This design comes from an exercise in tuning for small area, a short achievable clock period and few clock cycles on the open sky130 flow, not from production work. RTL that was checked went through simulation tests only; none was proved equivalent to the original. Some runs may be left out. An edit can pass the tests and still lose a function that they never use. Only the layout flow was run in runs 5 to 12 and 15; the RTL was not checked for function there.

## flow/config.mk

```make
export PLATFORM = sky130hd
export DESIGN_NAME = huffman
export DESIGN_NICKNAME = huffman
export VERILOG_FILES = /design/flow/design.v
export SDC_FILE = /design/flow/constraint.sdc
export NUM_CORES = 4
export LEC_CHECK = 0
export CAP_MARGIN = 20
export CORE_MARGIN = 2
export CORE_UTILIZATION = 40
export SLEW_MARGIN = 20
```

## flow/constraint.sdc

```tcl
create_clock -name core_clock -period 6.2 [get_ports {clk}]
set_input_delay 1.2400 -clock core_clock [delete_from_list [all_inputs] [get_ports {clk}]]
set_output_delay 1.2400 -clock core_clock [all_outputs]
set_load 0.01 [all_outputs]
```

## flow/design.v

```verilog
module huffman(clk, reset, gray_valid, gray_data, CNT_valid, CNT1, CNT2, CNT3, CNT4, CNT5, CNT6,
    code_valid, HC1, HC2, HC3, HC4, HC5, HC6, M1, M2, M3, M4, M5, M6);
input clk;
input reset;
input gray_valid;
input [7:0] gray_data;
output CNT_valid;
output [7:0] CNT1, CNT2, CNT3, CNT4, CNT5, CNT6;
output code_valid;
output [7:0] HC1, HC2, HC3, HC4, HC5, HC6;
output [7:0] M1, M2, M3, M4, M5, M6;
parameter Wait = 0;
parameter GetData = 1;
parameter Bubble = 2;
parameter Calculate = 3;
parameter Reorder = 4;
parameter Done = 5;
reg [2:0] state;
reg [7:0] gray_data_ [1:6];    
reg [5:0] group_ [1:6];        
reg [7:0] huffman_code [1:6];
reg [7:0] Mi_ [1:6];
reg [6:0] data_count;
reg [2:0] x, y;                
reg [2:0] last;                
reg [2:0] z;                   
reg finishGetData, finish;
assign CNT1 = gray_data_[1];
assign CNT2 = gray_data_[2];
assign CNT3 = gray_data_[3];
assign CNT4 = gray_data_[4];
assign CNT5 = gray_data_[5];
assign CNT6 = gray_data_[6];
assign CNT_valid = finishGetData;
assign HC1 = huffman_code[1];
assign HC2 = huffman_code[2];
assign HC3 = huffman_code[3];
assign HC4 = huffman_code[4];
assign HC5 = huffman_code[5];
assign HC6 = huffman_code[6];
assign M1 = Mi_[1];
assign M2 = Mi_[2];
assign M3 = Mi_[3];
assign M4 = Mi_[4];
assign M5 = Mi_[5];
assign M6 = Mi_[6];
assign code_valid = finish;
wire [7:0] upper_w = gray_data_[last - 3'd1];
wire [7:0] lower_w = gray_data_[last];
wire [5:0] upper_g = group_[last - 3'd1];
wire [5:0] lower_g = group_[last];
integer i;
always@(posedge clk)begin
  finishGetData <= 1'b0;
  finish <= 1'b0;
  if(reset)begin
	state <= Wait;
	data_count <= 7'd0;
	x <= 3'd1;
	y <= 3'd1;
	z <= 3'd1;
	last <= 3'd6;
	for(i = 1;i < 7;i = i + 1)begin
		gray_data_[i] <= 8'd0;
		group_[i] <= 6'd1 << (i - 1);
		Mi_[i] <= 8'd0;
		huffman_code[i] <= 8'd0;
	end
  end
  else begin
	case(state)
		Wait, GetData:begin
			if(gray_valid)begin
				state <= GetData;
				for(i = 1;i < 7;i = i + 1)
					if(gray_data == i)
						gray_data_[i] <= gray_data_[i] + 8'd1;
				data_count <= data_count + 7'd1;
				if(data_count == 7'd99)begin
					finishGetData <= 1'b1;
					state <= Bubble;
				end
			end
		end
		Bubble:begin
			if(gray_data_[x] < gray_data_[x + 3'd1])begin
				gray_data_[x] <= gray_data_[x + 3'd1];
				gray_data_[x + 3'd1] <= gray_data_[x];
				group_[x] <= group_[x + 3'd1];
				group_[x + 3'd1] <= group_[x];
			end
			if((x + y) < 6)
				x <= x + 3'd1;
			else begin
				x <= 3'd1;
				if(y == 3'd5)
					state <= Calculate;
				else
					y <= y + 3'd1;
			end
		end
		Calculate:begin
			for(i = 1;i < 7;i = i + 1)begin
				if(lower_g[i - 1])begin
					huffman_code[i] <= huffman_code[i] | (Mi_[i] + 8'd1);
					Mi_[i] <= {Mi_[i][6:0], 1'b1};
				end
				if(upper_g[i - 1])
					Mi_[i] <= {Mi_[i][6:0], 1'b1};
			end
			gray_data_[last - 3'd1] <= upper_w + lower_w;
			group_[last - 3'd1] <= upper_g | lower_g;
			last <= last - 3'd1;
			z <= last - 3'd1;
			if(last == 3'd2)begin
				finish <= 1'b1;
				state <= Done;
			end
			else
				state <= Reorder;
		end
		Reorder:begin
			if(z >= 3'd2 && gray_data_[z - 3'd1] < gray_data_[z])begin
				gray_data_[z] <= gray_data_[z - 3'd1];
				gray_data_[z - 3'd1] <= gray_data_[z];
				group_[z] <= group_[z - 3'd1];
				group_[z - 3'd1] <= group_[z];
				z <= z - 3'd1;
			end
			else
				state <= Calculate;
		end
		default:
			state <= Done;
	endcase
  end
end
endmodule
```

## flow/run.sh

```bash
#!/bin/bash
# synth_recipe.tcl (not shown) runs the flow's synth.tcl, then flattens the netlist and writes it again
# the make line also repeats each setting of config.mk as NAME=value (left out here)
make -C /OpenROAD-flow-scripts/flow DESIGN_CONFIG=/design/flow/config.mk WORK_HOME=/design/flow/orfs CLKGATE_MAP_FILE= SYNTH_SCRIPT=/design/flow/synth_recipe.tcl finish
```

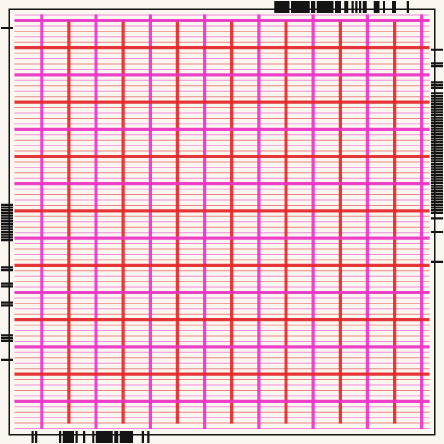
*Power grid, run 1*
Drawn at 2 px/um. Pins as bars on the die edge.
color	net
magenta	VSS
red	VDD
met4 straps	15
met5 straps	15

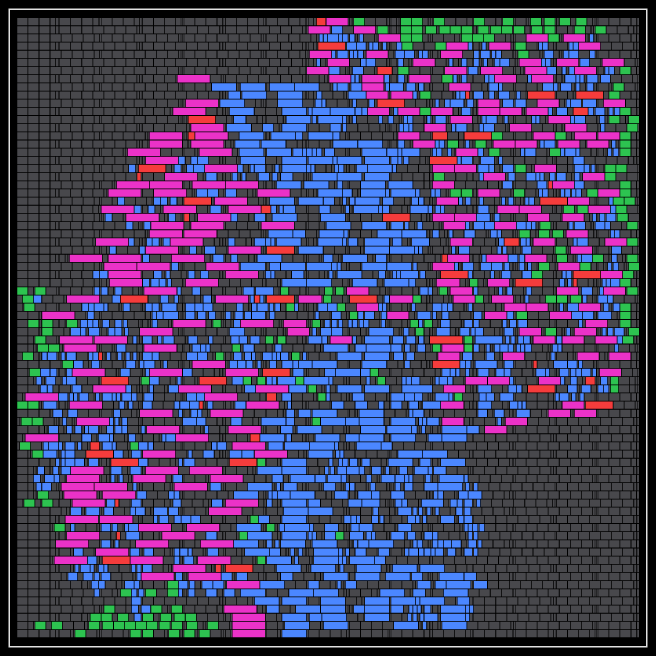
*Placement by cell class, run 1*
Drawn at 3 px/um. Fill, decap, tap and diode cells in gray.
color	class	cells	share of their area
magenta	registers	241	30%
green	remaining buffers and delay cells	198	9.6%
blue	remaining logic cells	1,226	55%
red	clock drivers and dummy loads	54	4.7%

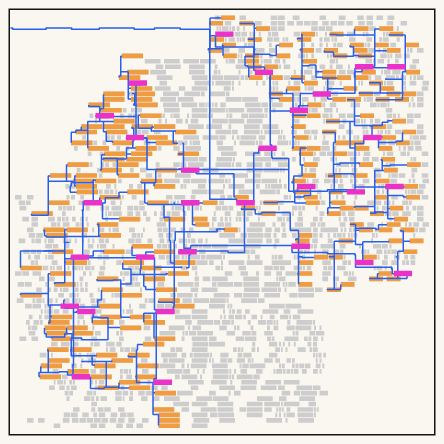
*Clock network drawn from the DEF, run 1*
Drawn at 2 px/um.
[orange] flip-flops | count: 241
[magenta] clock-net drivers | count: 29
[blue] clock wires | length: 3,430 um
routed clock nets	30
flops lie	all over the die

run 1: kinds of logic (layout without fill, tap and decap cells):
logic type / count (synthesis) / after routing / share of synthesized area
AOI/OAI and AO/OA: 292 / 292 / 0.119
xor gates and xnor gates: 87 / 87 / 0.0445
adders and majority gates: 45 / 45 / 0.0334
buffers and inverters: 147 / 285 / 0.0369
DFF: 241 / 241 / 0.344
muxes: 302 / 302 / 0.299
and+or+nand+nor: 467 / 467 / 0.124
run 1: how the worst max path moves through the flow:
stage / startpoint / end / slack, ps / cells past startpoint
after floorplan: z[0] / gray_data_[0][0] / 350 / 20
after global placement: z[0] / gray_data_[4][2] / 850 / 15
final: z[0] / gray_data_[4][6] / 560 / 15
after detailed placement: z[0] / gray_data_[4][5] / 690 / 15
after CTS: z[0] / gray_data_[4][6] / 650 / 15
after global routing: z[0] / gray_data_[4][6] / 300 / 15
run 1: per-layer routing:
| metal | vias up | routed length (um) |
|---|---|---|
| met5 | - | 0 |
| met4 | 0 | 1800 |
| met3 | 142 | 7540 |
| met2 | 1023 | 26000 |
| met1 | 7374 | 23800 |
| li1 | 6359 | - |
run 1: metrics by stage:
step                cell area (sq um)  hold slack [ps]  setup WS, ps
floorplan                       17300              449           349
global placement                19400              449           853
detailed placement              19400              453           689
CTS                             20300              469           646
global route                    20300              490           302
finish                          20300              461           559
run 1: worst max-delay path, cell delays in order, from the launching register on:
cell	delay, ps
dfxtp_2	330
clkinv_1	260
ha_1	720
buf_4	290
mux4_2	520
nand2_1	80
nand2_1	80
ha_1	310
o21ai_0	90
a21oi_1	280
nor4_2	100
a21oi_4	410
buf_4	400
o31a_1	560
nand3_1	410
or2_2	510
run 1: flip-flops by register name, summed over array words and instances (netlist names), named ones only:
name,cells
huffman_code,48
gray_data_,64
z,3
last,3
Mi_,48
finish,1
y,3
finishGetData,1
state,3
x,3
group_,48
data_count,7
run 1: cells in the mapped netlist, types with 14 or more instances:
cell        n  area [sq um]
dfxtp_1   129          2580
mux2i_1   106          1060
nand3_1    65           325
nor3_1     14          70.1
edfxtp_1  112          3360
inv_1      31           116
o22ai_1    36           225
clkbuf_1   64           240
nor2_1    145           544
mux2_2     25           282
nand2_1   157           589
a21oi_1    81           405
and3_1     21           131
xor2_1     45           394
buf_2      27           135
o21ai_0    25           125
ha_1       43           538
xnor2_1    41           359
o221ai_1   37           324
mux4_2    168          3780
run 1: cell type report:
| cell class | count | share of cell area |
|---|---|---|
| Multi-Input combinational cell | 1193 | 0.528 |
| Clock buffer | 39 | 0.0395 |
| Clock inverter | 15 | 0.00584 |
| Sequential cell | 241 | 0.293 |
| Tap cell | 585 | 0.0360 |
| Timing Repair Buffer | 198 | 0.0921 |
| Inverter | 33 | 0.00609 |
run 1: cells in the final DEF (no fill, tap or decap), types with 7 or more instances in the layout:
cell type          n
o31ai_1            7
o22ai_1           36
ha_1              43
nand3_1           65
o21ai_0           25
nand4_1            8
mux4_2           168
nor2_1           145
a21oi_1           81
clkbuf_16         29
mux2i_1          106
nand2b_1          10
xnor2_1           41
dfxtp_1          124
buf_4             43
clkdlybuf4s50_1  155
xor2_1            45
and3_1            21
edfxtp_1         112
a22oi_1           11
a221o_1            8
o221ai_1          37
inv_1             31
o211ai_1           7
mux2_2            25
o21ai_1           12
nand2_1          157
nor3_1            14
a211oi_1          10
==> run summary, run 1 <==
outcome finished clean; clock buffer depth 3; Worst R2R Path Depth 15; fillers 3,962; I/O Pins 157; R2R setup slack 560 ps; largest net degree at the start of global routing 92; area grow syn2layout 17.6%; global route hottest layer met2; Crit Path Category reg2reg; Setup crit end kind register; die height 212 um; met3 track demand over resource 0.0637; CORE AREA 42,900 sq um; Yosys reg bits 241; root buffer cell clkbuf_16; final core occ 0.474; clock sink count 241; H-tree Lvls 1; clock slew seen by the registers of the worst setup and hold paths 60 ps; multi-input logic area 10,700 sq um; share of cells above drive strength 1 0.188; Routed wire per std cell 25.7 um; Resized cells post-CTS 0; Post-CTS Setup Bufs 0; first-pass detailed-route iteration total 8; antenna cells 0; global-route wire length before repair 89,900 um; drt drc 0
Testbench counts for the RTL of run 1, summed over its fixed seeds: cycles 8,199.
==> run 2: changes to the inputs <==
==> flow/design.v (replaced) <==
module huffman(clk, reset, gray_valid, gray_data, CNT_valid, CNT1, CNT2, CNT3, CNT4, CNT5, CNT6,
    code_valid, HC1, HC2, HC3, HC4, HC5, HC6, M1, M2, M3, M4, M5, M6);
input clk;
input reset;
input gray_valid;
input [7:0] gray_data;
output CNT_valid;
output [7:0] CNT1, CNT2, CNT3, CNT4, CNT5, CNT6;
output code_valid;
output [7:0] HC1, HC2, HC3, HC4, HC5, HC6;
output [7:0] M1, M2, M3, M4, M5, M6;
reg [41:0] W;    
reg [17:0] D;    
reg [29:0] R;    
reg [6:0] S;     
reg [3:0] t;     
reg pv;          
wire start = (t == 4'd0) & pv & ~gray_valid;
wire rnk = (t <= 4'd4);
wire rank_en = start | (t >= 4'd1 && t <= 4'd4);
wire comb = (t >= 4'd5 && t <= 4'd9);
integer i;
reg [6:0] w [0:5];
reg [2:0] d [0:5];
reg [4:0] r [0:5];
always @* begin
  for (i = 0; i < 6; i = i + 1) begin
    w[i] = W[7*i +: 7];
    d[i] = D[3*i +: 3];
    r[i] = R[5*i +: 5];
  end
end
reg [6:0] P, Q;
always @* begin
  P = 7'd0;
  Q = 7'd0;
  for (i = 0; i < 6; i = i + 1) begin
    if (rnk ? (t == i) : (d[i] == 3'd2)) P = P | w[i];
    if (d[i] == 3'd3) Q = Q | w[i];
  end
end
wire [6:0] X = rnk ? P : S;
reg [5:0] lt;
reg [7:0] diff;
always @* begin
  for (i = 0; i < 6; i = i + 1) begin
    diff = {1'b0, w[i]} + {1'b0, ~X} + {7'd0, (t > ((i < 4) ? i : 4))};
    lt[i] = ~diff[7];
  end
end
reg [5:2] h;
always @* begin
  h = 4'd0;
  for (i = 0; i < 6; i = i + 1)
    if (d[i] >= 3'd2 && lt[i]) h[d[i]] = 1'b1;
end
wire [2:0] m = {h[5], h[3] & ~h[5], (h[2] & ~h[3]) | (h[4] & ~h[5])};
wire [6:0] S_next = P + (h[3] ? Q : S);
reg [4:0] rn;
reg [5:0] T;
reg inc;
always @(posedge clk) begin
  if (reset) begin
    W <= 42'd0;
    D <= {6{3'd2}};
    R <= {6{5'd1}};
    S <= 7'h7f;
    t <= 4'd0;
    pv <= 1'b0;
  end else begin
    pv <= gray_valid;
    if (t == 4'd0)
      t <= start ? 4'd1 : 4'd0;
    else if (t != 4'd11)
      t <= t + 4'd1;
    if (comb)
      S <= S_next;
    for (i = 0; i < 6; i = i + 1) begin
      if (t == 4'd0 && gray_valid && gray_data == i + 1)
        W[7*i +: 7] <= w[i] + 7'd1;
      if (rank_en) begin
        inc = (i < 5 && t == i) ? lt[5] : ~lt[i];
        D[3*i +: 3] <= d[i] + {2'b00, inc};
      end
      if (comb) begin
        if (d[i] <= 3'd1) begin
          W[7*i +: 7] <= S;
          D[3*i +: 3] <= m;
          T[5] = 1'b0;
          for (integer k = 4; k >= 0; k = k - 1)
            T[k] = T[k+1] | r[i][k];
          for (integer k = 0; k < 5; k = k + 1)
            rn[k] = T[k+1] ? r[i][k] : (r[i][k] ? (d[i] == 3'd0) : ((k > 0) ? r[i][k-1] : 1'b0));
          R[5*i +: 5] <= rn;
        end else
          D[3*i +: 3] <= d[i] + {2'b11, ~lt[i]};
      end
    end
  end
end
reg [7:0] hc [0:5];
reg [7:0] mk [0:5];
reg [5:0] TT;
always @* begin
  for (i = 0; i < 6; i = i + 1) begin
    TT[5] = 1'b0;
    for (integer k = 4; k >= 0; k = k - 1)
      TT[k] = TT[k+1] | r[i][k];
    mk[i] = {3'b000, TT[4:0]};
    for (integer k = 0; k < 5; k = k + 1)
      hc[i][k] = r[i][k] & (TT[k+1] | (d[i] == 3'd0));
    hc[i][7:5] = 3'b000;
  end
end
assign CNT_valid = (t == 4'd1);
assign code_valid = (t == 4'd10);
assign CNT1 = {1'b0, W[6:0]};
assign CNT2 = {1'b0, W[13:7]};
assign CNT3 = {1'b0, W[20:14]};
assign CNT4 = {1'b0, W[27:21]};
assign CNT5 = {1'b0, W[34:28]};
assign CNT6 = {1'b0, W[41:35]};
assign HC1 = hc[0];
assign HC2 = hc[1];
assign HC3 = hc[2];
assign HC4 = hc[3];
assign HC5 = hc[4];
assign HC6 = hc[5];
assign M1 = mk[0];
assign M2 = mk[1];
assign M3 = mk[2];
assign M4 = mk[3];
assign M5 = mk[4];
assign M6 = mk[5];
endmodule
--- a/flow/config.mk
+++ b/flow/config.mk
@@ -5,7 +5,9 @@
 export SDC_FILE = /design/flow/constraint.sdc
 export NUM_CORES = 4
 export LEC_CHECK = 0
+export ABC_CLOCK_PERIOD_IN_PS = 3200
 export CAP_MARGIN = 20
 export CORE_MARGIN = 2
 export CORE_UTILIZATION = 40
+export SETUP_SLACK_MARGIN = 3.0
 export SLEW_MARGIN = 20
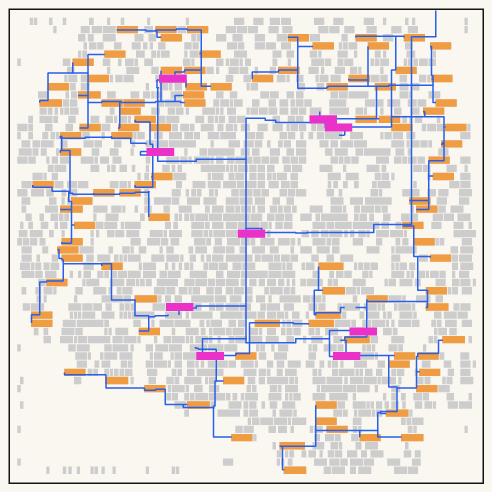
*Clock network drawn from the DEF, run 2*
Drawn at 3 px/um.
[orange] flip-flops | count: 102
[blue] clock wires | length: 1,610 um
[magenta] clock-net drivers | count: 9
routed clock nets	10

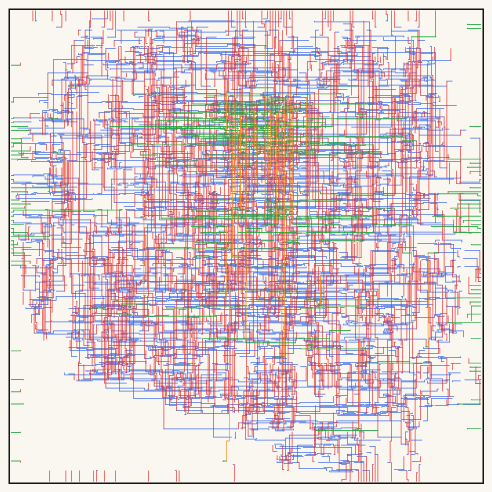
*Routed metal, one color a layer, run 2*
Drawn at 3 px/um.
color	layer	wire length
orange	M4	1,240 um
blue	M1	15,000 um
green	M3	2,640 um
red	M2	15,100 um

==> run 2 against run 1 <==
- flip-flop and latch count fell by 139
- synthesized area fell by 46%
- global-route usage rose by 0.15 points
- die area fell by 45%
- critical path depth rose by 12
- utilization rose by 8.1 points
- critical path type unchanged
- critical endpoint is now S[6]
==> run summary, run 2 <==
outcome finished clean; Setup crit end kind register; area leader, netlist dfxtp_1; final WL 33,900 um; largest net degree at the start of global routing 82 (-11%); Yosys reg bits 102 (-58%); Final setup viols 0; biggest regs W (42), R (30), D (18); first-pass detailed-route iteration total 9 (+1); Largest register FFs 42 (-34%); CORE AREA 23,300 sq um (-46%); largest family of logic cells by synthesized area compound AO/OA/AOI/OAI gates; die height 157 um (-26%); clock sink count 102 (-58%); root buffer cell clkbuf_16; most frequent cells in the layout buf_4, ha_1, nor2_1; complex-gate fraction of the synthesized area 0.243 (+0.123); Crit Path Category reg2reg; xor/xnor share of the synthesized area 0.0344 (-0.0101); Routed wire per std cell 19.4 um (-24%); simple-gate portion of the synthesized area 0.200 (+0.0765); CP peak stage delay 480 ps (-240 ps); I/O Pins 157 (unchanged); antenna cells 0 (unchanged); Reg with most FFs W; most common cell after layout, fill and taps aside buf_4; top-count cell post-synth ha_1; Commonest cells post-synth ha_1, nor2_1, dfxtp_1; area grow syn2layout 37.5%; Synth Area in Adders 0.198 (+0.165); clock slew seen by the registers of the worst setup and hold paths 90 ps (+30 ps); critical path's slowest cell a222oi_1; post-synthesis mux area share 0.0171 (-0.281); multi-input logic area 7350 sq um (-32%); fillers 2,187 (-45%); drt drc 0 (unchanged); worst slew pin tran 1100 ps; H-tree Lvls 3 (+2); share of cells above drive strength 1 0.244 (+0.0560); startpoint types register; Area contributors post-synth dfxtp_1, ha_1, nor2_1
Testbench counts for the RTL of run 2, summed over its fixed seeds: cycles 7,104.
-- run 2: cell types whose count changed in the layout (fill, tap and decap cells not counted), sizes merged, moves of 38 or more --
cell	change
nand2	-62
edfxtp	-112
mux2i	-93
nand3	-39
conb	+42
ha	+95
mux4	-168
inv	+38
clkdlybuf4s50	-83
buf	+128
-- run 2: worst paths after layout --
path                            depth (start not counted)  startpoint  slack [ps]  endpoint
worst max-delay path                                   27        t[0]         380      S[6]
worst min-delay path                                    2        R[8]         500      R[9]
worst max register to register                         27        t[0]         380      S[6]
worst min register to register                          2        R[8]         500      R[9]
-- run 2: cell type report --
cell class | count | area share
clock inverters | 7 | 0.00724
multi-input cells | 955 | 0.567
clock buffers | 9 | 0.0174
inverters | 72 | 0.0221
flip-flops and latches | 102 | 0.160
repair buffers | 282 | 0.195
well taps | 319 | 0.0308
-- run 2: repair_timing --
| item | in CTS | in global routing |
|---|---|---|
| endpoints found under the setup margin | 97 | 86 |
| gates cloned | 0 | 1 |
| pin swaps | 36 | 46 |
| gates resized for setup | 107 | 131 |
| buffers inserted | 87 | 39 |
-- run 2: per-layer routing --
layer,vias up,track usage,wire length (um)
li1,4718,-,-
met1,4663,0.358,15000
met2,434,0.419,15100
met3,91,0.0485,2640
met4,0,0.0879,1240
met5,-,0,0
-- run 2: worst reg2reg max path: cells and delay by family, from the launching register on --
family          cells  cell delay, ps
compound gates     14            2710
xor+xnor            1             180
fa+ha+maj           3             760
buf+inv             3             310
flops               1             390
simple gates        6            1330
-- run 2: per-stage QoR --
stage / cell area (sq um) / cells / hold slack (ps) / worst slack [ps]
floorplan: 9700 / 1230 / 465 / 624
finish: 13000 / 1746 / 496 / 382
global placement: 10900 / 1603 / 498 / 180
detailed placement: 10900 / 1603 / 500 / 1.30
global route: 13000 / 1746 / 534 / 137
CTS: 12200 / 1706 / 519 / 578
-- run 2: kinds of logic (layout without fill, tap and decap cells) --
family / count (synthesis) / in the layout
buffers and inverters: 173 / 370
AND/OR/NAND/NOR: 382 / 382
AO/OA/AOI/OAI: 333 / 333
adder cells (fa/ha/maj): 145 / 145
other: 1 / 42
multiplexers: 16 / 16
XOR/XNOR: 37 / 37
flip-flops: 102 / 102
==> run 3: changes to the inputs <==
--- a/flow/config.mk
+++ b/flow/config.mk
@@ -5,9 +5,10 @@
 export SDC_FILE = /design/flow/constraint.sdc
 export NUM_CORES = 4
 export LEC_CHECK = 0
+export ABC_AREA = 1
 export ABC_CLOCK_PERIOD_IN_PS = 3200
 export CAP_MARGIN = 20
 export CORE_MARGIN = 2
 export CORE_UTILIZATION = 40
-export SETUP_SLACK_MARGIN = 3.0
+export SETUP_SLACK_MARGIN = 2.5
 export SLEW_MARGIN = 20
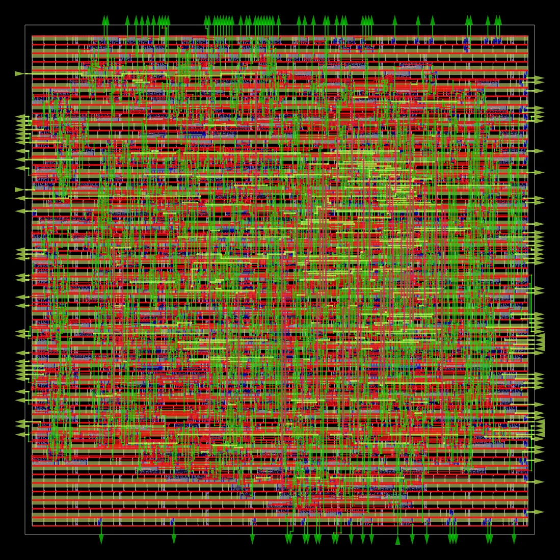
*The routed nets, run 3*
met3 wire len: 2050 um
via count: 10.3k

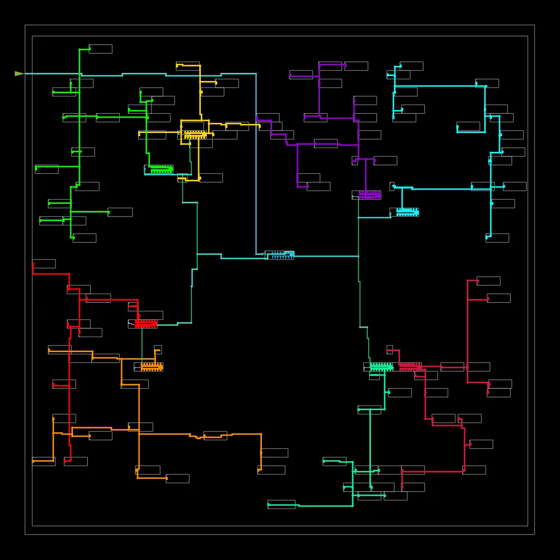
*The clock tree on the layout, run 3*
sequential cells: 102
clock sink count: 102
Num CTS Buffers: 9
H-tree Lvls: 3

==> run 3 against run 2 <==
- worst hold slack lost 13 ps
- still clean
- first-iteration DRC count shrank 15%
- largest cell class unchanged
- flip-flop and latch count unchanged
==> run summary, run 3 <==
outcome finished clean; CORE AREA 24,300 sq um (+4.2%); antenna cells 0 (unchanged); Setup crit end kind register; dpl ws 632 ps (+631 ps); startpoint types register; Final setup viols 0 (unchanged); area leader, netlist dfxtp_1; biggest regs W (42), R (30), D (18); Setup WS post-layout 788 ps (+407 ps); Final Cell Area 12,800 sq um (-1.1%); most common cell after layout, fill and taps aside inv_1; Routed wire per std cell 18.0 um (-7.5%); die height 161 um (+2.4%); clock slew seen by the registers of the worst setup and hold paths 80 ps (about the same); I/O Pins 157 (unchanged); Reg with most FFs W; critical hold path startpoint S[3]; Area contributors post-synth dfxtp_1, ha_1, inv_1; worst slew pin tran 884 ps (-216 ps); most frequent cells in the layout inv_1, nand2_1, ha_1; critical path's slowest cell dfxtp_4; Largest register FFs 42 (unchanged); drt drc 0 (unchanged); Critical R2R Launch t[2]; Critical Path Source t[2]; largest net degree at the start of global routing 43 (-48%); root buffer cell clkbuf_16; Crit Path Category reg2reg; final cell count without fillers 1,950 (+12%); placed cells 1,845 (+15%); Yosys reg bits 102 (unchanged); Commonest cells post-synth inv_1, nand2_1, ha_1; area grow syn2layout 29.5%; fraction of registers with async set/reset 0; final WL 35,000 um (+3.3%)
run 3: stage by stage:
stage	hold WS [ps]	utilization
6_report	483	0.527
2_1_floorplan	436	-
3_5_place_dp	457	0.463
4_1_cts	483	0.514
3_3_place_gp	455	0.463
5_1_grt	513	0.527
run 3: worst max-delay path, delay by kind of cell, from the launching register on:
kind | cells | cell delay (ps)
buf+inv | 9 | 730
fa+ha+maj | 3 | 690
flops | 1 | 390
simple gates | 18 | 1970
compound gates | 10 | 1570
run 3: path summary, 6_finish.rpt:
| path | endpoint | slack (ps) | cells after the start |
|---|---|---|---|
| worst min register to register | S[3] | 480 | 2 |
| worst max-delay path | S[6] | 790 | 40 |
| worst max register to register | S[6] | 790 | 40 |
| worst min-delay path | S[3] | 480 | 2 |
run 3: cell type report:
class,instances,area (sq um)
repair buffers,212,2070
clock buffers,10,229
fillers,2403,11500
multi-input cells,1041,7010
clock inverters,6,42.5
well taps,324,405
flip-flops and latches,102,2080
inverters,255,991
run 3: logic make-up after synthesis:
group	after synthesis	synth area share
AO/OA/AOI/OAI	297	0.184
XOR/XNOR	47	0.0416
adder cells (fa/ha/maj)	145	0.189
buffers and inverters	335	0.147
flip-flops	102	0.206
multiplexers	4	0.00455
other	1	0.000379
AND/OR/NAND/NOR	506	0.228
run 3: metal layers:
metal / up-vias / track usage / part of all wire
met5: - / 0 / 0
met4: 0 / 0.121 / 0.042
met3: 94 / 0.0398 / 0.059
met2: 379 / 0.454 / 0.47
met1: 4792 / 0.332 / 0.43
li1: 5025 / - / -
run 3: timing repair:
| item | CTS | global route |
|---|---|---|
| resized for setup | 97 | 45 |
| pin swaps | 37 | 32 |
| endpoints found under the setup margin | 25 | 37 |
| setup buffers | 78 | 11 |
==> run 4: changes to the inputs <==
==> flow/config.mk (replaced) <==
export PLATFORM = sky130hd
export DESIGN_NAME = huffman
export DESIGN_NICKNAME = huffman
export VERILOG_FILES = /design/flow/design.v
export SDC_FILE = /design/flow/constraint.sdc
export NUM_CORES = 4
export LEC_CHECK = 0
export CAP_MARGIN = 20
export CORE_MARGIN = 2
export CORE_UTILIZATION = 40
export SLEW_MARGIN = 20
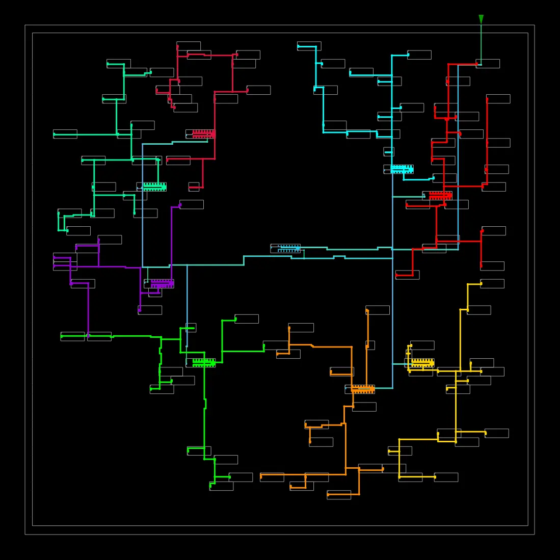
*The clock tree on the layout, run 4*
root buffer cell: clkbuf_16

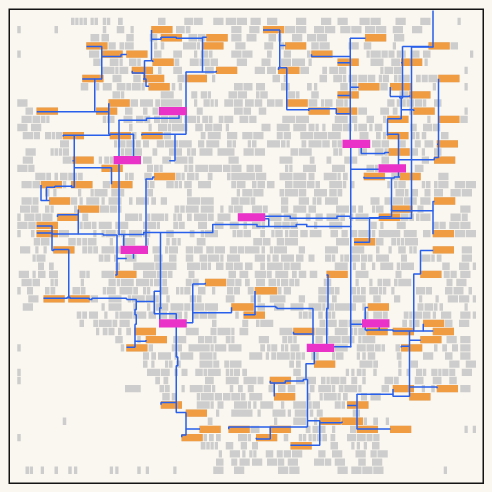
*Clock network drawn from the DEF, run 4*
Drawn at 3 px/um.
[orange] flip-flops | count: 102
[magenta] clock-net drivers | count: 9
[blue] clock wires | length: 1,700 um
routed clock nets	10
flops lie	all over the die

==> run 4 against run 3 <==
- still clean on timing, DRC and antenna
- highest routed layer unchanged
- fmax shrank 9.5%
- clock-buffer cell count shrank 1
- non-clock buffer count shrank 30
==> run summary, run 4 <==
fillers 2,295 (-4.5%); fraction of registers with async set/reset 0 (unchanged); share of the synthesized area in the top cell type 0.217; Area contributors post-synth dfxtp_1, ha_1, nor2_1; biggest regs W (42), R (30), D (18); Commonest cells post-synth ha_1, nor2_1, dfxtp_1; Setup crit end kind register; starting DRC count in detailed routing 912; Final setup viols 0 (unchanged); Routed wire per std cell 18.9 um (+5.5%); worst slew pin tran 960 ps (+75.9 ps); final WL 31,200 um (-11%); Max Cap Violations 0; Largest register FFs 42 (unchanged); hold_ws 517 ps (+34.2 ps); total grt overflow 0; Critical R2R Launch t[3]; clock slew seen by the registers of the worst setup and hold paths 80 ps (about the same); Worst path top cell family by delay compound AO/OA/AOI/OAI gates; Yosys reg bits 102 (unchanged); Seq. cell area 2040 sq um (-1.5%); startpoint types register; via count 9,353 (-9.1%); Num CTS Buffers 9 (unchanged); Crit Path Category reg2reg; area grow syn2layout 21.3%; Seq/Total Area, Yosys 0.217; RD Place Congestion 0.988; outcome finished clean; drt drc 0 (unchanged); most frequent cells in the layout ha_1, nor2_1, clkdlybuf4s50_1; Critical Path Source t[3]; antenna cells 0 (unchanged); HP Class reg2reg; largest net degree at the start of global routing 57 (+33%); WP buf/inv 1 (-8); Reg with most FFs W; most common cell after layout, fill and taps aside ha_1; maximum fanout along the worst path 7; H-tree Lvls 3 (unchanged); I/O Pins 157 (unchanged); die height 157 um (-2.3%); CORE AREA 23,300 sq um (-4.1%)
[run 4: cells by family after synthesis]
logic type / after synthesis / synth area share
simple gates: 382 / 0.200
xor+xnor: 37 / 0.0344
flops: 102 / 0.217
compound gates: 333 / 0.243
mux: 16 / 0.0171
fa+ha+maj: 145 / 0.198
buf+inv: 173 / 0.0905
other cells: 1 / 0.000398
[run 4: routing by layer]
layer / vias up / wire length [um] / share of wire / global-route usage
met5: - / 0 / 0 / 0
met4: 0 / 994 / 0.032 / 0.0818
met3: 73 / 2390 / 0.077 / 0.0405
met2: 378 / 13400 / 0.43 / 0.383
met1: 4399 / 14400 / 0.46 / 0.359
li1: 4503 / - / - / -
[run 4: layout make-up]
| class | count | area share |
|---|---|---|
| flip-flops and latches | 102 | 0.179 |
| inverters | 72 | 0.0236 |
| clock buffers | 9 | 0.0197 |
| multi-input cells | 955 | 0.593 |
| well taps | 319 | 0.0349 |
| clock inverters | 7 | 0.00482 |
| repair buffers | 182 | 0.145 |
[run 4: tightest hold or removal path, delay by kind of cell, from the launching register on]
| kind | cells | cell delay, ps |
|---|---|---|
| AOI/OAI and AO/OA | 2 | 140 |
| DFF | 1 | 330 |
[run 4: path summary, 6_finish.rpt]
| kind | cells after the start | slack, ps | endpoint |
|---|---|---|---|
| min | 2 | 520 | R[23] |
| min reg2reg | 2 | 520 | R[23] |
| max reg2reg | 25 | 220 | S[6] |
| max | 25 | 220 | S[6] |
[run 4: metrics by stage]
stage	std cells	area, sq um	setup WS [ps]	utilization
3_5_place_dp	1626	11000	-177	0.472
3_3_place_gp	1626	11000	19.1	0.472
2_1_floorplan	1230	9580	162	-
5_1_grt	1646	11400	-42.2	0.490
6_report	1646	11400	220	0.490
4_1_cts	1642	11300	16.2	0.485
[run 4: repair_timing]
action,in CTS,in global routing
setup endpoints to repair,1,2
pin swaps,0,5
setup buffers,0,3
resized for setup,5,24
--- run 5 (changed files replaced; the others as in run 4) ---
==> flow/design.v <==
module huffman(clk, reset, gray_valid, gray_data, CNT_valid, CNT1, CNT2, CNT3, CNT4, CNT5, CNT6,
    code_valid, HC1, HC2, HC3, HC4, HC5, HC6, M1, M2, M3, M4, M5, M6);
input clk;
input reset;
input gray_valid;
input [7:0] gray_data;
output CNT_valid;
output [7:0] CNT1, CNT2, CNT3, CNT4, CNT5, CNT6;
output code_valid;
output [7:0] HC1, HC2, HC3, HC4, HC5, HC6;
output [7:0] M1, M2, M3, M4, M5, M6;
function lt7(input [6:0] a, input [6:0] b, input le);
  reg [6:0] l, e;
  reg l10, e10, l32, e32, l54, e54, l30, e30, l60, e60;
  begin
    l = ~a & b;
    e = ~(a ^ b);
    l10 = l[1] | (e[1] & l[0]);   e10 = e[1] & e[0];
    l32 = l[3] | (e[3] & l[2]);   e32 = e[3] & e[2];
    l54 = l[5] | (e[5] & l[4]);   e54 = e[5] & e[4];
    l30 = l32 | (e32 & l10);      e30 = e32 & e10;
    l60 = l[6] | (e[6] & l54);    e60 = e[6] & e54;
    lt7 = l60 | (e60 & (l30 | (e30 & le)));
  end
endfunction
function [6:0] add7(input [6:0] a, input [6:0] b);
  reg [6:0] g, p, c;
  reg [6:0] g1, p1, g2, p2;
  integer j;
  begin
    g = a & b;
    p = a ^ b;
    g1 = g; p1 = p;
    for (j = 1; j < 7; j = j + 1) begin g1[j] = g[j] | (p[j] & g[j-1]); p1[j] = p[j] & p[j-1]; end
    g2 = g1; p2 = p1;
    for (j = 2; j < 7; j = j + 1) begin g2[j] = g1[j] | (p1[j] & g1[j-2]); p2[j] = p1[j] & p1[j-2]; end
    c = g2;
    for (j = 4; j < 7; j = j + 1) c[j] = g2[j] | (p2[j] & g2[j-4]);
    add7 = p ^ {c[5:0], 1'b0};
  end
endfunction
reg [3:0] t;     
reg pv;          
reg [6:0] S;     
wire t0 = (t == 4'd0);
wire t1 = (t == 4'd1);
wire t2 = (t == 4'd2);
wire t3 = (t == 4'd3);
wire t4 = (t == 4'd4);
wire rnk = t0 | t1 | t2 | t3 | t4;
wire start = t0 & pv & ~gray_valid;
wire rank_en = start | t1 | t2 | t3 | t4;
wire comb = (t == 4'd5) | (t == 4'd6) | (t == 4'd7) | (t == 4'd8) | (t == 4'd9);
wire [5:0] self = {1'b0, t4, t3, t2, t1, t0};
wire [5:0] le = {rnk, rnk, t0 | t1 | t2 | t3, t0 | t1 | t2, t0 | t1, t0};
reg [6:0] w [0:5];
reg [2:0] d [0:5];
reg [4:0] r [0:5];    
wire [5:0] lt;
wire [5:0] kp, kq;
wire [6:0] X = t0 ? w[0] : S;
genvar gi;
generate for (gi = 0; gi < 6; gi = gi + 1) begin : sym
  assign lt[gi] = lt7(w[gi], X, le[gi]);
  assign kp[gi] = (gi >= 1 && gi <= 4) ? (rnk ? (t == gi - 1) : (d[gi] == 3'd2)) : (d[gi] == 3'd2) & ~rnk;
  assign kq[gi] = (d[gi] == 3'd3);
end endgenerate
reg [6:0] P, Q;
reg [5:2] h;     
integer i;
always @* begin
  P = 7'd0;
  Q = 7'd0;
  h = 4'd0;
  for (i = 0; i < 6; i = i + 1) begin
    P = P | (w[i] & {7{kp[i]}});
    Q = Q | (w[i] & {7{kq[i]}});
    if (d[i] == 3'd2 && lt[i]) h[2] = 1'b1;
    if (d[i] == 3'd3 && lt[i]) h[3] = 1'b1;
    if (d[i] == 3'd4 && lt[i]) h[4] = 1'b1;
    if (d[i] == 3'd5 && lt[i]) h[5] = 1'b1;
  end
end
wire [2:0] m = {h[5], h[3] & ~h[5], (h[2] & ~h[3]) | (h[4] & ~h[5])};
wire [6:0] PQ = add7(P, Q);
wire [6:0] PS = add7(P, S);
always @(posedge clk) begin
  if (rnk)
    S <= t4 ? 7'h7f : P;
  else if (comb)
    S <= (PQ & {7{h[3]}}) | (PS & {7{~h[3]}});
  if (reset) begin
    t <= 4'd0;
    pv <= 1'b0;
  end else begin
    pv <= gray_valid;
    if (t0)
      t <= {3'b000, start};
    else if (t != 4'd11)
      t <= t + 4'd1;
  end
end
generate for (gi = 0; gi < 6; gi = gi + 1) begin : upd
  wire member = (d[gi][2:1] == 2'b00);
  wire inc = (gi < 5 && self[gi]) ? lt[5] : ~lt[gi];
  wire [5:0] above = {1'b0, r[gi][4], |r[gi][4:3], |r[gi][4:2], |r[gi][4:1], |r[gi][4:0]};
  wire [4:0] rn = (r[gi] & (above[5:1] | {5{~d[gi][0]}})) | ({r[gi][3:0], 1'b0} & ~above[4:0]);
  always @(posedge clk) begin
    if (reset) begin
      w[gi] <= 7'd0;
      r[gi] <= 5'd1;
    end else begin
      if (t0 && gray_valid && gray_data == gi + 1)
        w[gi] <= w[gi] + 7'd1;
      if (comb && member) begin
        w[gi] <= S;
        r[gi] <= rn;
      end
    end
    if (rank_en)
      d[gi] <= (t0 ? 3'd2 : d[gi]) + {2'b00, inc};
    else if (comb)
      d[gi] <= member ? m : d[gi] + {2'b11, ~lt[gi]};
  end
end endgenerate
wire [7:0] hc [0:5];
wire [7:0] mo [0:5];
generate for (gi = 0; gi < 6; gi = gi + 1) begin : outs
  wire [5:0] above = {1'b0, r[gi][4], |r[gi][4:3], |r[gi][4:2], |r[gi][4:1], |r[gi][4:0]};
  assign mo[gi] = {3'b000, above[4:0]};
  assign hc[gi] = {3'b000, r[gi] & (above[5:1] | {5{d[gi] == 3'd0}})};
end endgenerate
assign CNT_valid = t1;
assign code_valid = (t == 4'd10);
assign CNT1 = {1'b0, w[0]};
assign CNT2 = {1'b0, w[1]};
assign CNT3 = {1'b0, w[2]};
assign CNT4 = {1'b0, w[3]};
assign CNT5 = {1'b0, w[4]};
assign CNT6 = {1'b0, w[5]};
assign HC1 = hc[0];
assign HC2 = hc[1];
assign HC3 = hc[2];
assign HC4 = hc[3];
assign HC5 = hc[4];
assign HC6 = hc[5];
assign M1 = mo[0];
assign M2 = mo[1];
assign M3 = mo[2];
assign M4 = mo[3];
assign M5 = mo[4];
assign M6 = mo[5];
endmodule
==> flow/config.mk <==
export PLATFORM = sky130hd
export DESIGN_NAME = huffman
export DESIGN_NICKNAME = huffman
export VERILOG_FILES = /design/flow/design.v
export SDC_FILE = /design/flow/constraint.sdc
export NUM_CORES = 4
export LEC_CHECK = 0
export CAP_MARGIN = 20
export CORE_MARGIN = 2
export CORE_UTILIZATION = 40
export SETUP_SLACK_MARGIN = 2.5
export SLEW_MARGIN = 20
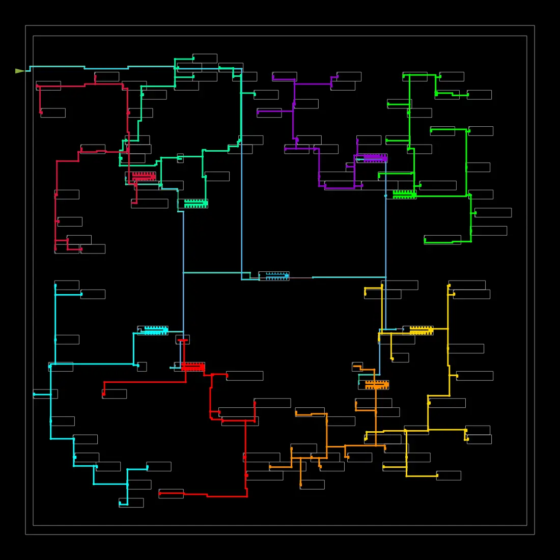
*The clock tree on the layout, run 5*

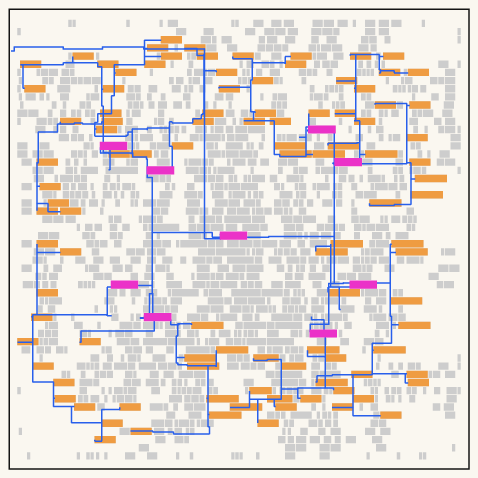
*Clock network drawn from the DEF, run 5*
Drawn at 3 px/um.
[magenta] clock-net drivers | count: 9
[orange] flip-flops | count: 102
[blue] clock wires | length: 1,580 um
flops lie	all over the die

==> run 5 against run 4 <==
- via count down 1.7%
- non-clock buffer count rose by 1
- still clean on timing, DRC and antenna
- worst hold slack worse by 26 ps
- wire length increased by 2.9%
- cell area is 0.68% lower
- critical path depth shrank 9
- sequential share of layout area up 2.4 points
- register-to-register slack better by 2000 ps
- worst setup slack better by 2000 ps
- clock-buffer cell count is 1 higher
==> run summary, run 5 <==
hold path depth 2 (unchanged); largest net degree at the start of global routing 41 (-28%); Seq/Total Area, Yosys 0.259 (+0.0424); total grt overflow 0 (unchanged); HP Class reg2reg; fraction of registers with async set/reset 0 (unchanged); drt drc 0 (unchanged); R2R setup slack 2270 ps (+2050 ps); via count 9,197 (-1.7%); worst slew pin tran 931 ps (-28.8 ps); Hold Path Sink r[3][3]; Reg with most FFs w; Max Cap Violations 0 (unchanged); share of the synthesized area in the top cell type 0.174 (-0.0424); H-tree Lvls 3 (unchanged); starting DRC count in detailed routing 979 (+7.3%); outcome finished clean; final WL 32,100 um (+2.9%); Setup crit end kind register; area grow syn2layout 28.3%; Largest register FFs 42 (unchanged); placed cells 1,469 (-9.7%); Worst R2R Path Depth 16 (-36%); clock slew seen by the registers of the worst setup and hold paths 80 ps (about the same); Routed wire per std cell 20.7 um (+9.4%); maximum fanout along the worst path 9 (+2); Critical R2R Launch d[3][1]; RD Place Congestion 0.971 (-1.7%); die height 153 um (-3.0%); Commonest cells post-synth inv_1, nor2_1, ha_1; Yosys reg bits 102 (unchanged); I/O Pins 157 (unchanged); CORE AREA 21,800 sq um (-6.8%)
## run 5: cell types whose count changed after synthesis, sizes merged, moves of 15 or more
cell / change
inv: +21
a311oi: -20
nor3: +19
nor2: -26
a21o: +15
ha: -49
o21ai: +45
nand2: -15
a31oi: -21
a211oi: -30
dfxtp: -25
and3: +32
edfxtp: +25
a221oi: +16
## run 5: layout make-up
| class | count | area, sq um |
|---|---|---|
| multi-input combinational | 873 | 6300 |
| sequential | 102 | 2300 |
| clock inverter | 6 | 70.1 |
| fill | 2091 | 10400 |
| inverter | 93 | 354 |
| clock buffer | 10 | 239 |
| timing repair buffer | 183 | 1740 |
| tap | 280 | 350 |
## run 5: worst max path at each step
stage,startpoint,to,slack (ps),cells after the start
3_5_place_dp,t[1],d[4][1],1400,13
4_1_cts,t[1],d[2][0],2410,16
6_report,d[3][1],S[6],2270,16
5_1_grt,t[0],S[6],2170,18
2_1_floorplan,t[1],d[1][1],2510,17
3_3_place_gp,t[1],d[1][1],1630,13
## run 5: logic make-up (layout without fill, tap and decap cells)
logic type | after synthesis | after routing | share of synthesized area
and+or+nand+nor | 371 | 373 | 0.216
AOI/OAI and AO/OA | 334 | 334 | 0.254
buffers and inverters | 189 | 292 | 0.107
DFF | 102 | 102 | 0.259
adders and majority gates | 91 | 91 | 0.130
xor gates and xnor gates | 27 | 27 | 0.0267
muxes | 6 | 6 | 0.00679
other | 1 | 42 | 0.000424
## run 5: repair_timing
item                       in CTS  in global routing
hold endpoints to repair        0                  0
setup endpoints to repair      27                 46
pin swaps                      19                 41
gates cloned                    1                  1
setup buffers                  28                 31
gates resized for setup        41                 72
## run 5: metal layers
| layer | GRT usage | share of wire | vias to the layer above |
|---|---|---|---|
| li1 | - | - | 4297 |
| met1 | 0.347 | 0.42 | 4323 |
| met2 | 0.411 | 0.45 | 476 |
| met3 | 0.0410 | 0.081 | 101 |
| met4 | 0.112 | 0.044 | 0 |
| met5 | 0 | 0 | - |
## run 5: stage by stage
step / setup WS [ps] / utilization / hold WS (ps)
after CTS: 2410 / 0.496 / 496
after global routing: 2170 / 0.522 / 519
after floorplan: 2510 / - / 463
after detailed placement: 1400 / 0.463 / 488
final: 2270 / 0.522 / 491
after global placement: 1630 / 0.463 / 485
## run 5: worst max-delay path, cell delays in order, from the launching register on
cell      delay [ps]
edfxtp_1         540
inv_1            150
nor3b_1          770
inv_1            340
o21ai_0          250
a221oi_1          80
o221ai_1         140
ha_2             260
fa_2             210
a21o_1           120
a21oi_2           60
o21bai_1         160
a21oi_1          100
xor2_1           140
mux2i_1          160
xnor2_1          130
o21ai_1           80
==> run 6: changes to the inputs <==
--- a/flow/config.mk
+++ b/flow/config.mk
@@ -8,5 +8,4 @@
 export CAP_MARGIN = 20
 export CORE_MARGIN = 2
 export CORE_UTILIZATION = 40
-export SETUP_SLACK_MARGIN = 2.5
 export SLEW_MARGIN = 20
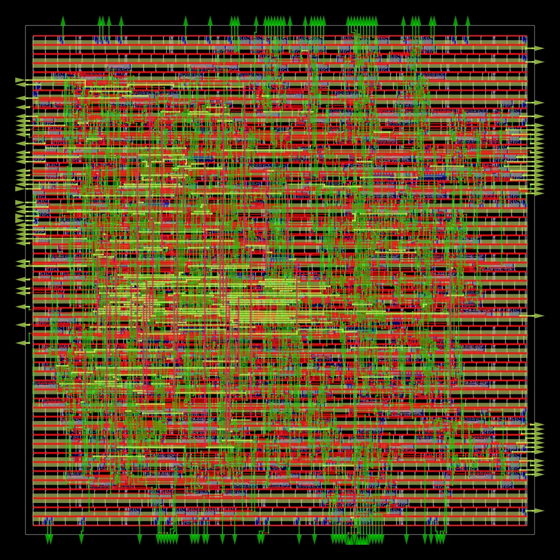
*The routed nets, run 6*
wl on met1: 13,500 um
GRT Total Usage: 0.251
met3 wire len: 2210 um
final WL: 30,300 um
Routed wire per std cell: 20.3 um

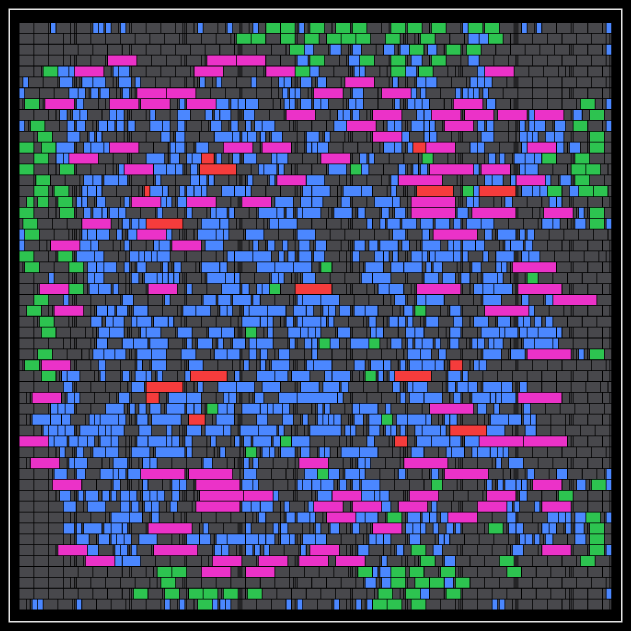
*Placement by cell class, run 6*
Drawn at 4 px/um. Fill, decap, tap and diode cells in gray.
color	class	cells	share of their area
blue	remaining logic cells	964	61%
magenta	registers	102	23%
green	remaining buffers and delay cells	132	13%
red	clock drivers and dummy loads	16	2.8%

==> run 6 against run 5 <==
- worst setup slack worse by 1000 ps
- wire length down 5.6%
- utilization down 4.7 points
- worst hold slack worse by 7.3 ps
- critical path type unchanged
- global-route usage down 0.74 points
- synthesized cell count unchanged
==> run summary, run 6 <==
outcome finished clean; via count 8,754 (-4.8%); share of the synthesized area in the top cell type 0.174 (unchanged); Commonest cells post-synth inv_1, nor2_1, ha_1; worst slew pin tran 1190 ps (+260 ps); dpl ws 1300 ps (-96.2 ps); Largest register FFs 42 (unchanged); largest net degree at the start of global routing 78 (+90%); Setup crit end kind register; CORE AREA 21,800 sq um (unchanged); I/O Pins 157 (unchanged); Seq/Total Area, Yosys 0.259 (unchanged); Reg with most FFs w; Max Used Layer met4; met2 WL 13,500 um (-6.9%); starting DRC count in detailed routing 904 (-7.7%); Worst R2R Path Depth 14 (-2); Post-CTS Setup Bufs 0 (-100%); Setup WS post-layout 1260 ps (-1010 ps); Yosys reg bits 102 (unchanged); Synth Area in Adders 0.130 (unchanged); fraction of registers with async set/reset 0 (unchanged); HP Class reg2reg; complex-gate fraction of the synthesized area 0.254 (unchanged); largest family of logic cells by synthesized area compound AO/OA/AOI/OAI gates; maximum fanout along the worst path 20 (+11); simple-gate portion of the synthesized area 0.216 (unchanged); area grow syn2layout 16.7%; post-synthesis mux area share 0.00679 (unchanged); die height 153 um (unchanged); total grt overflow 0 (unchanged); H-tree Lvls 3 (unchanged); hold path depth 2 (unchanged)
==> run 6: cell types whose count changed in the layout (fill, tap and decap cells not counted), moves of 5 or more <==
cell     delta
buf_4      -33
o21ai_0    +23
buf_6      -13
ha_1       +13
ha_4       -10
o21ai_1    -10
o21ai_4     -9
a21oi_1     +7
a21oi_2     -6
nand2_1     +5
nor2_1      +5
==> run 6: worst max-delay path, cell delays in order, from the launching register on <==
cell and delay (ps):
dfxtp_1 360, inv_1 110, ha_1 380, nand2_1 210
buf_4 260, o21ai_0 670, ha_1 390, a21oi_1 130
o41ai_1 100, a211oi_2 480, o2111ai_1 200, or4_1 720
a21o_1 240, a21oi_2 350, a221o_1 220
==> run 6: kinds of logic (layout without fill, tap and decap cells) <==
| logic type | count (synthesis) | in the layout |
|---|---|---|
| buf+inv | 189 | 241 |
| mux | 6 | 6 |
| xor+xnor | 27 | 27 |
| simple gates | 371 | 371 |
| flops | 102 | 102 |
| fa+ha+maj | 91 | 91 |
| compound gates | 334 | 334 |
| other cells | 1 | 42 |
==> run 6: final cells by class <==
cell class / count / area (sq um)
Clock buffer: 9 / 225
Clock inverter: 7 / 58.8
Fill cell: 2160 / 11400
Inverter: 93 / 349
Multi-Input combinational cell: 871 / 5780
Sequential cell: 102 / 2290
Tap cell: 280 / 350
Timing Repair Buffer: 132 / 1270
==> run 6: path summary, 6_finish.rpt <==
path              to  slack (ps)     from
max          d[3][0]        1260     t[0]
min          r[3][3]         480  r[3][2]
max reg2reg  d[3][0]        1260     t[0]
min reg2reg  r[3][3]         480  r[3][2]
==> run 6: per-layer routing <==
metal / track usage / up-vias
met5: 0 / -
met4: 0.0939 / 0
met3: 0.0486 / 74
met2: 0.393 / 379
met1: 0.342 / 4115
li1: - / 4186
==> run 6: through the flow <==
step / cells / utilization / hold slack (ps)
2_1_floorplan: 1162 / - / 463
3_3_place_gp: 1478 / 0.461 / 487
3_5_place_dp: 1478 / 0.461 / 490
4_1_cts: 1494 / 0.474 / 481
5_1_grt: 1494 / 0.475 / 503
6_report: 1494 / 0.475 / 484
==> run 7: changes to the inputs <==
--- a/flow/config.mk
+++ b/flow/config.mk
@@ -8,4 +8,5 @@
 export CAP_MARGIN = 20
 export CORE_MARGIN = 2
 export CORE_UTILIZATION = 40
+export SETUP_SLACK_MARGIN = 3.0
 export SLEW_MARGIN = 20
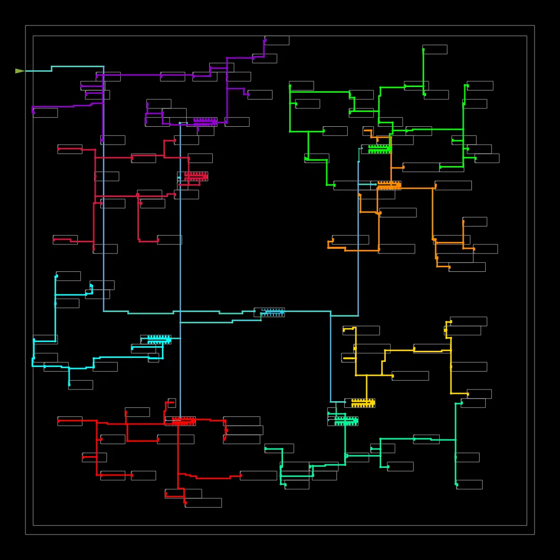
*The clock tree on the layout, run 7*

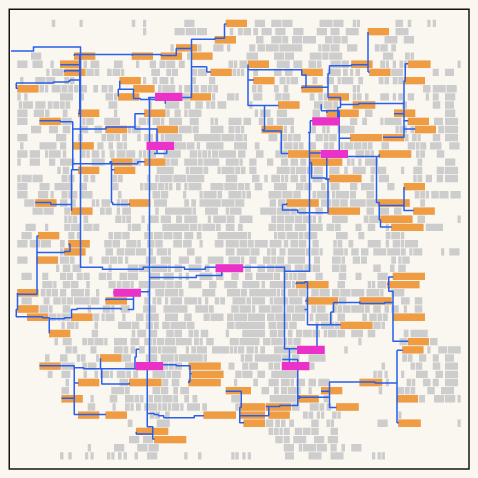
*Clock network drawn from the DEF, run 7*
Drawn at 3 px/um.
[blue] clock wires | length: 1,600 um
[magenta] clock-net drivers | count: 9
[orange] flip-flops | count: 102
flops lie	all over the die
routed clock nets	10

==> run 7 against run 6 <==
- first-iteration DRC count is 7.2% higher
- non-clock buffer count is 98 higher
- flip-flop and latch count stayed put
- fmax grew 31%
- still clean
- via count rose by 7.1%
- cell area is 15% higher
- die area did not move
- register-to-register slack improved by 1200 ps
==> run summary, run 7 <==
outcome finished clean; H-tree Lvls 3 (unchanged); Yosys reg bits 102 (unchanged); Max Used Layer met4; Worst path top cell family by delay compound AO/OA/AOI/OAI gates; GRT Total Usage 0.258 (+0.00777); HP Class reg2reg; critical path's slowest cell a2111o_1; Worst path depth 17 (+3); WP buf/inv 5 (+3); RR Endpoint d[3][0]; dpl ws 1760 ps (+462 ps); R2R setup slack 2430 ps (+1170 ps); Seq/Total Area, Yosys 0.259 (unchanged); worst slew pin tran 879 ps (-311 ps); total grt overflow 0 (unchanged); fraction of registers with async set/reset 0 (unchanged); final cell count without fillers 1,594 (+6.7%); share of the synthesized area in the top cell type 0.174 (unchanged); maximum fanout along the worst path 7 (-65%); final WL 31,900 um (+5.3%); Critical R2R Launch t[1]; met2 WL 14,500 um (+7.6%); crit path cell chain inv_4 > ha_4 > buf_4 > buf_8 > nand2_8 > nand2_1 > o21ai_4 > ha_4 > a2111o_1 > o32ai_4 > buf_4 > buf_6 > nor4b_1 > a211oi_1 > a21o_1 > a21oi_4 > a221o_1; I/O Pins 157 (unchanged); CP endpoint d[3][0]; starting DRC count in detailed routing 969 (+7.2%); area grow syn2layout 33.7%
run 7: layout make-up:
type,instances,area [sq um]
clock inverter,6,51.3
fill,2048,9930
tap,280,350
sequential,102,2310
timing repair buffer,230,2100
clock buffer,10,239
multi-input combinational,873,6420
inverter,93,354
run 7: worst min path at each step:
stage                        from      end  slack [ps]  cells after the start
after floorplan           r[2][2]  r[2][3]         460                      2
after global placement    r[4][0]  r[4][1]         480                      2
after detailed placement  r[4][0]  r[4][1]         490                      2
after CTS                 r[5][0]  r[5][1]         500                      2
after global routing      r[5][0]  r[5][1]         520                      2
final                     r[4][0]  r[4][1]         490                      2
run 7: metal layers:
metal | up-vias | global-route usage
li1 | 4390 | -
met1 | 4443 | 0.351
met2 | 454 | 0.412
met3 | 89 | 0.0367
met4 | 0 | 0.109
met5 | - | 0
run 7: cells by family (layout without fill, tap and decap cells):
logic type	count (synthesis)	after routing	share of synthesized area
AND/OR/NAND/NOR	371	373	0.216
AO/OA/AOI/OAI	334	334	0.254
buffers and inverters	189	339	0.107
flip-flops	102	102	0.259
adder cells (fa/ha/maj)	91	91	0.130
XOR/XNOR	27	27	0.0267
multiplexers	6	6	0.00679
other	1	42	0.000424
run 7: what timing repair did:
| item | in CTS | in global routing |
|---|---|---|
| hold buffers | 0 | 0 |
| gates resized for setup | 114 | 66 |
| pin swaps | 33 | 34 |
| setup endpoints to repair | 116 | 88 |
| hold endpoints to repair | 0 | 0 |
| gates cloned | 2 | 0 |
| buffers inserted | 58 | 45 |
run 7: per-stage QoR:
| stage | hold WS (ps) | util |
|---|---|---|
| 2_1_floorplan | 463 | - |
| 3_3_place_gp | 484 | 0.466 |
| 3_5_place_dp | 488 | 0.466 |
| 4_1_cts | 498 | 0.518 |
| 5_1_grt | 524 | 0.544 |
| 6_report | 493 | 0.544 |
run 7: worst reg2reg max path, delay by kind of cell, from the launching register on:
kind / cells / cell delay, ps
buf+inv: 5 / 620
simple gates: 3 / 280
fa+ha+maj: 2 / 450
compound gates: 7 / 1820
flops: 1 / 400
==> run 8: changes to the inputs <==
--- a/flow/config.mk
+++ b/flow/config.mk
@@ -8,5 +8,5 @@
 export CAP_MARGIN = 20
 export CORE_MARGIN = 2
 export CORE_UTILIZATION = 40
-export SETUP_SLACK_MARGIN = 3.0
+export SETUP_SLACK_MARGIN = 3.5
 export SLEW_MARGIN = 20
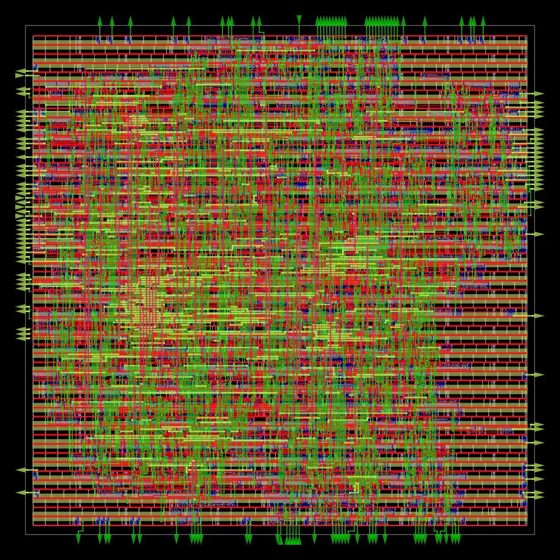
*The routed nets, run 8*
met3 wire len: 3060 um
wl on met1: 14,000 um

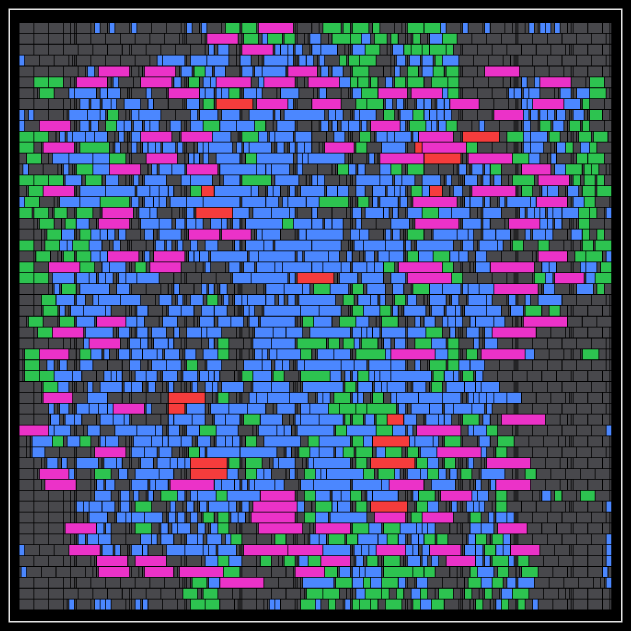
*Placement by cell class, run 8*
Drawn at 4 px/um. Fill, decap, tap and diode cells in gray.
color	class	cells	share of their area
blue	remaining logic cells	966	57%
magenta	registers	102	18%
red	clock drivers and dummy loads	16	2.5%
green	remaining buffers and delay cells	326	22%

==> run 8 against run 7 <==
- global-route usage grew 1.7 points
- sequential share of layout area shrank 1.8 points
- worst setup slack lost 180 ps
- first-iteration DRC count grew 14%
==> run summary, run 8 <==
outcome finished clean; final core occ 0.617 (+0.0736); area grow syn2layout 51.8%; GRT Total Usage 0.275 (+0.0166); post-synthesis mux area share 0.00679 (unchanged); HP Class reg2reg; Die ar. 23,300 sq um; total grt overflow 0 (unchanged); Seq. cell area 2380 sq um (+3.0%); starting DRC count in detailed routing 1,104 (+14%); Seq/Total Area, Yosys 0.259 (unchanged); multi-input logic area 7130 sq um (+11%); Synth Area in Adders 0.130 (unchanged); largest family of logic cells by synthesized area compound AO/OA/AOI/OAI gates; critical hold path startpoint r[3][2]; Yosys reg bits 102 (unchanged); simple-gate portion of the synthesized area 0.216 (unchanged); share of the synthesized area in the top cell type 0.174 (unchanged); hold path depth 2 (unchanged); RR Endpoint d[3][1]; maximum fanout along the worst path 7 (unchanged); fillers 1,847 (-9.8%); dpl ws 1770 ps (+10.6 ps); H-tree Lvls 3 (unchanged); Hold Path Sink r[3][3]; final WL 35,200 um (+10%); Critical R2R Launch t[0]
-- run 8: cell counts after synthesis --
Identical to the previous run, type by type.
-- run 8: worst max path at each step --
stage | start | end | slack [ps] | cells past startpoint
after global routing | t[0] | S[6] | 2130 | 20
after CTS | t[1] | S[6] | 2450 | 19
after detailed placement | t[0] | d[2][1] | 1770 | 14
after global placement | t[0] | d[3][1] | 1910 | 13
final | t[0] | d[3][1] | 2250 | 18
after floorplan | t[3] | d[1][1] | 2520 | 16
-- run 8: final cells by class --
class	instances	share of cell area
Sequential cell	102	0.177
Tap cell	280	0.0261
Inverter	93	0.0265
Clock buffer	10	0.0186
Clock inverter	6	0.00559
Multi-Input combinational cell	873	0.531
Timing Repair Buffer	326	0.215
-- run 8: cell families (layout without fill, tap and decap cells) --
family,Yosys count,in the layout
AND/OR/NAND/NOR,371,373
AO/OA/AOI/OAI,334,334
buffers and inverters,189,435
flip-flops,102,102
adder cells (fa/ha/maj),91,91
XOR/XNOR,27,27
multiplexers,6,6
other,1,42
-- run 8: timing repair --
item	in CTS	in global routing
resized for setup	391	215
cloned	2	0
pin swaps	71	90
hold buffers	0	0
endpoints found under the setup margin	166	139
setup buffers	127	70
-- run 8: metal layers --
| metal | global-route usage | share of wire |
|---|---|---|
| met5 | 0 | 0 |
| met2 | 0.449 | 0.46 |
| met4 | 0.130 | 0.055 |
| met3 | 0.0489 | 0.087 |
| met1 | 0.353 | 0.40 |
-- run 8: stage by stage --
step / instances / hold slack [ps]
2_1_floorplan: 1162 / 463
4_1_cts: 1620 / 502
5_1_grt: 1690 / 515
3_5_place_dp: 1475 / 489
6_report: 1690 / 492
3_3_place_gp: 1475 / 483
-- run 8: worst max-delay path, stage by stage, from the launching register on --
cell and delay [ps]:
dfxtp_4 400, inv_4 60, ha_4 170, buf_4 140, buf_6 100, buf_6 110
buf_12 130, nand2_8 130, nand2_4 70, o21ai_4 190, ha_4 270, a2111o_1 420
o32ai_4 300, buf_12 160, nor3_2 50, or4_4 470, or2_4 320, nor3_2 120
o22a_1 170
==> run 9: changes to the inputs <==
--- a/flow/design.v
+++ b/flow/design.v
@@ -49,7 +49,6 @@
 wire t4 = (t == 4'd4);
 wire rnk = t0 | t1 | t2 | t3 | t4;
 wire start = t0 & pv & ~gray_valid;
-wire rank_en = start | t1 | t2 | t3 | t4;
 wire comb = (t == 4'd5) | (t == 4'd6) | (t == 4'd7) | (t == 4'd8) | (t == 4'd9);
 wire [5:0] self = {1'b0, t4, t3, t2, t1, t0};
 wire [5:0] le = {rnk, rnk, t0 | t1 | t2 | t3, t0 | t1 | t2, t0 | t1, t0};
@@ -58,11 +57,12 @@
 reg [4:0] r [0:5];    
 wire [5:0] lt;
 wire [5:0] kp, kq;
-wire [6:0] X = t0 ? w[0] : S;
+wire [6:0] X = S;
+reg [6:0] w0n;    
 genvar gi;
 generate for (gi = 0; gi < 6; gi = gi + 1) begin : sym
   assign lt[gi] = lt7(w[gi], X, le[gi]);
-  assign kp[gi] = (gi >= 1 && gi <= 4) ? (rnk ? (t == gi - 1) : (d[gi] == 3'd2)) : (d[gi] == 3'd2) & ~rnk;
+  assign kp[gi] = (gi >= 1 && gi <= 4) ? (rnk ? self[gi - 1] : (d[gi] == 3'd2)) : (d[gi] == 3'd2) & ~rnk;
   assign kq[gi] = (d[gi] == 3'd3);
 end endgenerate
 reg [6:0] P, Q;
@@ -85,9 +85,11 @@
 wire [6:0] PQ = add7(P, Q);
 wire [6:0] PS = add7(P, S);
 always @(posedge clk) begin
-  if (rnk)
+  if (t0 & ~start)
+    S <= w0n;
+  else if (rnk)
     S <= t4 ? 7'h7f : P;
-  else if (comb)
+  else
     S <= (PQ & {7{h[3]}}) | (PS & {7{~h[3]}});
   if (reset) begin
     t <= 4'd0;
@@ -99,6 +101,11 @@
     else if (t != 4'd11)
       t <= t + 4'd1;
   end
+end
+always @* begin
+  w0n = w[0];
+  if (gray_valid && gray_data == 8'd1)
+    w0n = w[0] + 7'd1;
 end
 generate for (gi = 0; gi < 6; gi = gi + 1) begin : upd
   wire member = (d[gi][2:1] == 2'b00);
@@ -117,9 +124,9 @@
         r[gi] <= rn;
       end
     end
-    if (rank_en)
+    if (rnk)
       d[gi] <= (t0 ? 3'd2 : d[gi]) + {2'b00, inc};
-    else if (comb)
+    else
       d[gi] <= member ? m : d[gi] + {2'b11, ~lt[gi]};
   end
 end endgenerate
--- a/flow/config.mk
+++ b/flow/config.mk
@@ -7,6 +7,7 @@
 export LEC_CHECK = 0
 export CAP_MARGIN = 20
 export CORE_MARGIN = 2
-export CORE_UTILIZATION = 40
-export SETUP_SLACK_MARGIN = 3.5
+export CORE_UTILIZATION = 60
+export PLACE_DENSITY = 0.75
+export SETUP_SLACK_MARGIN = 3.0
 export SLEW_MARGIN = 20
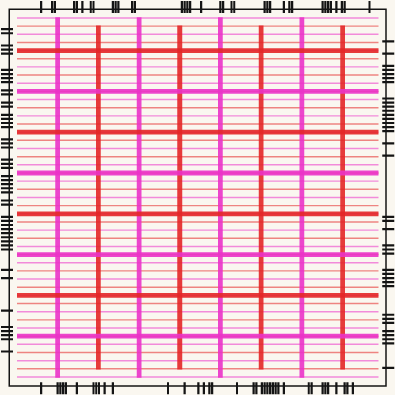
*Power grid, run 9*
Drawn at 3 px/um. Pins as bars on the die edge.
color	net
magenta	VSS
red	VDD
met4 straps	8
met1 rails	45
rows	44
met5 straps	8
signal pins	157

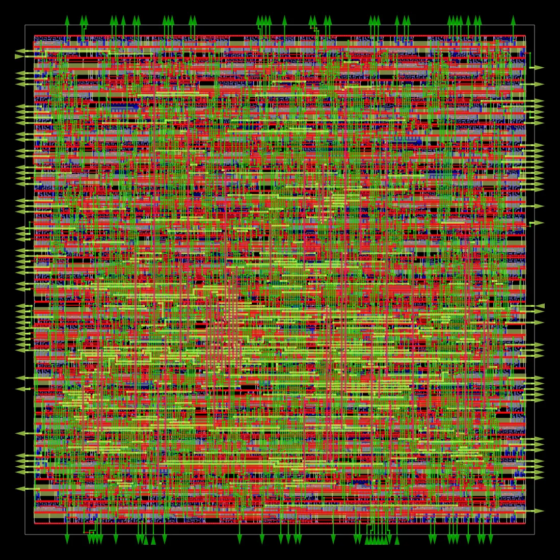
*The routed nets, run 9*
wl on met1: 12,500 um
Max Used Layer: met4

==> run 9 against run 8 <==
- worst setup slack improved by 260 ps
- register-to-register slack improved by 260 ps
==> run summary, run 9 <==
Post-Synthesis Cells 1,180; startpoint types register; CTS tree done; hold-fix buffers at CTS 0 (unchanged); H-tree Lvls 3 (unchanged); share of the synthesized area in the top cell type 0.232 (+0.0580); die height 125 um; worst slew pin tran 914 ps; via count 9,515; clock buffer depth 2; CORE AREA 14,400 sq um; area leader, netlist dfxtp_1; Worst path top cell family by delay compound AO/OA/AOI/OAI gates; area grow syn2layout 27.5%; Reg with most FFs w; Die ar. 15,600 sq um (-33%); I/O Pins 157; fin. max-slew vios 0; Critical Path AT 3950 ps; starting DRC count in detailed routing 1,045 (-5.3%); most frequent cells in the layout nor2_1, a21oi_1, clkdlybuf4s50_1; post-synthesis mux area share 0.00569 (-0.00110); crit path cell chain inv_4 > ha_4 > nor2b_2 > nor3_4 > buf_6 > o21bai_4 > a222oi_1 > nand3_4 > ha_4 > fa_2 > a21oi_2 > nor2_1 > o21ai_0 > a21oi_1 > xor2_1 > mux2i_1 > xnor2_1 > a222oi_1; maximum fanout along the worst path 6 (-1); Final Cycle Share 0.596; HP Class reg2reg; xor/xnor share of the synthesized area 0.0279; Num CTS Buffers 9; Yosys reg bits 102 (unchanged); Die Span X 125 um; hold_ws 500 ps (+7.72 ps); share of cells above drive strength 1 0.163; Routed wire per std cell 19.7 um; CP peak stage delay 530 ps (+60 ps); fillers 1,111 (-40%); GRT Total Usage 0.364 (+0.0888); fraction of registers with async set/reset 0; drt via density 6.35; vias in the first global route 8,660; Initial Util 0.609; largest family of logic cells by synthesized area compound AO/OA/AOI/OAI gates; outcome finished clean; Max Clock Freq 271 MHz; critical path's slowest cell a222oi_1; crit path time final 3690 ps; Area contributors post-synth dfxtp_1, ha_1, a21oi_1; Distinct cells, synth 74; simple-gate portion of the synthesized area 0.243 (+0.0271); biggest regs w (42), r (30), d (18); EDFF count, synth 0; setup_tns 0 ps; Slew Limit Headroom 0.391; Synth Area in Adders 0.131 (+0.000835); Commonest cells post-synth nor2_1, a21oi_1, dfxtp_1; WP buf/inv 2 (-4); total grt overflow 0 (unchanged); final WL 29,500 um (-16%); Seq/Total Area, Yosys 0.232 (-0.0268)
[run 9: cell count changes in the layout (fill, tap and decap cells not counted), sizes merged, moves of 16 or more]
| cell | previous run | this run |
|---|---|---|
| dfxtp | 77 | 102 |
| clkdlybuf4s50 | 49 | 97 |
| buf | 259 | 63 |
| nand2 | 83 | 99 |
| a21oi | 79 | 103 |
| edfxtp | 25 | 0 |
[run 9: cells by family after synthesis]
kind of cell,Yosys count
buffers and inverters,188
muxes,5
DFF,102
and+or+nand+nor,419
xor gates and xnor gates,28
AOI/OAI and AO/OA,346
adders and majority gates,91
other,1
[run 9: worst paths after layout]
path | startpoint | slack [ps] | cells past startpoint | endpoint
worst max-delay path | t[1] | 2510 | 18 | S[6]
worst min-delay path | r[1][0] | 500 | 2 | r[1][1]
worst max register to register | t[1] | 2510 | 18 | S[6]
worst min register to register | r[1][0] | 500 | 2 | r[1][1]
[run 9: repair_timing]
item	4_1_cts	5_1_grt
setup buffers	34	11
gates resized for setup	89	82
pin swaps	32	48
hold endpoints to repair	0	0
gates cloned	1	0
setup endpoints to repair	99	73
[run 9: per-layer routing]
layer	track usage	share of wire	up-vias
met5	0	0	-
met4	0.169	0.039	0
met3	0.0633	0.096	98
met2	0.569	0.44	539
met1	0.491	0.42	4461
li1	-	-	4417
[run 9: cell type report]
type	instances	area, sq um	area share
Clock inverter	7	77.6	0.00692
Tap cell	184	230	0.0205
Timing Repair Buffer	174	1670	0.149
Clock buffer	9	225	0.0201
Sequential cell	102	2070	0.185
Multi-Input combinational cell	931	6580	0.587
Inverter	91	354	0.0316
[run 9: worst register-to-register path, stage by stage, from the launching register on]
cell      delay, ps
dfxtp_4         380
inv_4            80
ha_4            190
nor2b_2          80
nor3_4          250
buf_6           160
o21bai_4         80
a222oi_1        540
nand3_4         170
ha_4            200
fa_2            360
a21oi_2         150
nor2_1           70
o21ai_0         160
a21oi_1         100
xor2_1          160
mux2i_1         160
xnor2_1         100
a222oi_1        200
[run 9: per-stage QoR]
step | utilization | std cells | worst slack, ps
after floorplan | - | 1221 | 2710
after global placement | 0.691 | 1436 | 2070
after detailed placement | 0.691 | 1436 | 2040
after CTS | 0.750 | 1487 | 2590
after global routing | 0.777 | 1498 | 2310
final | 0.777 | 1498 | 2510
==> run 10: changes to the inputs <==
--- a/flow/config.mk
+++ b/flow/config.mk
@@ -7,7 +7,6 @@
 export LEC_CHECK = 0
 export CAP_MARGIN = 20
 export CORE_MARGIN = 2
-export CORE_UTILIZATION = 60
-export PLACE_DENSITY = 0.75
+export CORE_UTILIZATION = 40
 export SETUP_SLACK_MARGIN = 3.0
 export SLEW_MARGIN = 20
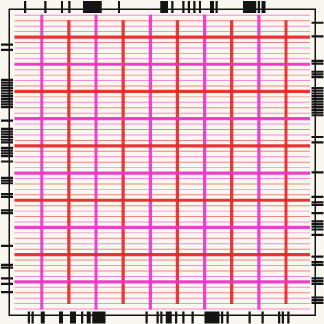
*Power grid, run 10*
Drawn at 2 px/um. Pins as bars on the die edge.
color	net
magenta	VSS
red	VDD
met1 rails	55
signal pins	157
met5 straps	10
met4 straps	10

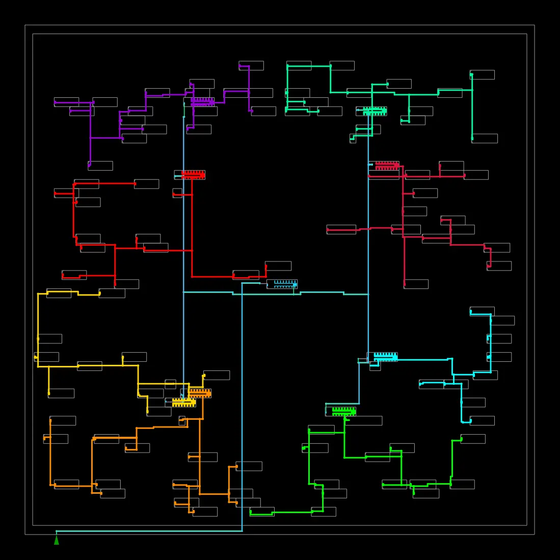
*The clock tree on the layout, run 10*

==> run 10 against run 9 <==
- still clean
- clock skew grew 0.94 ps
- worst hold slack got worse by 2.7 ps
- sequential share of layout area fell by 0.44 points
- via count shrank 0.82%
- critical path depth up 4
- register-to-register slack worse by 80 ps
- largest cell class unchanged
==> run summary, run 10 <==
hold_ws 497 ps (-2.67 ps); CP endpoint S[0]; dpl ws 1690 ps (-346 ps); Post-Synthesis Cells 1,180 (unchanged); Setup WS post-layout 2420 ps (-83.4 ps); hold path depth 2 (unchanged); biggest regs w (42), r (30), d (18); final cell count without fillers 1,612 (+7.6%); critical path's slowest cell a222oi_1; GRT Total Usage 0.265 (-0.0991); Reg with most FFs w; CP peak stage delay 490 ps (-40 ps); area leader, netlist dfxtp_1; Commonest cells post-synth nor2_1, a21oi_1, dfxtp_1; most frequent cells in the layout nor2_1, a21oi_1, clkdlybuf4s50_1; share of the synthesized area in the top cell type 0.232 (unchanged); Crit path required time 6450 ps; R2R setup slack 2420 ps (-80 ps); H-tree Lvls 3 (unchanged); via count 9,437 (-0.82%); fraction of registers with async set/reset 0 (unchanged); area grow syn2layout 30.8%; RR Endpoint S[0]; Worst path top cell family by delay buffers and inverters; Area contributors post-synth dfxtp_1, ha_1, a21oi_1; total grt overflow 0 (unchanged); fin. max-slew vios 0 (unchanged); drt via density 5.85 (-7.8%); Routed wire per std cell 19.8 um (+0.47%); startpoint types register; Critical Path AT 4030 ps (+80 ps); Die ar. 23,200 sq um (+48%); Num CTS Buffers 9 (unchanged); Critical Path Source t[0]; hold-fix buffers at CTS 0 (unchanged); maximum fanout along the worst path 4 (-2); starting DRC count in detailed routing 968 (-7.4%); outcome finished clean; Critical R2R Launch t[0]; HP Class reg2reg; setup_tns 0 ps (unchanged); crit path cell chain inv_4 > ha_4 > nor2b_4 > nor3_4 > buf_6 > o21bai_4 > a222oi_1 > nand3_2 > buf_4 > buf_6 > buf_4 > buf_6 > buf_6 > buf_6 > buf_6 > buf_6 > buf_6 > buf_6 > buf_6 > buf_6 > a211oi_2 > o22ai_1; Final Cycle Share 0.609 (+0.0134); clock buffer depth 2 (unchanged); EDFF count, synth 0 (unchanged); placed cells 1,533 (+6.8%); CORE AREA 21,700 sq um (+50%); worst slew pin tran 992 ps (+77.8 ps); final WL 31,900 um (+8.1%); Yosys reg bits 102 (unchanged); Initial Util 0.405 (-0.204); Seq/Total Area, Yosys 0.232 (unchanged); Worst path depth 22 (+4); final core occ 0.530 (-0.247); Worst R2R Path Depth 22 (+4); WP buf/inv 14 (+12); Slew Limit Headroom 0.339 (-0.0519); Distinct cells, synth 74 (unchanged); Die Span X 152 um (+22%); crit path time final 3780 ps (+83.4 ps)
[run 10: cell counts after synthesis]
Identical to the previous run, type by type.
[run 10: per-layer routing]
layer / share of wire / track usage / wire [um] / vias to the layer above
li1: - / - / - / 4457
met5: 0 / 0 / 0 / -
met3: 0.079 / 0.0427 / 2520 / 85
met2: 0.44 / 0.412 / 14200 / 476
met4: 0.039 / 0.121 / 1250 / 0
met1: 0.44 / 0.360 / 14000 / 4419
[run 10: how the worst min path moves through the flow]
stage             from      end  slack, ps
3_5_place_dp   r[3][0]  r[3][1]        490
2_1_floorplan  r[3][2]  r[3][3]        460
5_1_grt        r[1][0]  r[1][1]        520
4_1_cts        r[3][0]  r[3][1]        500
3_3_place_gp   r[3][2]  r[3][3]        480
6_report       r[3][0]  r[3][1]        500
[run 10: worst min-delay path, cell delays in order (launching register included)]
cell     delay (ps)
dfxtp_1         330
nand3_1          70
a21oi_1          50
[run 10: area by class of cell]
type | instances | area [sq um]
Sequential cell | 102 | 2070
Multi-Input combinational cell | 931 | 6580
Fill cell | 2058 | 10200
Tap cell | 280 | 350
Inverter | 91 | 354
Clock buffer | 10 | 250
Timing Repair Buffer | 192 | 1830
Clock inverter | 6 | 65.1
[run 10: repair_timing]
action,CTS,global route
gates resized for setup,107,62
hold endpoints to repair,0,0
cloned,1,0
buffers inserted,49,13
setup endpoints to repair,101,65
pin swaps,41,30
[run 10: cells by family (layout without fill, tap and decap cells)]
family          count (synthesis)  count (layout)  share of synthesized area
mux                             5               5                    0.00569
compound gates                346             346                      0.256
flops                         102             102                      0.232
buf+inv                       188             299                      0.104
xor+xnor                       28              28                     0.0279
fa+ha+maj                      91              91                      0.131
simple gates                  419             419                      0.243
other cells                     1              42                   0.000427
[run 10: through the flow]
stage	instance area (sq um)
4_1_cts	11200
3_5_place_dp	10100
3_3_place_gp	10100
2_1_floorplan	9070
6_report	11500
5_1_grt	11500
==> run 11: changes to the inputs <==
==> flow/flow/run.sh (new file) <==
#!/bin/bash
# The standard layout, except that synthesis leaves adders and comparators
# to abc instead of extracting them into full/half-adder cells: an empty
# ADDER_MAP_FILE skips ORFS's extract_fa step. Registers are mapped as in the
# standard synthesis.
export ADDER_MAP_FILE=
bash standard.sh > standard.log 2>&1
==> flow/standard.sh (new file) <==
#!/bin/bash
# synth_recipe.tcl (not shown) runs the flow's synth.tcl, then flattens the netlist and writes it again
# the make line also repeats each setting of config.mk as NAME=value (left out here)
make -C /OpenROAD-flow-scripts/flow DESIGN_CONFIG=/design/flow/config.mk WORK_HOME=/design/flow/orfs CLKGATE_MAP_FILE= SYNTH_SCRIPT=/design/flow/synth_recipe.tcl "${@:-finish}"
--- a/flow/config.mk
+++ b/flow/config.mk
@@ -7,6 +7,7 @@
 export LEC_CHECK = 0
 export CAP_MARGIN = 20
 export CORE_MARGIN = 2
-export CORE_UTILIZATION = 40
+export CORE_UTILIZATION = 60
+export PLACE_DENSITY = 0.75
 export SETUP_SLACK_MARGIN = 3.0
 export SLEW_MARGIN = 20
removed: flow/run.sh
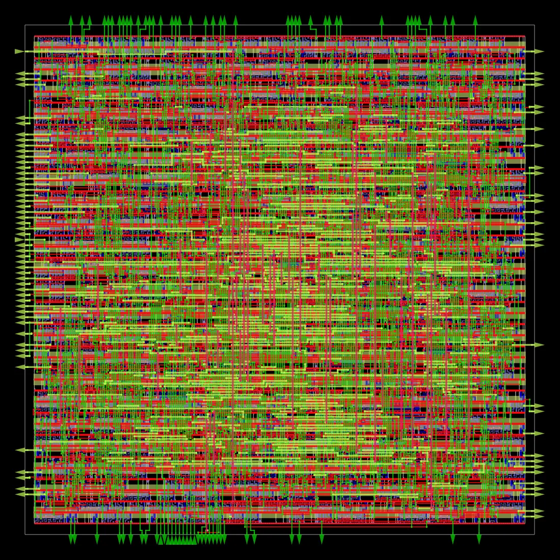
*The routed nets, run 11*
met3 wire len: 4420 um
GRT Total Usage: 0.388

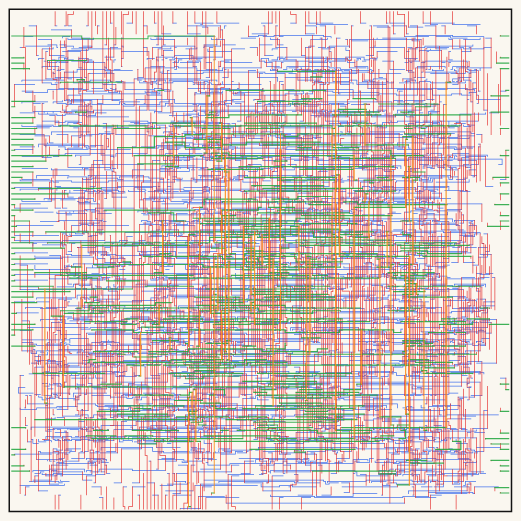
*Routed metal, one color a layer, run 11*
Drawn at 4 px/um.
color	layer	wire length
blue	M1	12,900 um
red	M2	13,700 um
green	M3	4,420 um
orange	M4	1,340 um

==> run 11 against run 10 <==
- via count rose by 8.8%
- clock-buffer cell count did not move
- global-route usage rose by 12 points
- synthesized area rose by 0.20%
- critical path type unchanged
- largest cell class unchanged
==> run summary, run 11 <==
final core occ 0.741 (+0.211); EDFF count, synth 0 (unchanged); drt via density 6.83 (+17%); Critical Path Source t[2]; Die Span X 125 um (-18%); clock buffer depth 2 (unchanged); hold-fix buffers at CTS 0 (unchanged); CP peak stage delay 500 ps (about the same); Post-Synthesis Cells 1,246 (+5.6%); H-tree Lvls 3 (unchanged); final WL 32,400 um (+1.4%); R2R setup slack 2820 ps (+390 ps); share of the synthesized area in the top cell type 0.232 (-0.000462); outcome finished clean; Die ar. 15,700 sq um (-32%); Yosys reg bits 102 (unchanged); Distinct cells, synth 77 (+4.1%); most frequent cells in the layout nor2_1, a21oi_1, clkdlybuf4s50_1; Initial Util 0.611 (+0.205); setup_tns 0 ps (unchanged); startpoint types register; worst slew pin tran 1140 ps (+151 ps); CORE AREA 14,400 sq um (-33%); area leader, netlist dfxtp_1; Reg with most FFs w; Final Cycle Share 0.546 (-0.0633); via count 10.3k (+8.8%); Crit path required time 6460 ps (about the same); area grow syn2layout 21.3%; critical path's slowest cell nor2_1; crit path time final 3380 ps (-392 ps); Hold Path Sink r[0][1]; fraction of registers with async set/reset 0 (unchanged); RR Endpoint S[4]; Critical Path AT 3640 ps (-390 ps)
==> run 11: changes by cell type after synthesis, moves of 19 or more <==
cell	delta
nand2b_1	+21
inv_1	-35
clkbuf_1	+44
a211oi_1	+21
o21ai_1	-19
ha_1	-89
==> run 11: cell families (layout without fill, tap and decap cells) <==
| logic type | count (synthesis) | after routing | share of synthesized area |
|---|---|---|---|
| xor+xnor | 41 | 41 | 0.0408 |
| fa+ha+maj | 7 | 7 | 0.00810 |
| mux | 13 | 13 | 0.0156 |
| buf+inv | 202 | 235 | 0.109 |
| flops | 102 | 102 | 0.232 |
| compound gates | 410 | 410 | 0.317 |
| simple gates | 470 | 470 | 0.278 |
| other cells | 1 | 42 | 0.000426 |
==> run 11: critical path: cells and delay by family, from the launching register on <==
family	cells	cell delay, ps
and+or+nand+nor	4	1210
xor gates and xnor gates	1	130
buffers and inverters	3	480
AOI/OAI and AO/OA	4	1050
DFF	1	380
==> run 11: final cells by class <==
type | count | area [sq um] | area share
Multi-Input combinational cell | 983 | 6340 | 0.593
Sequential cell | 102 | 2090 | 0.195
Timing Repair Buffer | 163 | 1530 | 0.143
Tap cell | 184 | 230 | 0.0215
Clock buffer | 10 | 229 | 0.0214
Inverter | 56 | 211 | 0.0198
Clock inverter | 6 | 70.1 | 0.00656
==> run 11: stage by stage <==
stage	hold slack [ps]	area [sq um]	worst slack, ps	instances
floorplan	463	8960	3030	1287
global placement	485	9720	2170	1456
detailed placement	494	9720	2100	1456
CTS	508	10300	2830	1483
global route	538	10700	2760	1504
finish	506	10700	2820	1504
==> run 11: metal layers <==
layer,vias to the layer above,global-route usage,part of all wire
met5,-,0,0
met4,0,0.182,0.042
met3,132,0.101,0.14
met2,764,0.568,0.42
met1,4733,0.535,0.40
li1,4637,-,-
==> run 11: how the worst max path moves through the flow <==
stage              end  slack, ps  cells after the start
3_3_place_gp   d[1][0]       2170                      9
2_1_floorplan     S[4]       3030                     11
3_5_place_dp   d[2][0]       2100                      9
5_1_grt           S[4]       2760                     11
4_1_cts           S[4]       2830                      9
6_report          S[4]       2820                     12
==> run 11: timing repair <==
item / in CTS / in global routing
gates resized for setup: 72 / 62
cloned: 0 / 1
endpoints found under the hold margin: 0 / 0
pin swaps: 8 / 16
setup endpoints to repair: 79 / 75
buffers inserted: 11 / 20
==> run 12: changes to the inputs <==
--- a/flow/config.mk
+++ b/flow/config.mk
@@ -5,6 +5,7 @@
 export SDC_FILE = /design/flow/constraint.sdc
 export NUM_CORES = 4
 export LEC_CHECK = 0
+export ABC_AREA = 1
 export CAP_MARGIN = 20
 export CORE_MARGIN = 2
 export CORE_UTILIZATION = 60
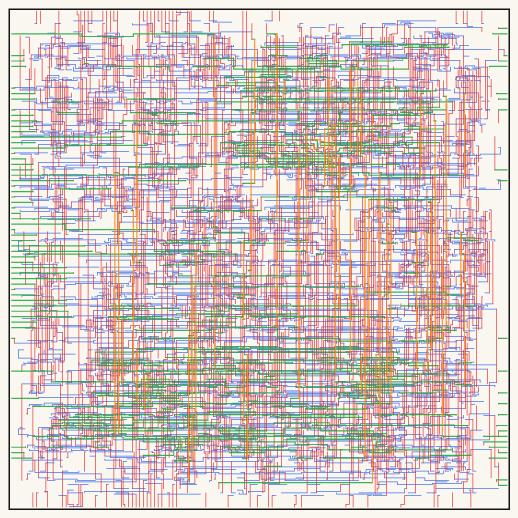
*Routed metal, one color a layer, run 12*
Drawn at 4 px/um.
color	layer	wire length
blue	M1	12,500 um
red	M2	13,600 um
orange	M4	1,630 um
green	M3	4,190 um

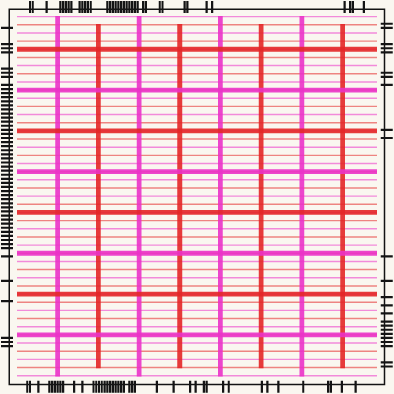
*Power grid, run 12*
Drawn at 3 px/um. Pins as bars on the die edge.
color	net
magenta	VSS
red	VDD
met1 rails	45
met5 straps	8
met4 straps	8
rows	44
signal pins	157

==> run 12 against run 11 <==
- worst setup slack better by 160 ps
- fmax up 4.9%
- global-route usage up 0.36 points
- utilization down 1.9 points
- clock skew up 2.6 ps
- still clean on timing, DRC and antenna
- worst hold slack worse by 27 ps
- critical endpoint is now S[6]
- largest cell class unchanged
- critical path type unchanged
==> run summary, run 12 <==
Die Span X 125 um (-0.44%); final WL 31,900 um (-1.5%); top-count cell post-synth nand2_1; drt via density 5.97 (-13%); Setup WS post-layout 2980 ps (+160 ps); Post-Synthesis Cells 1,481 (+19%); area leader, netlist dfxtp_1; Crit Path Category reg2reg; H-tree Lvls 3 (unchanged); clock sink count 102; Initial Util 0.607 (-0.00323); share of the synthesized area in the top cell type 0.234 (+0.00213); RR Endpoint S[6]; Yosys reg bits 102 (unchanged); most frequent cells in the layout nand2_1, inv_1, nor2_1; outcome finished clean; area grow syn2layout 18.9%; Critical Path AT 3470 ps (-170 ps); final core occ 0.722 (-0.0190); via count 10.6k (+3.0%); Final Cycle Share 0.520 (-0.0257); Die ar. 15,500 sq um (-0.88%); dpl ws 2350 ps (+250 ps); GRT Total Usage 0.392 (+0.00361); startpoint types register; R2R setup slack 2980 ps (+160 ps); fraction of registers with async set/reset 0 (unchanged); crit path time final 3220 ps (-160 ps); Hold Path Sink r[2][0]; CORE AREA 14,400 sq um (-0.38%); CP peak stage delay 690 ps (+190 ps); Reg with most FFs w; Distinct cells, synth 47 (-39%); worst slew pin tran 935 ps (-207 ps); Setup crit end kind register
## run 12: final cells by class
cell class	instances	area [sq um]	area share
clock inverter	5	66.3	0.00639
sequential	102	2050	0.198
timing repair buffer	131	1280	0.124
clock buffer	11	233	0.0224
inverter	236	902	0.0870
multi-input combinational	1101	5600	0.540
tap	184	230	0.0222
## run 12: repair_timing
action,in CTS,in global routing
gates resized for setup,23,58
setup buffers,1,12
setup endpoints to repair,79,69
hold buffers,0,0
pin swaps,1,7
## run 12: cell families after synthesis
family          Yosys count  share of synthesized area
compound gates          263                      0.181
xor+xnor                 45                     0.0452
fa+ha+maj                 1                    0.00115
buf+inv                 319                      0.161
flops                   102                      0.234
other cells               1                   0.000430
simple gates            750                      0.376
## run 12: metrics by stage
step                      std cells  hold slack (ps)  cell area, sq um
after global routing           1770              515             10400
after detailed placement       1741              468              9760
after floorplan                1522              450              8880
after CTS                      1758              479             10100
after global placement         1741              463              9760
final                          1770              478             10400
## run 12: critical path, delay by kind of cell, from the launching register on
kind	cells	cell delay [ps]
and+or+nand+nor	13	1900
DFF	1	690
buffers and inverters	2	520
## run 12: how the worst max path moves through the flow
stage	cells after the start	to	start	slack (ps)
finish	15	S[6]	S[6]	2980
CTS	4	HC2[1]	d[1][1]	2950
detailed placement	9	w[4][6]	gray_data[5]	2350
global route	4	HC5[1]	d[4][1]	2960
global placement	9	w[4][6]	gray_data[5]	2460
floorplan	8	w[4][6]	gray_data[5]	3200
## run 12: per-layer routing
metal	track usage	wire (um)	vias up
met1	0.504	12500	4806
met3	0.130	4190	117
met2	0.585	13600	711
met5	0	0	-
li1	-	-	4935
met4	0.201	1630	0
==> run 13: changes to the inputs <==
--- a/flow/design.v
+++ b/flow/design.v
@@ -58,11 +58,19 @@
 wire [5:0] lt;
 wire [5:0] kp, kq;
 wire [6:0] X = S;
+reg [6:0] bc;
+always @*
+  case (t[1:0])
+    2'd0: bc = w[1];
+    2'd1: bc = w[2];
+    2'd2: bc = w[3];
+    default: bc = w[4];
+  endcase
 reg [6:0] w0n;    
 genvar gi;
 generate for (gi = 0; gi < 6; gi = gi + 1) begin : sym
   assign lt[gi] = lt7(w[gi], X, le[gi]);
-  assign kp[gi] = (gi >= 1 && gi <= 4) ? (rnk ? self[gi - 1] : (d[gi] == 3'd2)) : (d[gi] == 3'd2) & ~rnk;
+  assign kp[gi] = (d[gi] == 3'd2);
   assign kq[gi] = (d[gi] == 3'd3);
 end endgenerate
 reg [6:0] P, Q;
@@ -85,10 +93,8 @@
 wire [6:0] PQ = add7(P, Q);
 wire [6:0] PS = add7(P, S);
 always @(posedge clk) begin
-  if (t0 & ~start)
-    S <= w0n;
-  else if (rnk)
-    S <= t4 ? 7'h7f : P;
+  if (rnk)
+    S <= (t0 & gray_valid) ? w0n : t4 ? 7'h7f : bc;
   else
     S <= (PQ & {7{h[3]}}) | (PS & {7{~h[3]}});
   if (reset) begin
@@ -104,7 +110,7 @@
 end
 always @* begin
   w0n = w[0];
-  if (gray_valid && gray_data == 8'd1)
+  if (gray_data == 8'd1)
     w0n = w[0] + 7'd1;
 end
 generate for (gi = 0; gi < 6; gi = gi + 1) begin : upd
@@ -135,7 +141,7 @@
 generate for (gi = 0; gi < 6; gi = gi + 1) begin : outs
   wire [5:0] above = {1'b0, r[gi][4], |r[gi][4:3], |r[gi][4:2], |r[gi][4:1], |r[gi][4:0]};
   assign mo[gi] = {3'b000, above[4:0]};
-  assign hc[gi] = {3'b000, r[gi] & (above[5:1] | {5{d[gi] == 3'd0}})};
+  assign hc[gi] = {3'b000, r[gi] & (above[5:1] | {5{~d[gi][0]}})};
 end endgenerate
 assign CNT_valid = t1;
 assign code_valid = (t == 4'd10);
--- a/flow/config.mk
+++ b/flow/config.mk
@@ -10,5 +10,5 @@
 export CORE_MARGIN = 2
 export CORE_UTILIZATION = 60
 export PLACE_DENSITY = 0.75
-export SETUP_SLACK_MARGIN = 3.0
+export SETUP_SLACK_MARGIN = 3.4
 export SLEW_MARGIN = 20
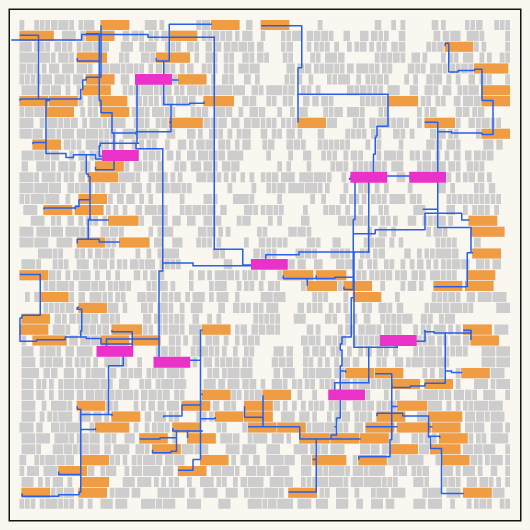
*Clock network drawn from the DEF, run 13*
Drawn at 4 px/um.
[magenta] clock-net drivers | count: 9
[orange] flip-flops | count: 102
[blue] clock wires | length: 1,480 um
routed clock nets	10
flops lie	all over the die

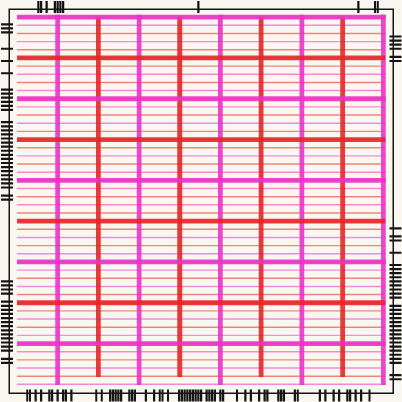
*Power grid, run 13*
Drawn at 3 px/um. Pins as bars on the die edge.
color	net
magenta	VSS
red	VDD
signal pins	157
rows	45
met5 straps	9

==> run 13 against run 12 <==
- critical path depth fell by 9
- flip-flop and latch count did not move
- fmax rose by 12%
- synthesized area rose by 4.8%
- largest cell class unchanged
==> run summary, run 13 <==
area grow syn2layout 19.1%; Distinct cells, synth 49 (+4.3%); area leader, netlist dfxtp_1; Die Span X 128 um (+2.3%); clock sink count 102 (unchanged); placed inst area 10,000 sq um (+2.6%); via count 11.6k (+9.6%); Crit Path Category reg2out; final cell count without fillers 1,905 (+7.6%); outcome finished clean; top-count cell post-synth nand2_1; startpoint types register; final WL 35,200 um (+11%); HP Class reg2reg; Largest register FFs 42; crit path time final 2880 ps (-349 ps); CORE AREA 15,000 sq um (+4.6%); Initial Util 0.609 (+0.00129); R2R setup slack 3460 ps (+480 ps); Reg with most FFs w; share of cells above drive strength 1 0.134; Hold Path Sink t[0]; share of the synthesized area in the top cell type 0.223 (-0.0108); worst slew pin tran 852 ps (-82.8 ps); Critical Path AT 1640 ps (-1830 ps); H-tree Lvls 3 (unchanged); Max Clock Freq 348 MHz; Die ar. 16,300 sq um (+4.7%); GRT Total Usage 0.417 (+0.0248); Commonest cells post-synth nand2_1, inv_1, nor2_1; RR Endpoint d[3][1]; hold-fix buffers at CTS 0 (unchanged); fraction of registers with async set/reset 0 (unchanged); Final Cell Area 10,900 sq um (+5.0%); Post-Synthesis Cells 1,596 (+7.8%); Final Cycle Share 0.464 (-0.0563); most common cell after layout, fill and taps aside nand2_1; most frequent cells in the layout nand2_1, inv_1, nor2_1; Setup crit end kind output port; Final setup viols 0; biggest regs w (42), r (30), d (18); cell row count 45; Yosys reg bits 102 (unchanged)
Testbench counts for the RTL of run 13, summed over its fixed seeds: cycles 7,104.
## run 13: cell types whose count changed after synthesis, sizes merged, moves of 28 or more
cell / previous run / this run
a21oi: 72 / 40
nand4: 27 / 59
buf: 65 / 93
o21ai: 81 / 112
nand2: 349 / 448
nand3: 144 / 105
## run 13: timing repair
action / in CTS / in global routing
endpoints found under the setup margin: 75 / 84
resized for setup: 129 / 78
pin swaps: 19 / 20
setup buffers: 38 / 13
gates cloned: 0 / 0
## run 13: kinds of logic after synthesis
family | Yosys count | synth area share
DFF | 102 | 0.223
other | 1 | 0.000410
AOI/OAI and AO/OA | 262 | 0.177
and+or+nand+nor | 848 | 0.398
xor gates and xnor gates | 19 | 0.0182
buffers and inverters | 364 | 0.183
## run 13: final cells by class
| class | instances | area [sq um] |
|---|---|---|
| multi-input combinational | 1171 | 5760 |
| fill | 1358 | 4140 |
| sequential | 102 | 2100 |
| timing repair buffer | 169 | 1510 |
| inverter | 259 | 1010 |
| tap | 188 | 235 |
| clock buffer | 10 | 229 |
| clock inverter | 6 | 51.3 |
## run 13: per-stage QoR
stage | util | worst slack, ps
finish | 0.725 | 3320
global placement | 0.666 | 2860
detailed placement | 0.666 | 2810
floorplan | - | 3580
global route | 0.725 | 3330
CTS | 0.713 | 3330
## run 13: layer usage
layer  part of all wire  GRT usage
met1               0.36      0.517
met2               0.44      0.656
met3               0.13      0.106
met4              0.065      0.243
met5                  0          0
## run 13: worst max-delay path by stage
stage                 start      end  slack (ps)  depth (start not counted)
2_1_floorplan  gray_data[5]  w[0][2]        3580                         12
3_3_place_gp   gray_data[0]  w[0][2]        2860                         12
3_5_place_dp   gray_data[0]  w[0][2]        2810                         12
4_1_cts             d[1][0]   HC2[1]        3330                          7
5_1_grt             d[3][0]   HC4[3]        3330                          6
6_report            d[2][0]   HC3[3]        3320                          6
## run 13: worst max-delay path, cell delays in order (launching register included)
cell           delay, ps
dfxtp_4              370
clkinvlp_4           170
buf_4                180
buf_4                120
nor2_1                80
nor2_1                60
dlygate4sd2_1        280
==> run 14: changes to the inputs <==
--- a/flow/config.mk
+++ b/flow/config.mk
@@ -10,5 +10,5 @@
 export CORE_MARGIN = 2
 export CORE_UTILIZATION = 60
 export PLACE_DENSITY = 0.75
-export SETUP_SLACK_MARGIN = 3.4
+export SETUP_SLACK_MARGIN = 3.0
 export SLEW_MARGIN = 20
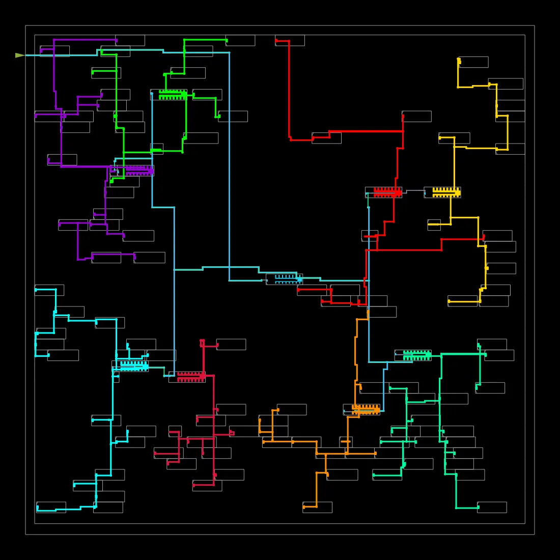
*The clock tree on the layout, run 14*

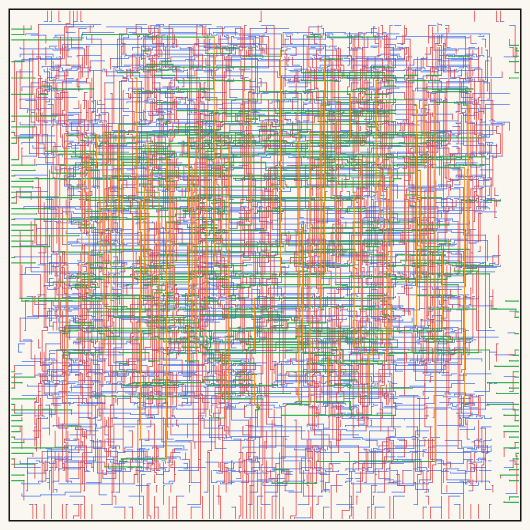
*Routed metal, one color a layer, run 14*
Drawn at 4 px/um.
color	layer	wire length
blue	M1	12,500 um
red	M2	14,300 um
orange	M4	2,250 um
green	M3	4,640 um

==> run 14 against run 13 <==
- wire length fell by 4.3%
- critical path depth is 2 lower
- worst hold slack worse by 11 ps
- global-route usage shrank 1.2 points
- non-clock buffer count fell by 44
- worst setup slack lost 300 ps
- clock skew decreased by 2.5 ps
- cell area is 3.9% lower
- synthesized cell count unchanged
- via count decreased by 2.6%
- still clean on timing, DRC and antenna
==> run summary, run 14 <==
HP Class reg2reg; Crit Path Category reg2out; Die ar. 16,300 sq um (unchanged); cell row count 45 (unchanged); final core occ 0.696 (-0.0285); via count 11.3k (-2.6%); Post-Synthesis Cells 1,596 (unchanged); Final Cycle Share 0.511 (+0.0477); biggest regs w (42), r (30), d (18); most common cell after layout, fill and taps aside nand2_1; startpoint types register; Reg with most FFs w; CORE AREA 15,000 sq um (unchanged); crit path cell chain nor2_4 > inv_2 > nor2_4 > clkdlybuf4s50_1; Commonest cells post-synth nand2_1, inv_1, nor2_1; critical path's slowest cell clkdlybuf4s50_1; Initial Util 0.609 (unchanged); Yosys warning total 4; multi-input logic area 5670 sq um (-1.6%); Crit path top cell by count nor2_4; area leader, netlist dfxtp_1; Die Span X 128 um (unchanged); fillers 1,434 (+5.6%); CP peak stage delay 560 ps (+190 ps); area grow syn2layout 14.4%; share of cells above drive strength 1 0.0741 (-0.0598); GRT Total Usage 0.404 (-0.0123); top-count cell post-synth nand2_1; Yosys reg bits 102 (unchanged); Critical Path AT 1930 ps (+290 ps); Max Clock Freq 315 MHz (-9.3%); Max Cap Violations 0; antenna cells 0; crit path time final 3170 ps (+296 ps); Final setup viols 0 (unchanged); WP buf/inv 2 (-2); worst slew pin tran 857 ps (+4.40 ps); hold_ws 496 ps; hold-fix buffers at CTS 0 (unchanged); Post-Syn Area per Cell 5.73 sq um; clock sink count 102 (unchanged); Distinct cells, synth 49 (unchanged); most frequent cells in the layout nand2_1, inv_1, nor2_1; share of the synthesized area in the top cell type 0.223 (unchanged); final WL 33,700 um (-4.3%); Largest register FFs 42 (unchanged); final cell count without fillers 1,861 (-2.3%); Setup crit end kind output port; H-tree Lvls 3 (unchanged); fraction of registers with async set/reset 0 (unchanged); outcome finished clean; Worst path top cell family by delay buffers and inverters
==> run 14: final cells by class <==
| cell class | count | share of cell area |
|---|---|---|
| multi-input cells | 1171 | 0.542 |
| flip-flops and latches | 102 | 0.197 |
| repair buffers | 125 | 0.117 |
| inverters | 259 | 0.0945 |
| well taps | 188 | 0.0225 |
| clock buffers | 10 | 0.0219 |
| clock inverters | 6 | 0.00490 |
==> run 14: routing by layer <==
metal  GRT usage  wire length, um  up-vias
met5           0                0        -
met4       0.234             2250        0
met3       0.105             4640      169
met2       0.628            14300      832
met1       0.508            12500     5038
li1            -                -     5248
==> run 14: worst min-delay path, delay by kind of cell (launching register included) <==
family	cells	cell delay (ps)
AO/OA/AOI/OAI	1	70
flip-flops	1	320
AND/OR/NAND/NOR	1	60
==> run 14: logic make-up after synthesis <==
logic type                synth area share
DFF                                  0.223
and+or+nand+nor                      0.398
xor gates and xnor gates            0.0182
buffers and inverters                0.183
AOI/OAI and AO/OA                    0.177
other                             0.000410
==> run 14: repair_timing <==
item | 4_1_cts | 5_1_grt
gates resized for setup | 21 | 30
setup buffers | 5 | 2
endpoints found under the setup margin | 19 | 27
pin swaps | 0 | 1
==> run 14: final timing paths <==
check,start,endpoint,cells past startpoint,slack [ps]
max,t[3],CNT_valid,4,3030
min,r[2][0],r[2][1],2,500
max reg2reg,S[4],d[3][1],15,3120
min reg2reg,r[2][0],r[2][1],2,500
==> run 14: per-stage QoR <==
step	instance area, sq um	setup slack (ps)
floorplan	9310	3580
detailed placement	10000	2810
global route	10500	2970
CTS	10400	2930
finish	10500	3030
global placement	10000	2860
==> run 15: changes to the inputs <==
--- a/flow/design.v
+++ b/flow/design.v
@@ -41,6 +41,7 @@
 endfunction
 reg [3:0] t;     
 reg pv;          
+reg cv, hv;      
 reg [6:0] S;     
 wire t0 = (t == 4'd0);
 wire t1 = (t == 4'd1);
@@ -100,8 +101,12 @@
   if (reset) begin
     t <= 4'd0;
     pv <= 1'b0;
+    cv <= 1'b0;
+    hv <= 1'b0;
   end else begin
     pv <= gray_valid;
+    cv <= start;
+    hv <= (t == 4'd9);
     if (t0)
       t <= {3'b000, start};
     else if (t != 4'd11)
@@ -143,8 +148,8 @@
   assign mo[gi] = {3'b000, above[4:0]};
   assign hc[gi] = {3'b000, r[gi] & (above[5:1] | {5{~d[gi][0]}})};
 end endgenerate
-assign CNT_valid = t1;
-assign code_valid = (t == 4'd10);
+assign CNT_valid = cv;
+assign code_valid = hv;
 assign CNT1 = {1'b0, w[0]};
 assign CNT2 = {1'b0, w[1]};
 assign CNT3 = {1'b0, w[2]};
==> flow/flow/run.sh (replaced) <==
#!/bin/bash
# The standard layout (standard.sh) with these changes:
#  - synthesis: ADDER_MAP_FILE is empty, so ORFS does not extract full/half
#    adder cells and abc maps the arithmetic like the rest of the logic; abc
#    runs flow/abc.script (area-oriented mapping; the layout's repair steps
#    size the gates) instead of ORFS's script. Registers are mapped by the
#    same dfflibmap step as in the standard synthesis.
#  - every port still gets a buffer, but a buf_4 instead of the delay cell
#    buffer_ports picks by default, and repair may resize cells across
#    footprints (MATCH_CELL_FOOTPRINT=0).
set -euo pipefail
here=$(pwd)
export ADDER_MAP_FILE=
export MY_ABC_SCRIPT=$here/flow/abc.script
sed -e "s#SYNTH_SCRIPT=[^ ]*#SYNTH_SCRIPT=$here/flow/synth.tcl#" \
    -e 's#"${@:-finish}"#MATCH_CELL_FOOTPRINT=0 "BUFFER_PORTS_ARGS=-buffer_cell sky130_fd_sc_hd__buf_4" "${@:-finish}"#' \
    standard.sh > my_standard.sh
bash my_standard.sh > standard.log 2>&1
==> flow/flow/abc.script (new file) <==
strash
&get -n
&fraig -x
&put
scorr
dc2
dretime
strash
&get -n
&dch -f
&nf -R 1000
&put
==> flow/flow/synth.tcl (new file) <==
# The standard flow's synthesis script (synth_recipe.tcl), with abc given our own script
# (abc.script beside this file) in place of ORFS's abc_speed/abc_area script.
proc synth {args} { yosys synth -nofsm -noshare {*}$args }
proc abc {args} {
  set i [lsearch -exact $args -script]
  if { $i >= 0 } { lset args [expr {$i + 1}] $::env(MY_ABC_SCRIPT) }
  yosys abc {*}$args
}
source $::env(SCRIPTS_DIR)/synth.tcl
# left out here: clear keep_hierarchy, flatten, clean up, hide names made inside functions, write 1_2_yosys.v
==> flow/config.mk (replaced) <==
export PLATFORM = sky130hd
export DESIGN_NAME = huffman
export DESIGN_NICKNAME = huffman
export VERILOG_FILES = /design/flow/design.v
export SDC_FILE = /design/flow/constraint.sdc
export NUM_CORES = 4
export LEC_CHECK = 0
export CAP_MARGIN = 20
export CORE_MARGIN = 2
export CORE_UTILIZATION = 45
export SETUP_SLACK_MARGIN = 3.4
export SLEW_MARGIN = 20
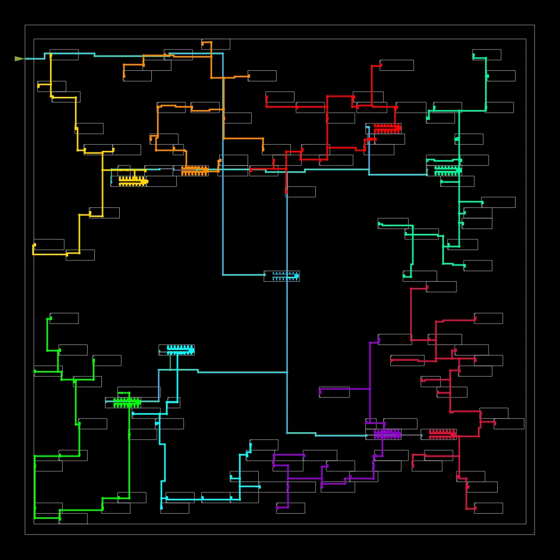
*The clock tree on the layout, run 15*
clock sink count: 104
sequential cells: 104

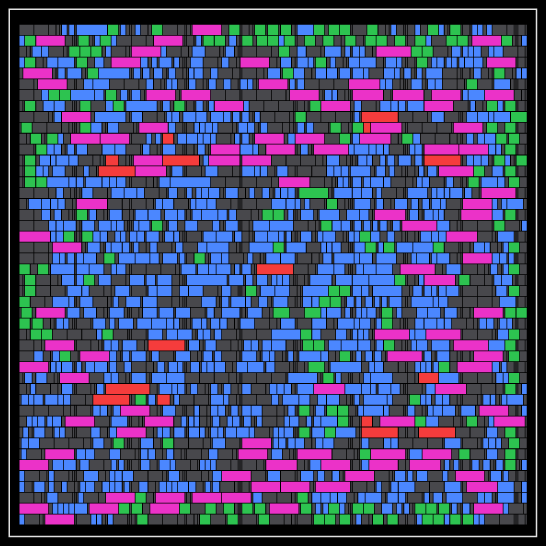
*Placement by cell class, run 15*
Drawn at 4 px/um. Fill, decap, tap and diode cells in gray.
color	class	cells	share of their area
magenta	registers	104	23%
red	clock drivers and dummy loads	16	3.2%
green	remaining buffers and delay cells	188	15%
blue	remaining logic cells	889	59%

==> run 15 against run 14 <==
- still clean
- non-clock buffer count rose by 63
- wire length fell by 19%
- clock skew fell by 3.1 ps
- fmax fell by 3.4%
- critical path depth rose by 10
- die area rose by 6.3%
- final cell count fell by 24%
- first-iteration DRC count fell by 22%
- via count fell by 23%
- critical path type is now reg2reg
- largest cell class unchanged
==> run summary, run 15 <==
share of the synthesized area in the top cell type 0.285 (+0.0617); critical path's slowest cell dfxtp_4; GRT Total Usage 0.305 (-0.0999); Final Cell Area 9870 sq um (-5.7%); Yosys warning total 4 (unchanged); Initial Util 0.460 (-0.149); Max Used Layer met4; CP peak stage delay 460 ps (-100 ps); Post-Synthesis Cells 1,005 (-37%); WP buf/inv 1 (-1); Commonest cells post-synth a21oi_1, nor2_1, dfxtp_1; worst slew pin tran 952 ps (+95.1 ps); Setup crit end kind register; area leader, netlist dfxtp_1; outcome finished clean; top-count cell post-synth a21oi_1; Crit Path Category reg2reg; Post-Syn Area per Cell 7.27 sq um (+27%); Die Span X 131 um (+3.1%); Max Cap Violations 0 (unchanged); placed inst area 8520 sq um (-15%); final core occ 0.621 (-0.0749); most common cell after layout, fill and taps aside buf_4; Final Cycle Share 0.529 (+0.0180); Worst path top cell family by delay compound AO/OA/AOI/OAI gates; area grow syn2layout 35.0%; cell row count 46 (+2.2%); Die ar. 17,300 sq um (+6.3%); fillers 1,528 (+6.6%); met2 WL 12,900 um (-9.6%); Final setup viols 0 (unchanged); Largest register FFs 42 (unchanged); Critical Path AT 3540 ps (+1610 ps); crit path time final 3280 ps (+111 ps); Crit path top cell by count o21a_1; via count 8,681 (-23%); Yosys reg bits 104 (+2.0%); startpoint types register; biggest regs w (42), r (30), d (18)
## run 15: cell types whose count changed after synthesis, moves of 25 or more
cell / before / now
inv_1: 232 / 0
nand3_1: 101 / 20
o21ai_1: 26 / 0
a21oi_1: 37 / 129
nand2_1: 432 / 91
xnor2_1: 3 / 28
a222oi_1: 0 / 36
a22oi_1: 2 / 30
nor2_1: 195 / 121
nand4_1: 59 / 7
clkinv_1: 4 / 57
## run 15: cells by family after synthesis
group	after synthesis	synth area share
AND/OR/NAND/NOR	360	0.227
adder cells (fa/ha/maj)	6	0.00822
flip-flops	104	0.285
other	1	0.000513
AO/OA/AOI/OAI	381	0.343
buffers and inverters	111	0.0847
multiplexers	4	0.00582
XOR/XNOR	38	0.0455
## run 15: final cells by class
| class | instances | area [sq um] | share of cell area |
|---|---|---|---|
| Inverter | 57 | 229 | 0.0232 |
| Clock inverter | 6 | 67.6 | 0.00684 |
| Timing Repair Buffer | 188 | 1440 | 0.146 |
| Multi-Input combinational cell | 832 | 5460 | 0.553 |
| Sequential cell | 104 | 2170 | 0.220 |
| Clock buffer | 10 | 239 | 0.0242 |
| Tap cell | 216 | 270 | 0.0274 |
## run 15: what timing repair did
item,4_1_cts,5_1_grt
gates resized for setup,118,60
endpoints found under the setup margin,67,68
setup buffers,49,17
pin swaps,46,35
hold buffers,0,0
cloned,1,0
## run 15: path summary, 6_finish.rpt
path	startpoint	to	slack (ps)	depth (start not counted)
min	pv	cv	490	1
max reg2reg	d[1][0]	S[6]	2920	14
min reg2reg	pv	cv	490	1
max	d[1][0]	S[6]	2920	14
## run 15: worst reg2reg max path, delay by kind of cell, from the launching register on
kind	cells	cell delay, ps
compound gates	6	1020
simple gates	4	830
flops	1	460
fa+ha+maj	1	360
xor+xnor	2	340
buf+inv	1	170
## run 15: stage by stage
| step | hold slack [ps] | cells | setup WS [ps] |
|---|---|---|---|
| 6_report | 486 | 1413 | 2920 |
| 5_1_grt | 502 | 1413 | 2750 |
| 4_1_cts | 487 | 1396 | 3000 |
| 3_5_place_dp | 479 | 1330 | 2320 |
| 3_3_place_gp | 478 | 1330 | 2250 |
| 2_1_floorplan | 460 | 1046 | 3180 |
## run 15: routing by layer
| metal | global-route usage | vias up |
|---|---|---|
| met5 | 0 | - |
| met4 | 0.127 | 0 |
| met3 | 0.0590 | 88 |
| met2 | 0.499 | 438 |
| met1 | 0.392 | 4071 |
| li1 | - | 4084 |

==> gallery <==
Routed metal, one color a layer.
picture 1
Drawn at 4 px/um.
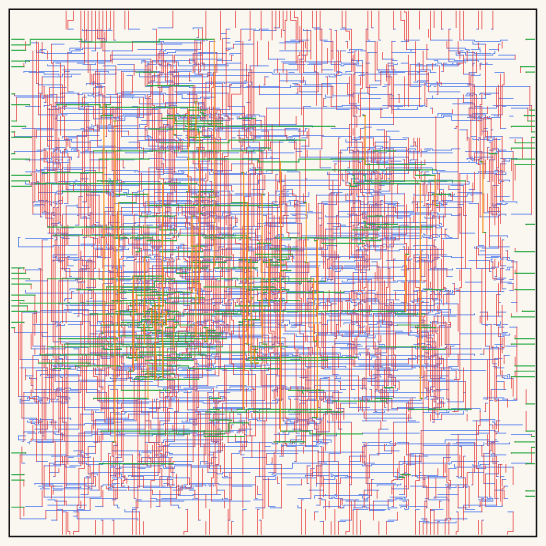
picture 2
Drawn at 3 px/um.
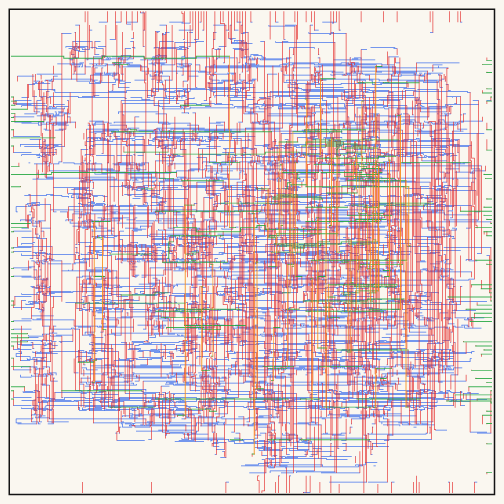
picture 3
Drawn at 2 px/um.
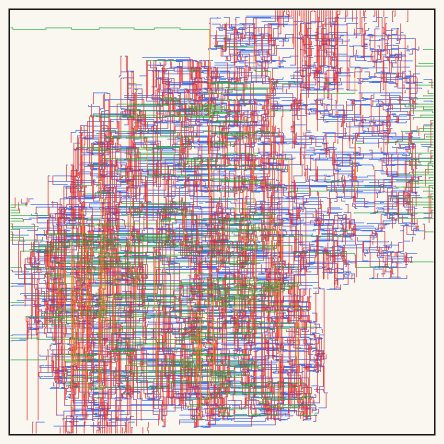
picture 4
Drawn at 3 px/um.
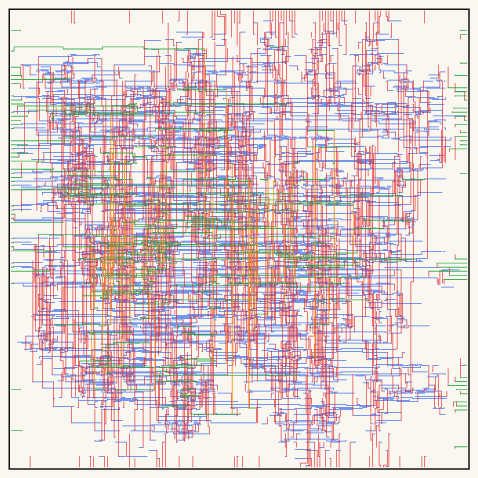
picture 5
Drawn at 3 px/um.
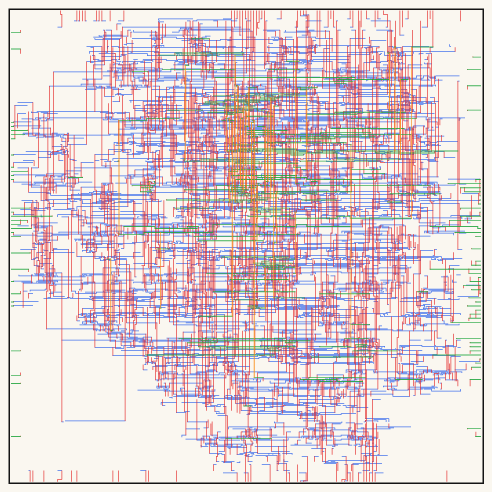
picture 6
Drawn at 4 px/um.
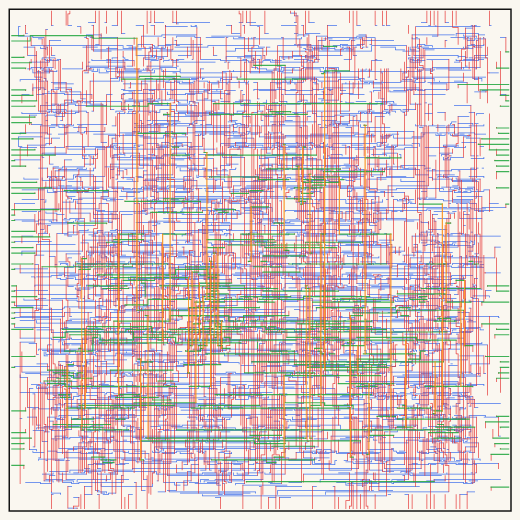
Of these, most wire: picture 3
Of these, largest die: picture 3
run 1: picture 3
run 4: picture 5
run 5: picture 4
run 9: picture 6
run 3: picture 2
run 15: picture 1

Key to picture 6:
color	layer	wire length
red	M2	13,000 um
orange	M4	1,160 um
blue	M1	12,500 um
green	M3	2,840 um


==> layout pictures side by side <==
Power grid.
(a)
Drawn at 2 px/um. Pins as bars on the die edge.
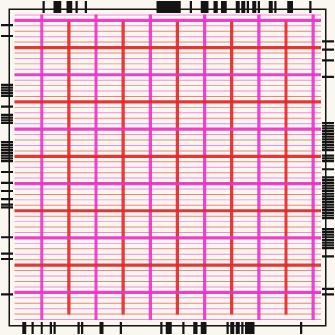
(b)
Drawn at 2 px/um. Pins as bars on the die edge.
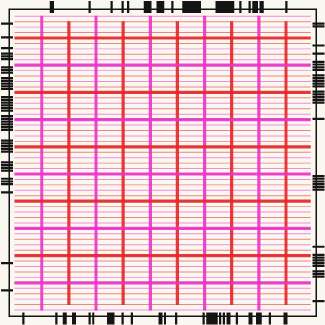
(c)
Drawn at 3 px/um. Pins as bars on the die edge.
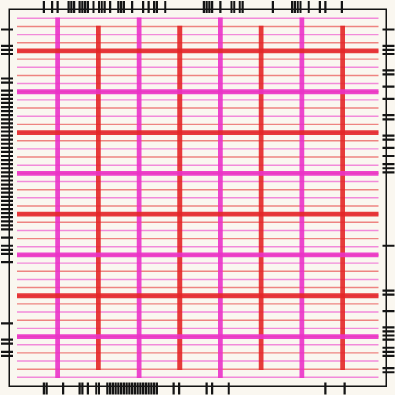
(d)
Drawn at 3 px/um. Pins as bars on the die edge.
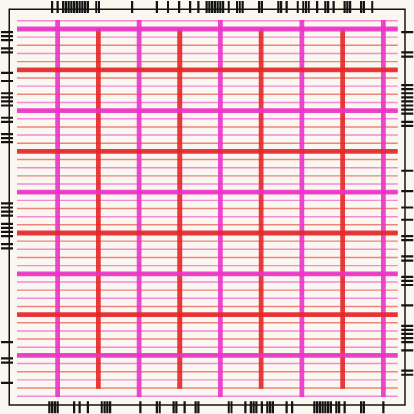
- run 11 = (c)
- run 5 = (b)
- run 4 = (a)
- run 15 = (d)

static timing again, ports no longer ideal:
Ports are ideal in the flow. The routed layouts listed here were re-timed in OpenROAD. Step 1 (the two cells are an assumption about what drives the block):
set clk [get_ports {clk}]
set_driving_cell -lib_cell sky130_fd_sc_hd__clkbuf_16 $clk
set_driving_cell -lib_cell sky130_fd_sc_hd__buf_2 [delete_from_list [all_inputs] $clk]
Step 2 times the ports against the registers' clock, not the clock port: input delays grow and output delays shrink by t, the midpoint of the rising clock arrivals with the driver on. Slacks: ideal ports / drivers / drivers and shift; pairs: ideal ports / drivers.
| run | t (ns) | slack for setup (ns) | latest minus earliest clock arrival (ns) | worst register clock-pin slew, ns | worst slew at a driven data input, ns |
|---|---|---|---|---|---|
| run 1 | 0.613 | 0.559 / 0.559 / 0.559 | 0.019 / 0.019 | 0.07 / 0.07 | 0.05 |
| run 2 | 0.423 | 0.382 / 0.382 / 0.382 | 0.012 / 0.012 | 0.09 / 0.09 | 0.04 |
| run 3 | 0.402 | 0.788 / 0.788 / 0.788 | 0.013 / 0.013 | 0.08 / 0.08 | 0.04 |
| run 4 | 0.417 | 0.220 / 0.220 / 0.220 | 0.012 / 0.012 | 0.08 / 0.08 | 0.04 |
| run 5 | 0.403 | 2.267 / 2.267 / 2.267 | 0.009 / 0.009 | 0.08 / 0.08 | 0.04 |
| run 6 | 0.411 | 1.261 / 1.261 / 1.261 | 0.012 / 0.012 | 0.08 / 0.08 | 0.04 |
| run 7 | 0.415 | 2.428 / 2.428 / 2.428 | 0.014 / 0.014 | 0.08 / 0.08 | 0.05 |
| run 8 | 0.415 | 2.248 / 2.248 / 2.248 | 0.010 / 0.009 | 0.08 / 0.08 | 0.04 |
| run 9 | 0.408 | 2.507 / 2.507 / 2.507 | 0.010 / 0.010 | 0.08 / 0.08 | 0.04 |
| run 10 | 0.407 | 2.424 / 2.424 / 2.424 | 0.012 / 0.011 | 0.08 / 0.08 | 0.04 |
| run 11 | 0.407 | 2.816 / 2.816 / 2.722 | 0.009 / 0.010 | 0.08 / 0.08 | 0.03 |
| run 12 | 0.401 | 2.976 / 2.976 / 2.739 | 0.012 / 0.011 | 0.08 / 0.08 | 0.03 |
| run 13 | 0.415 | 3.325 / 3.279 / 3.066 | 0.016 / 0.016 | 0.08 / 0.08 | 0.03 |
| run 14 | 0.409 | 3.029 / 2.984 / 2.803 | 0.014 / 0.013 | 0.08 / 0.08 | 0.04 |
| run 15 | 0.403 | 2.917 / 2.917 / 2.917 | 0.011 / 0.010 | 0.08 / 0.08 | 0.03 |
After both steps setup and hold are still met in every run listed. The setup slack of run 13, which loses most, moves by -0.046 ns with the drivers and by -0.259 ns with both steps.
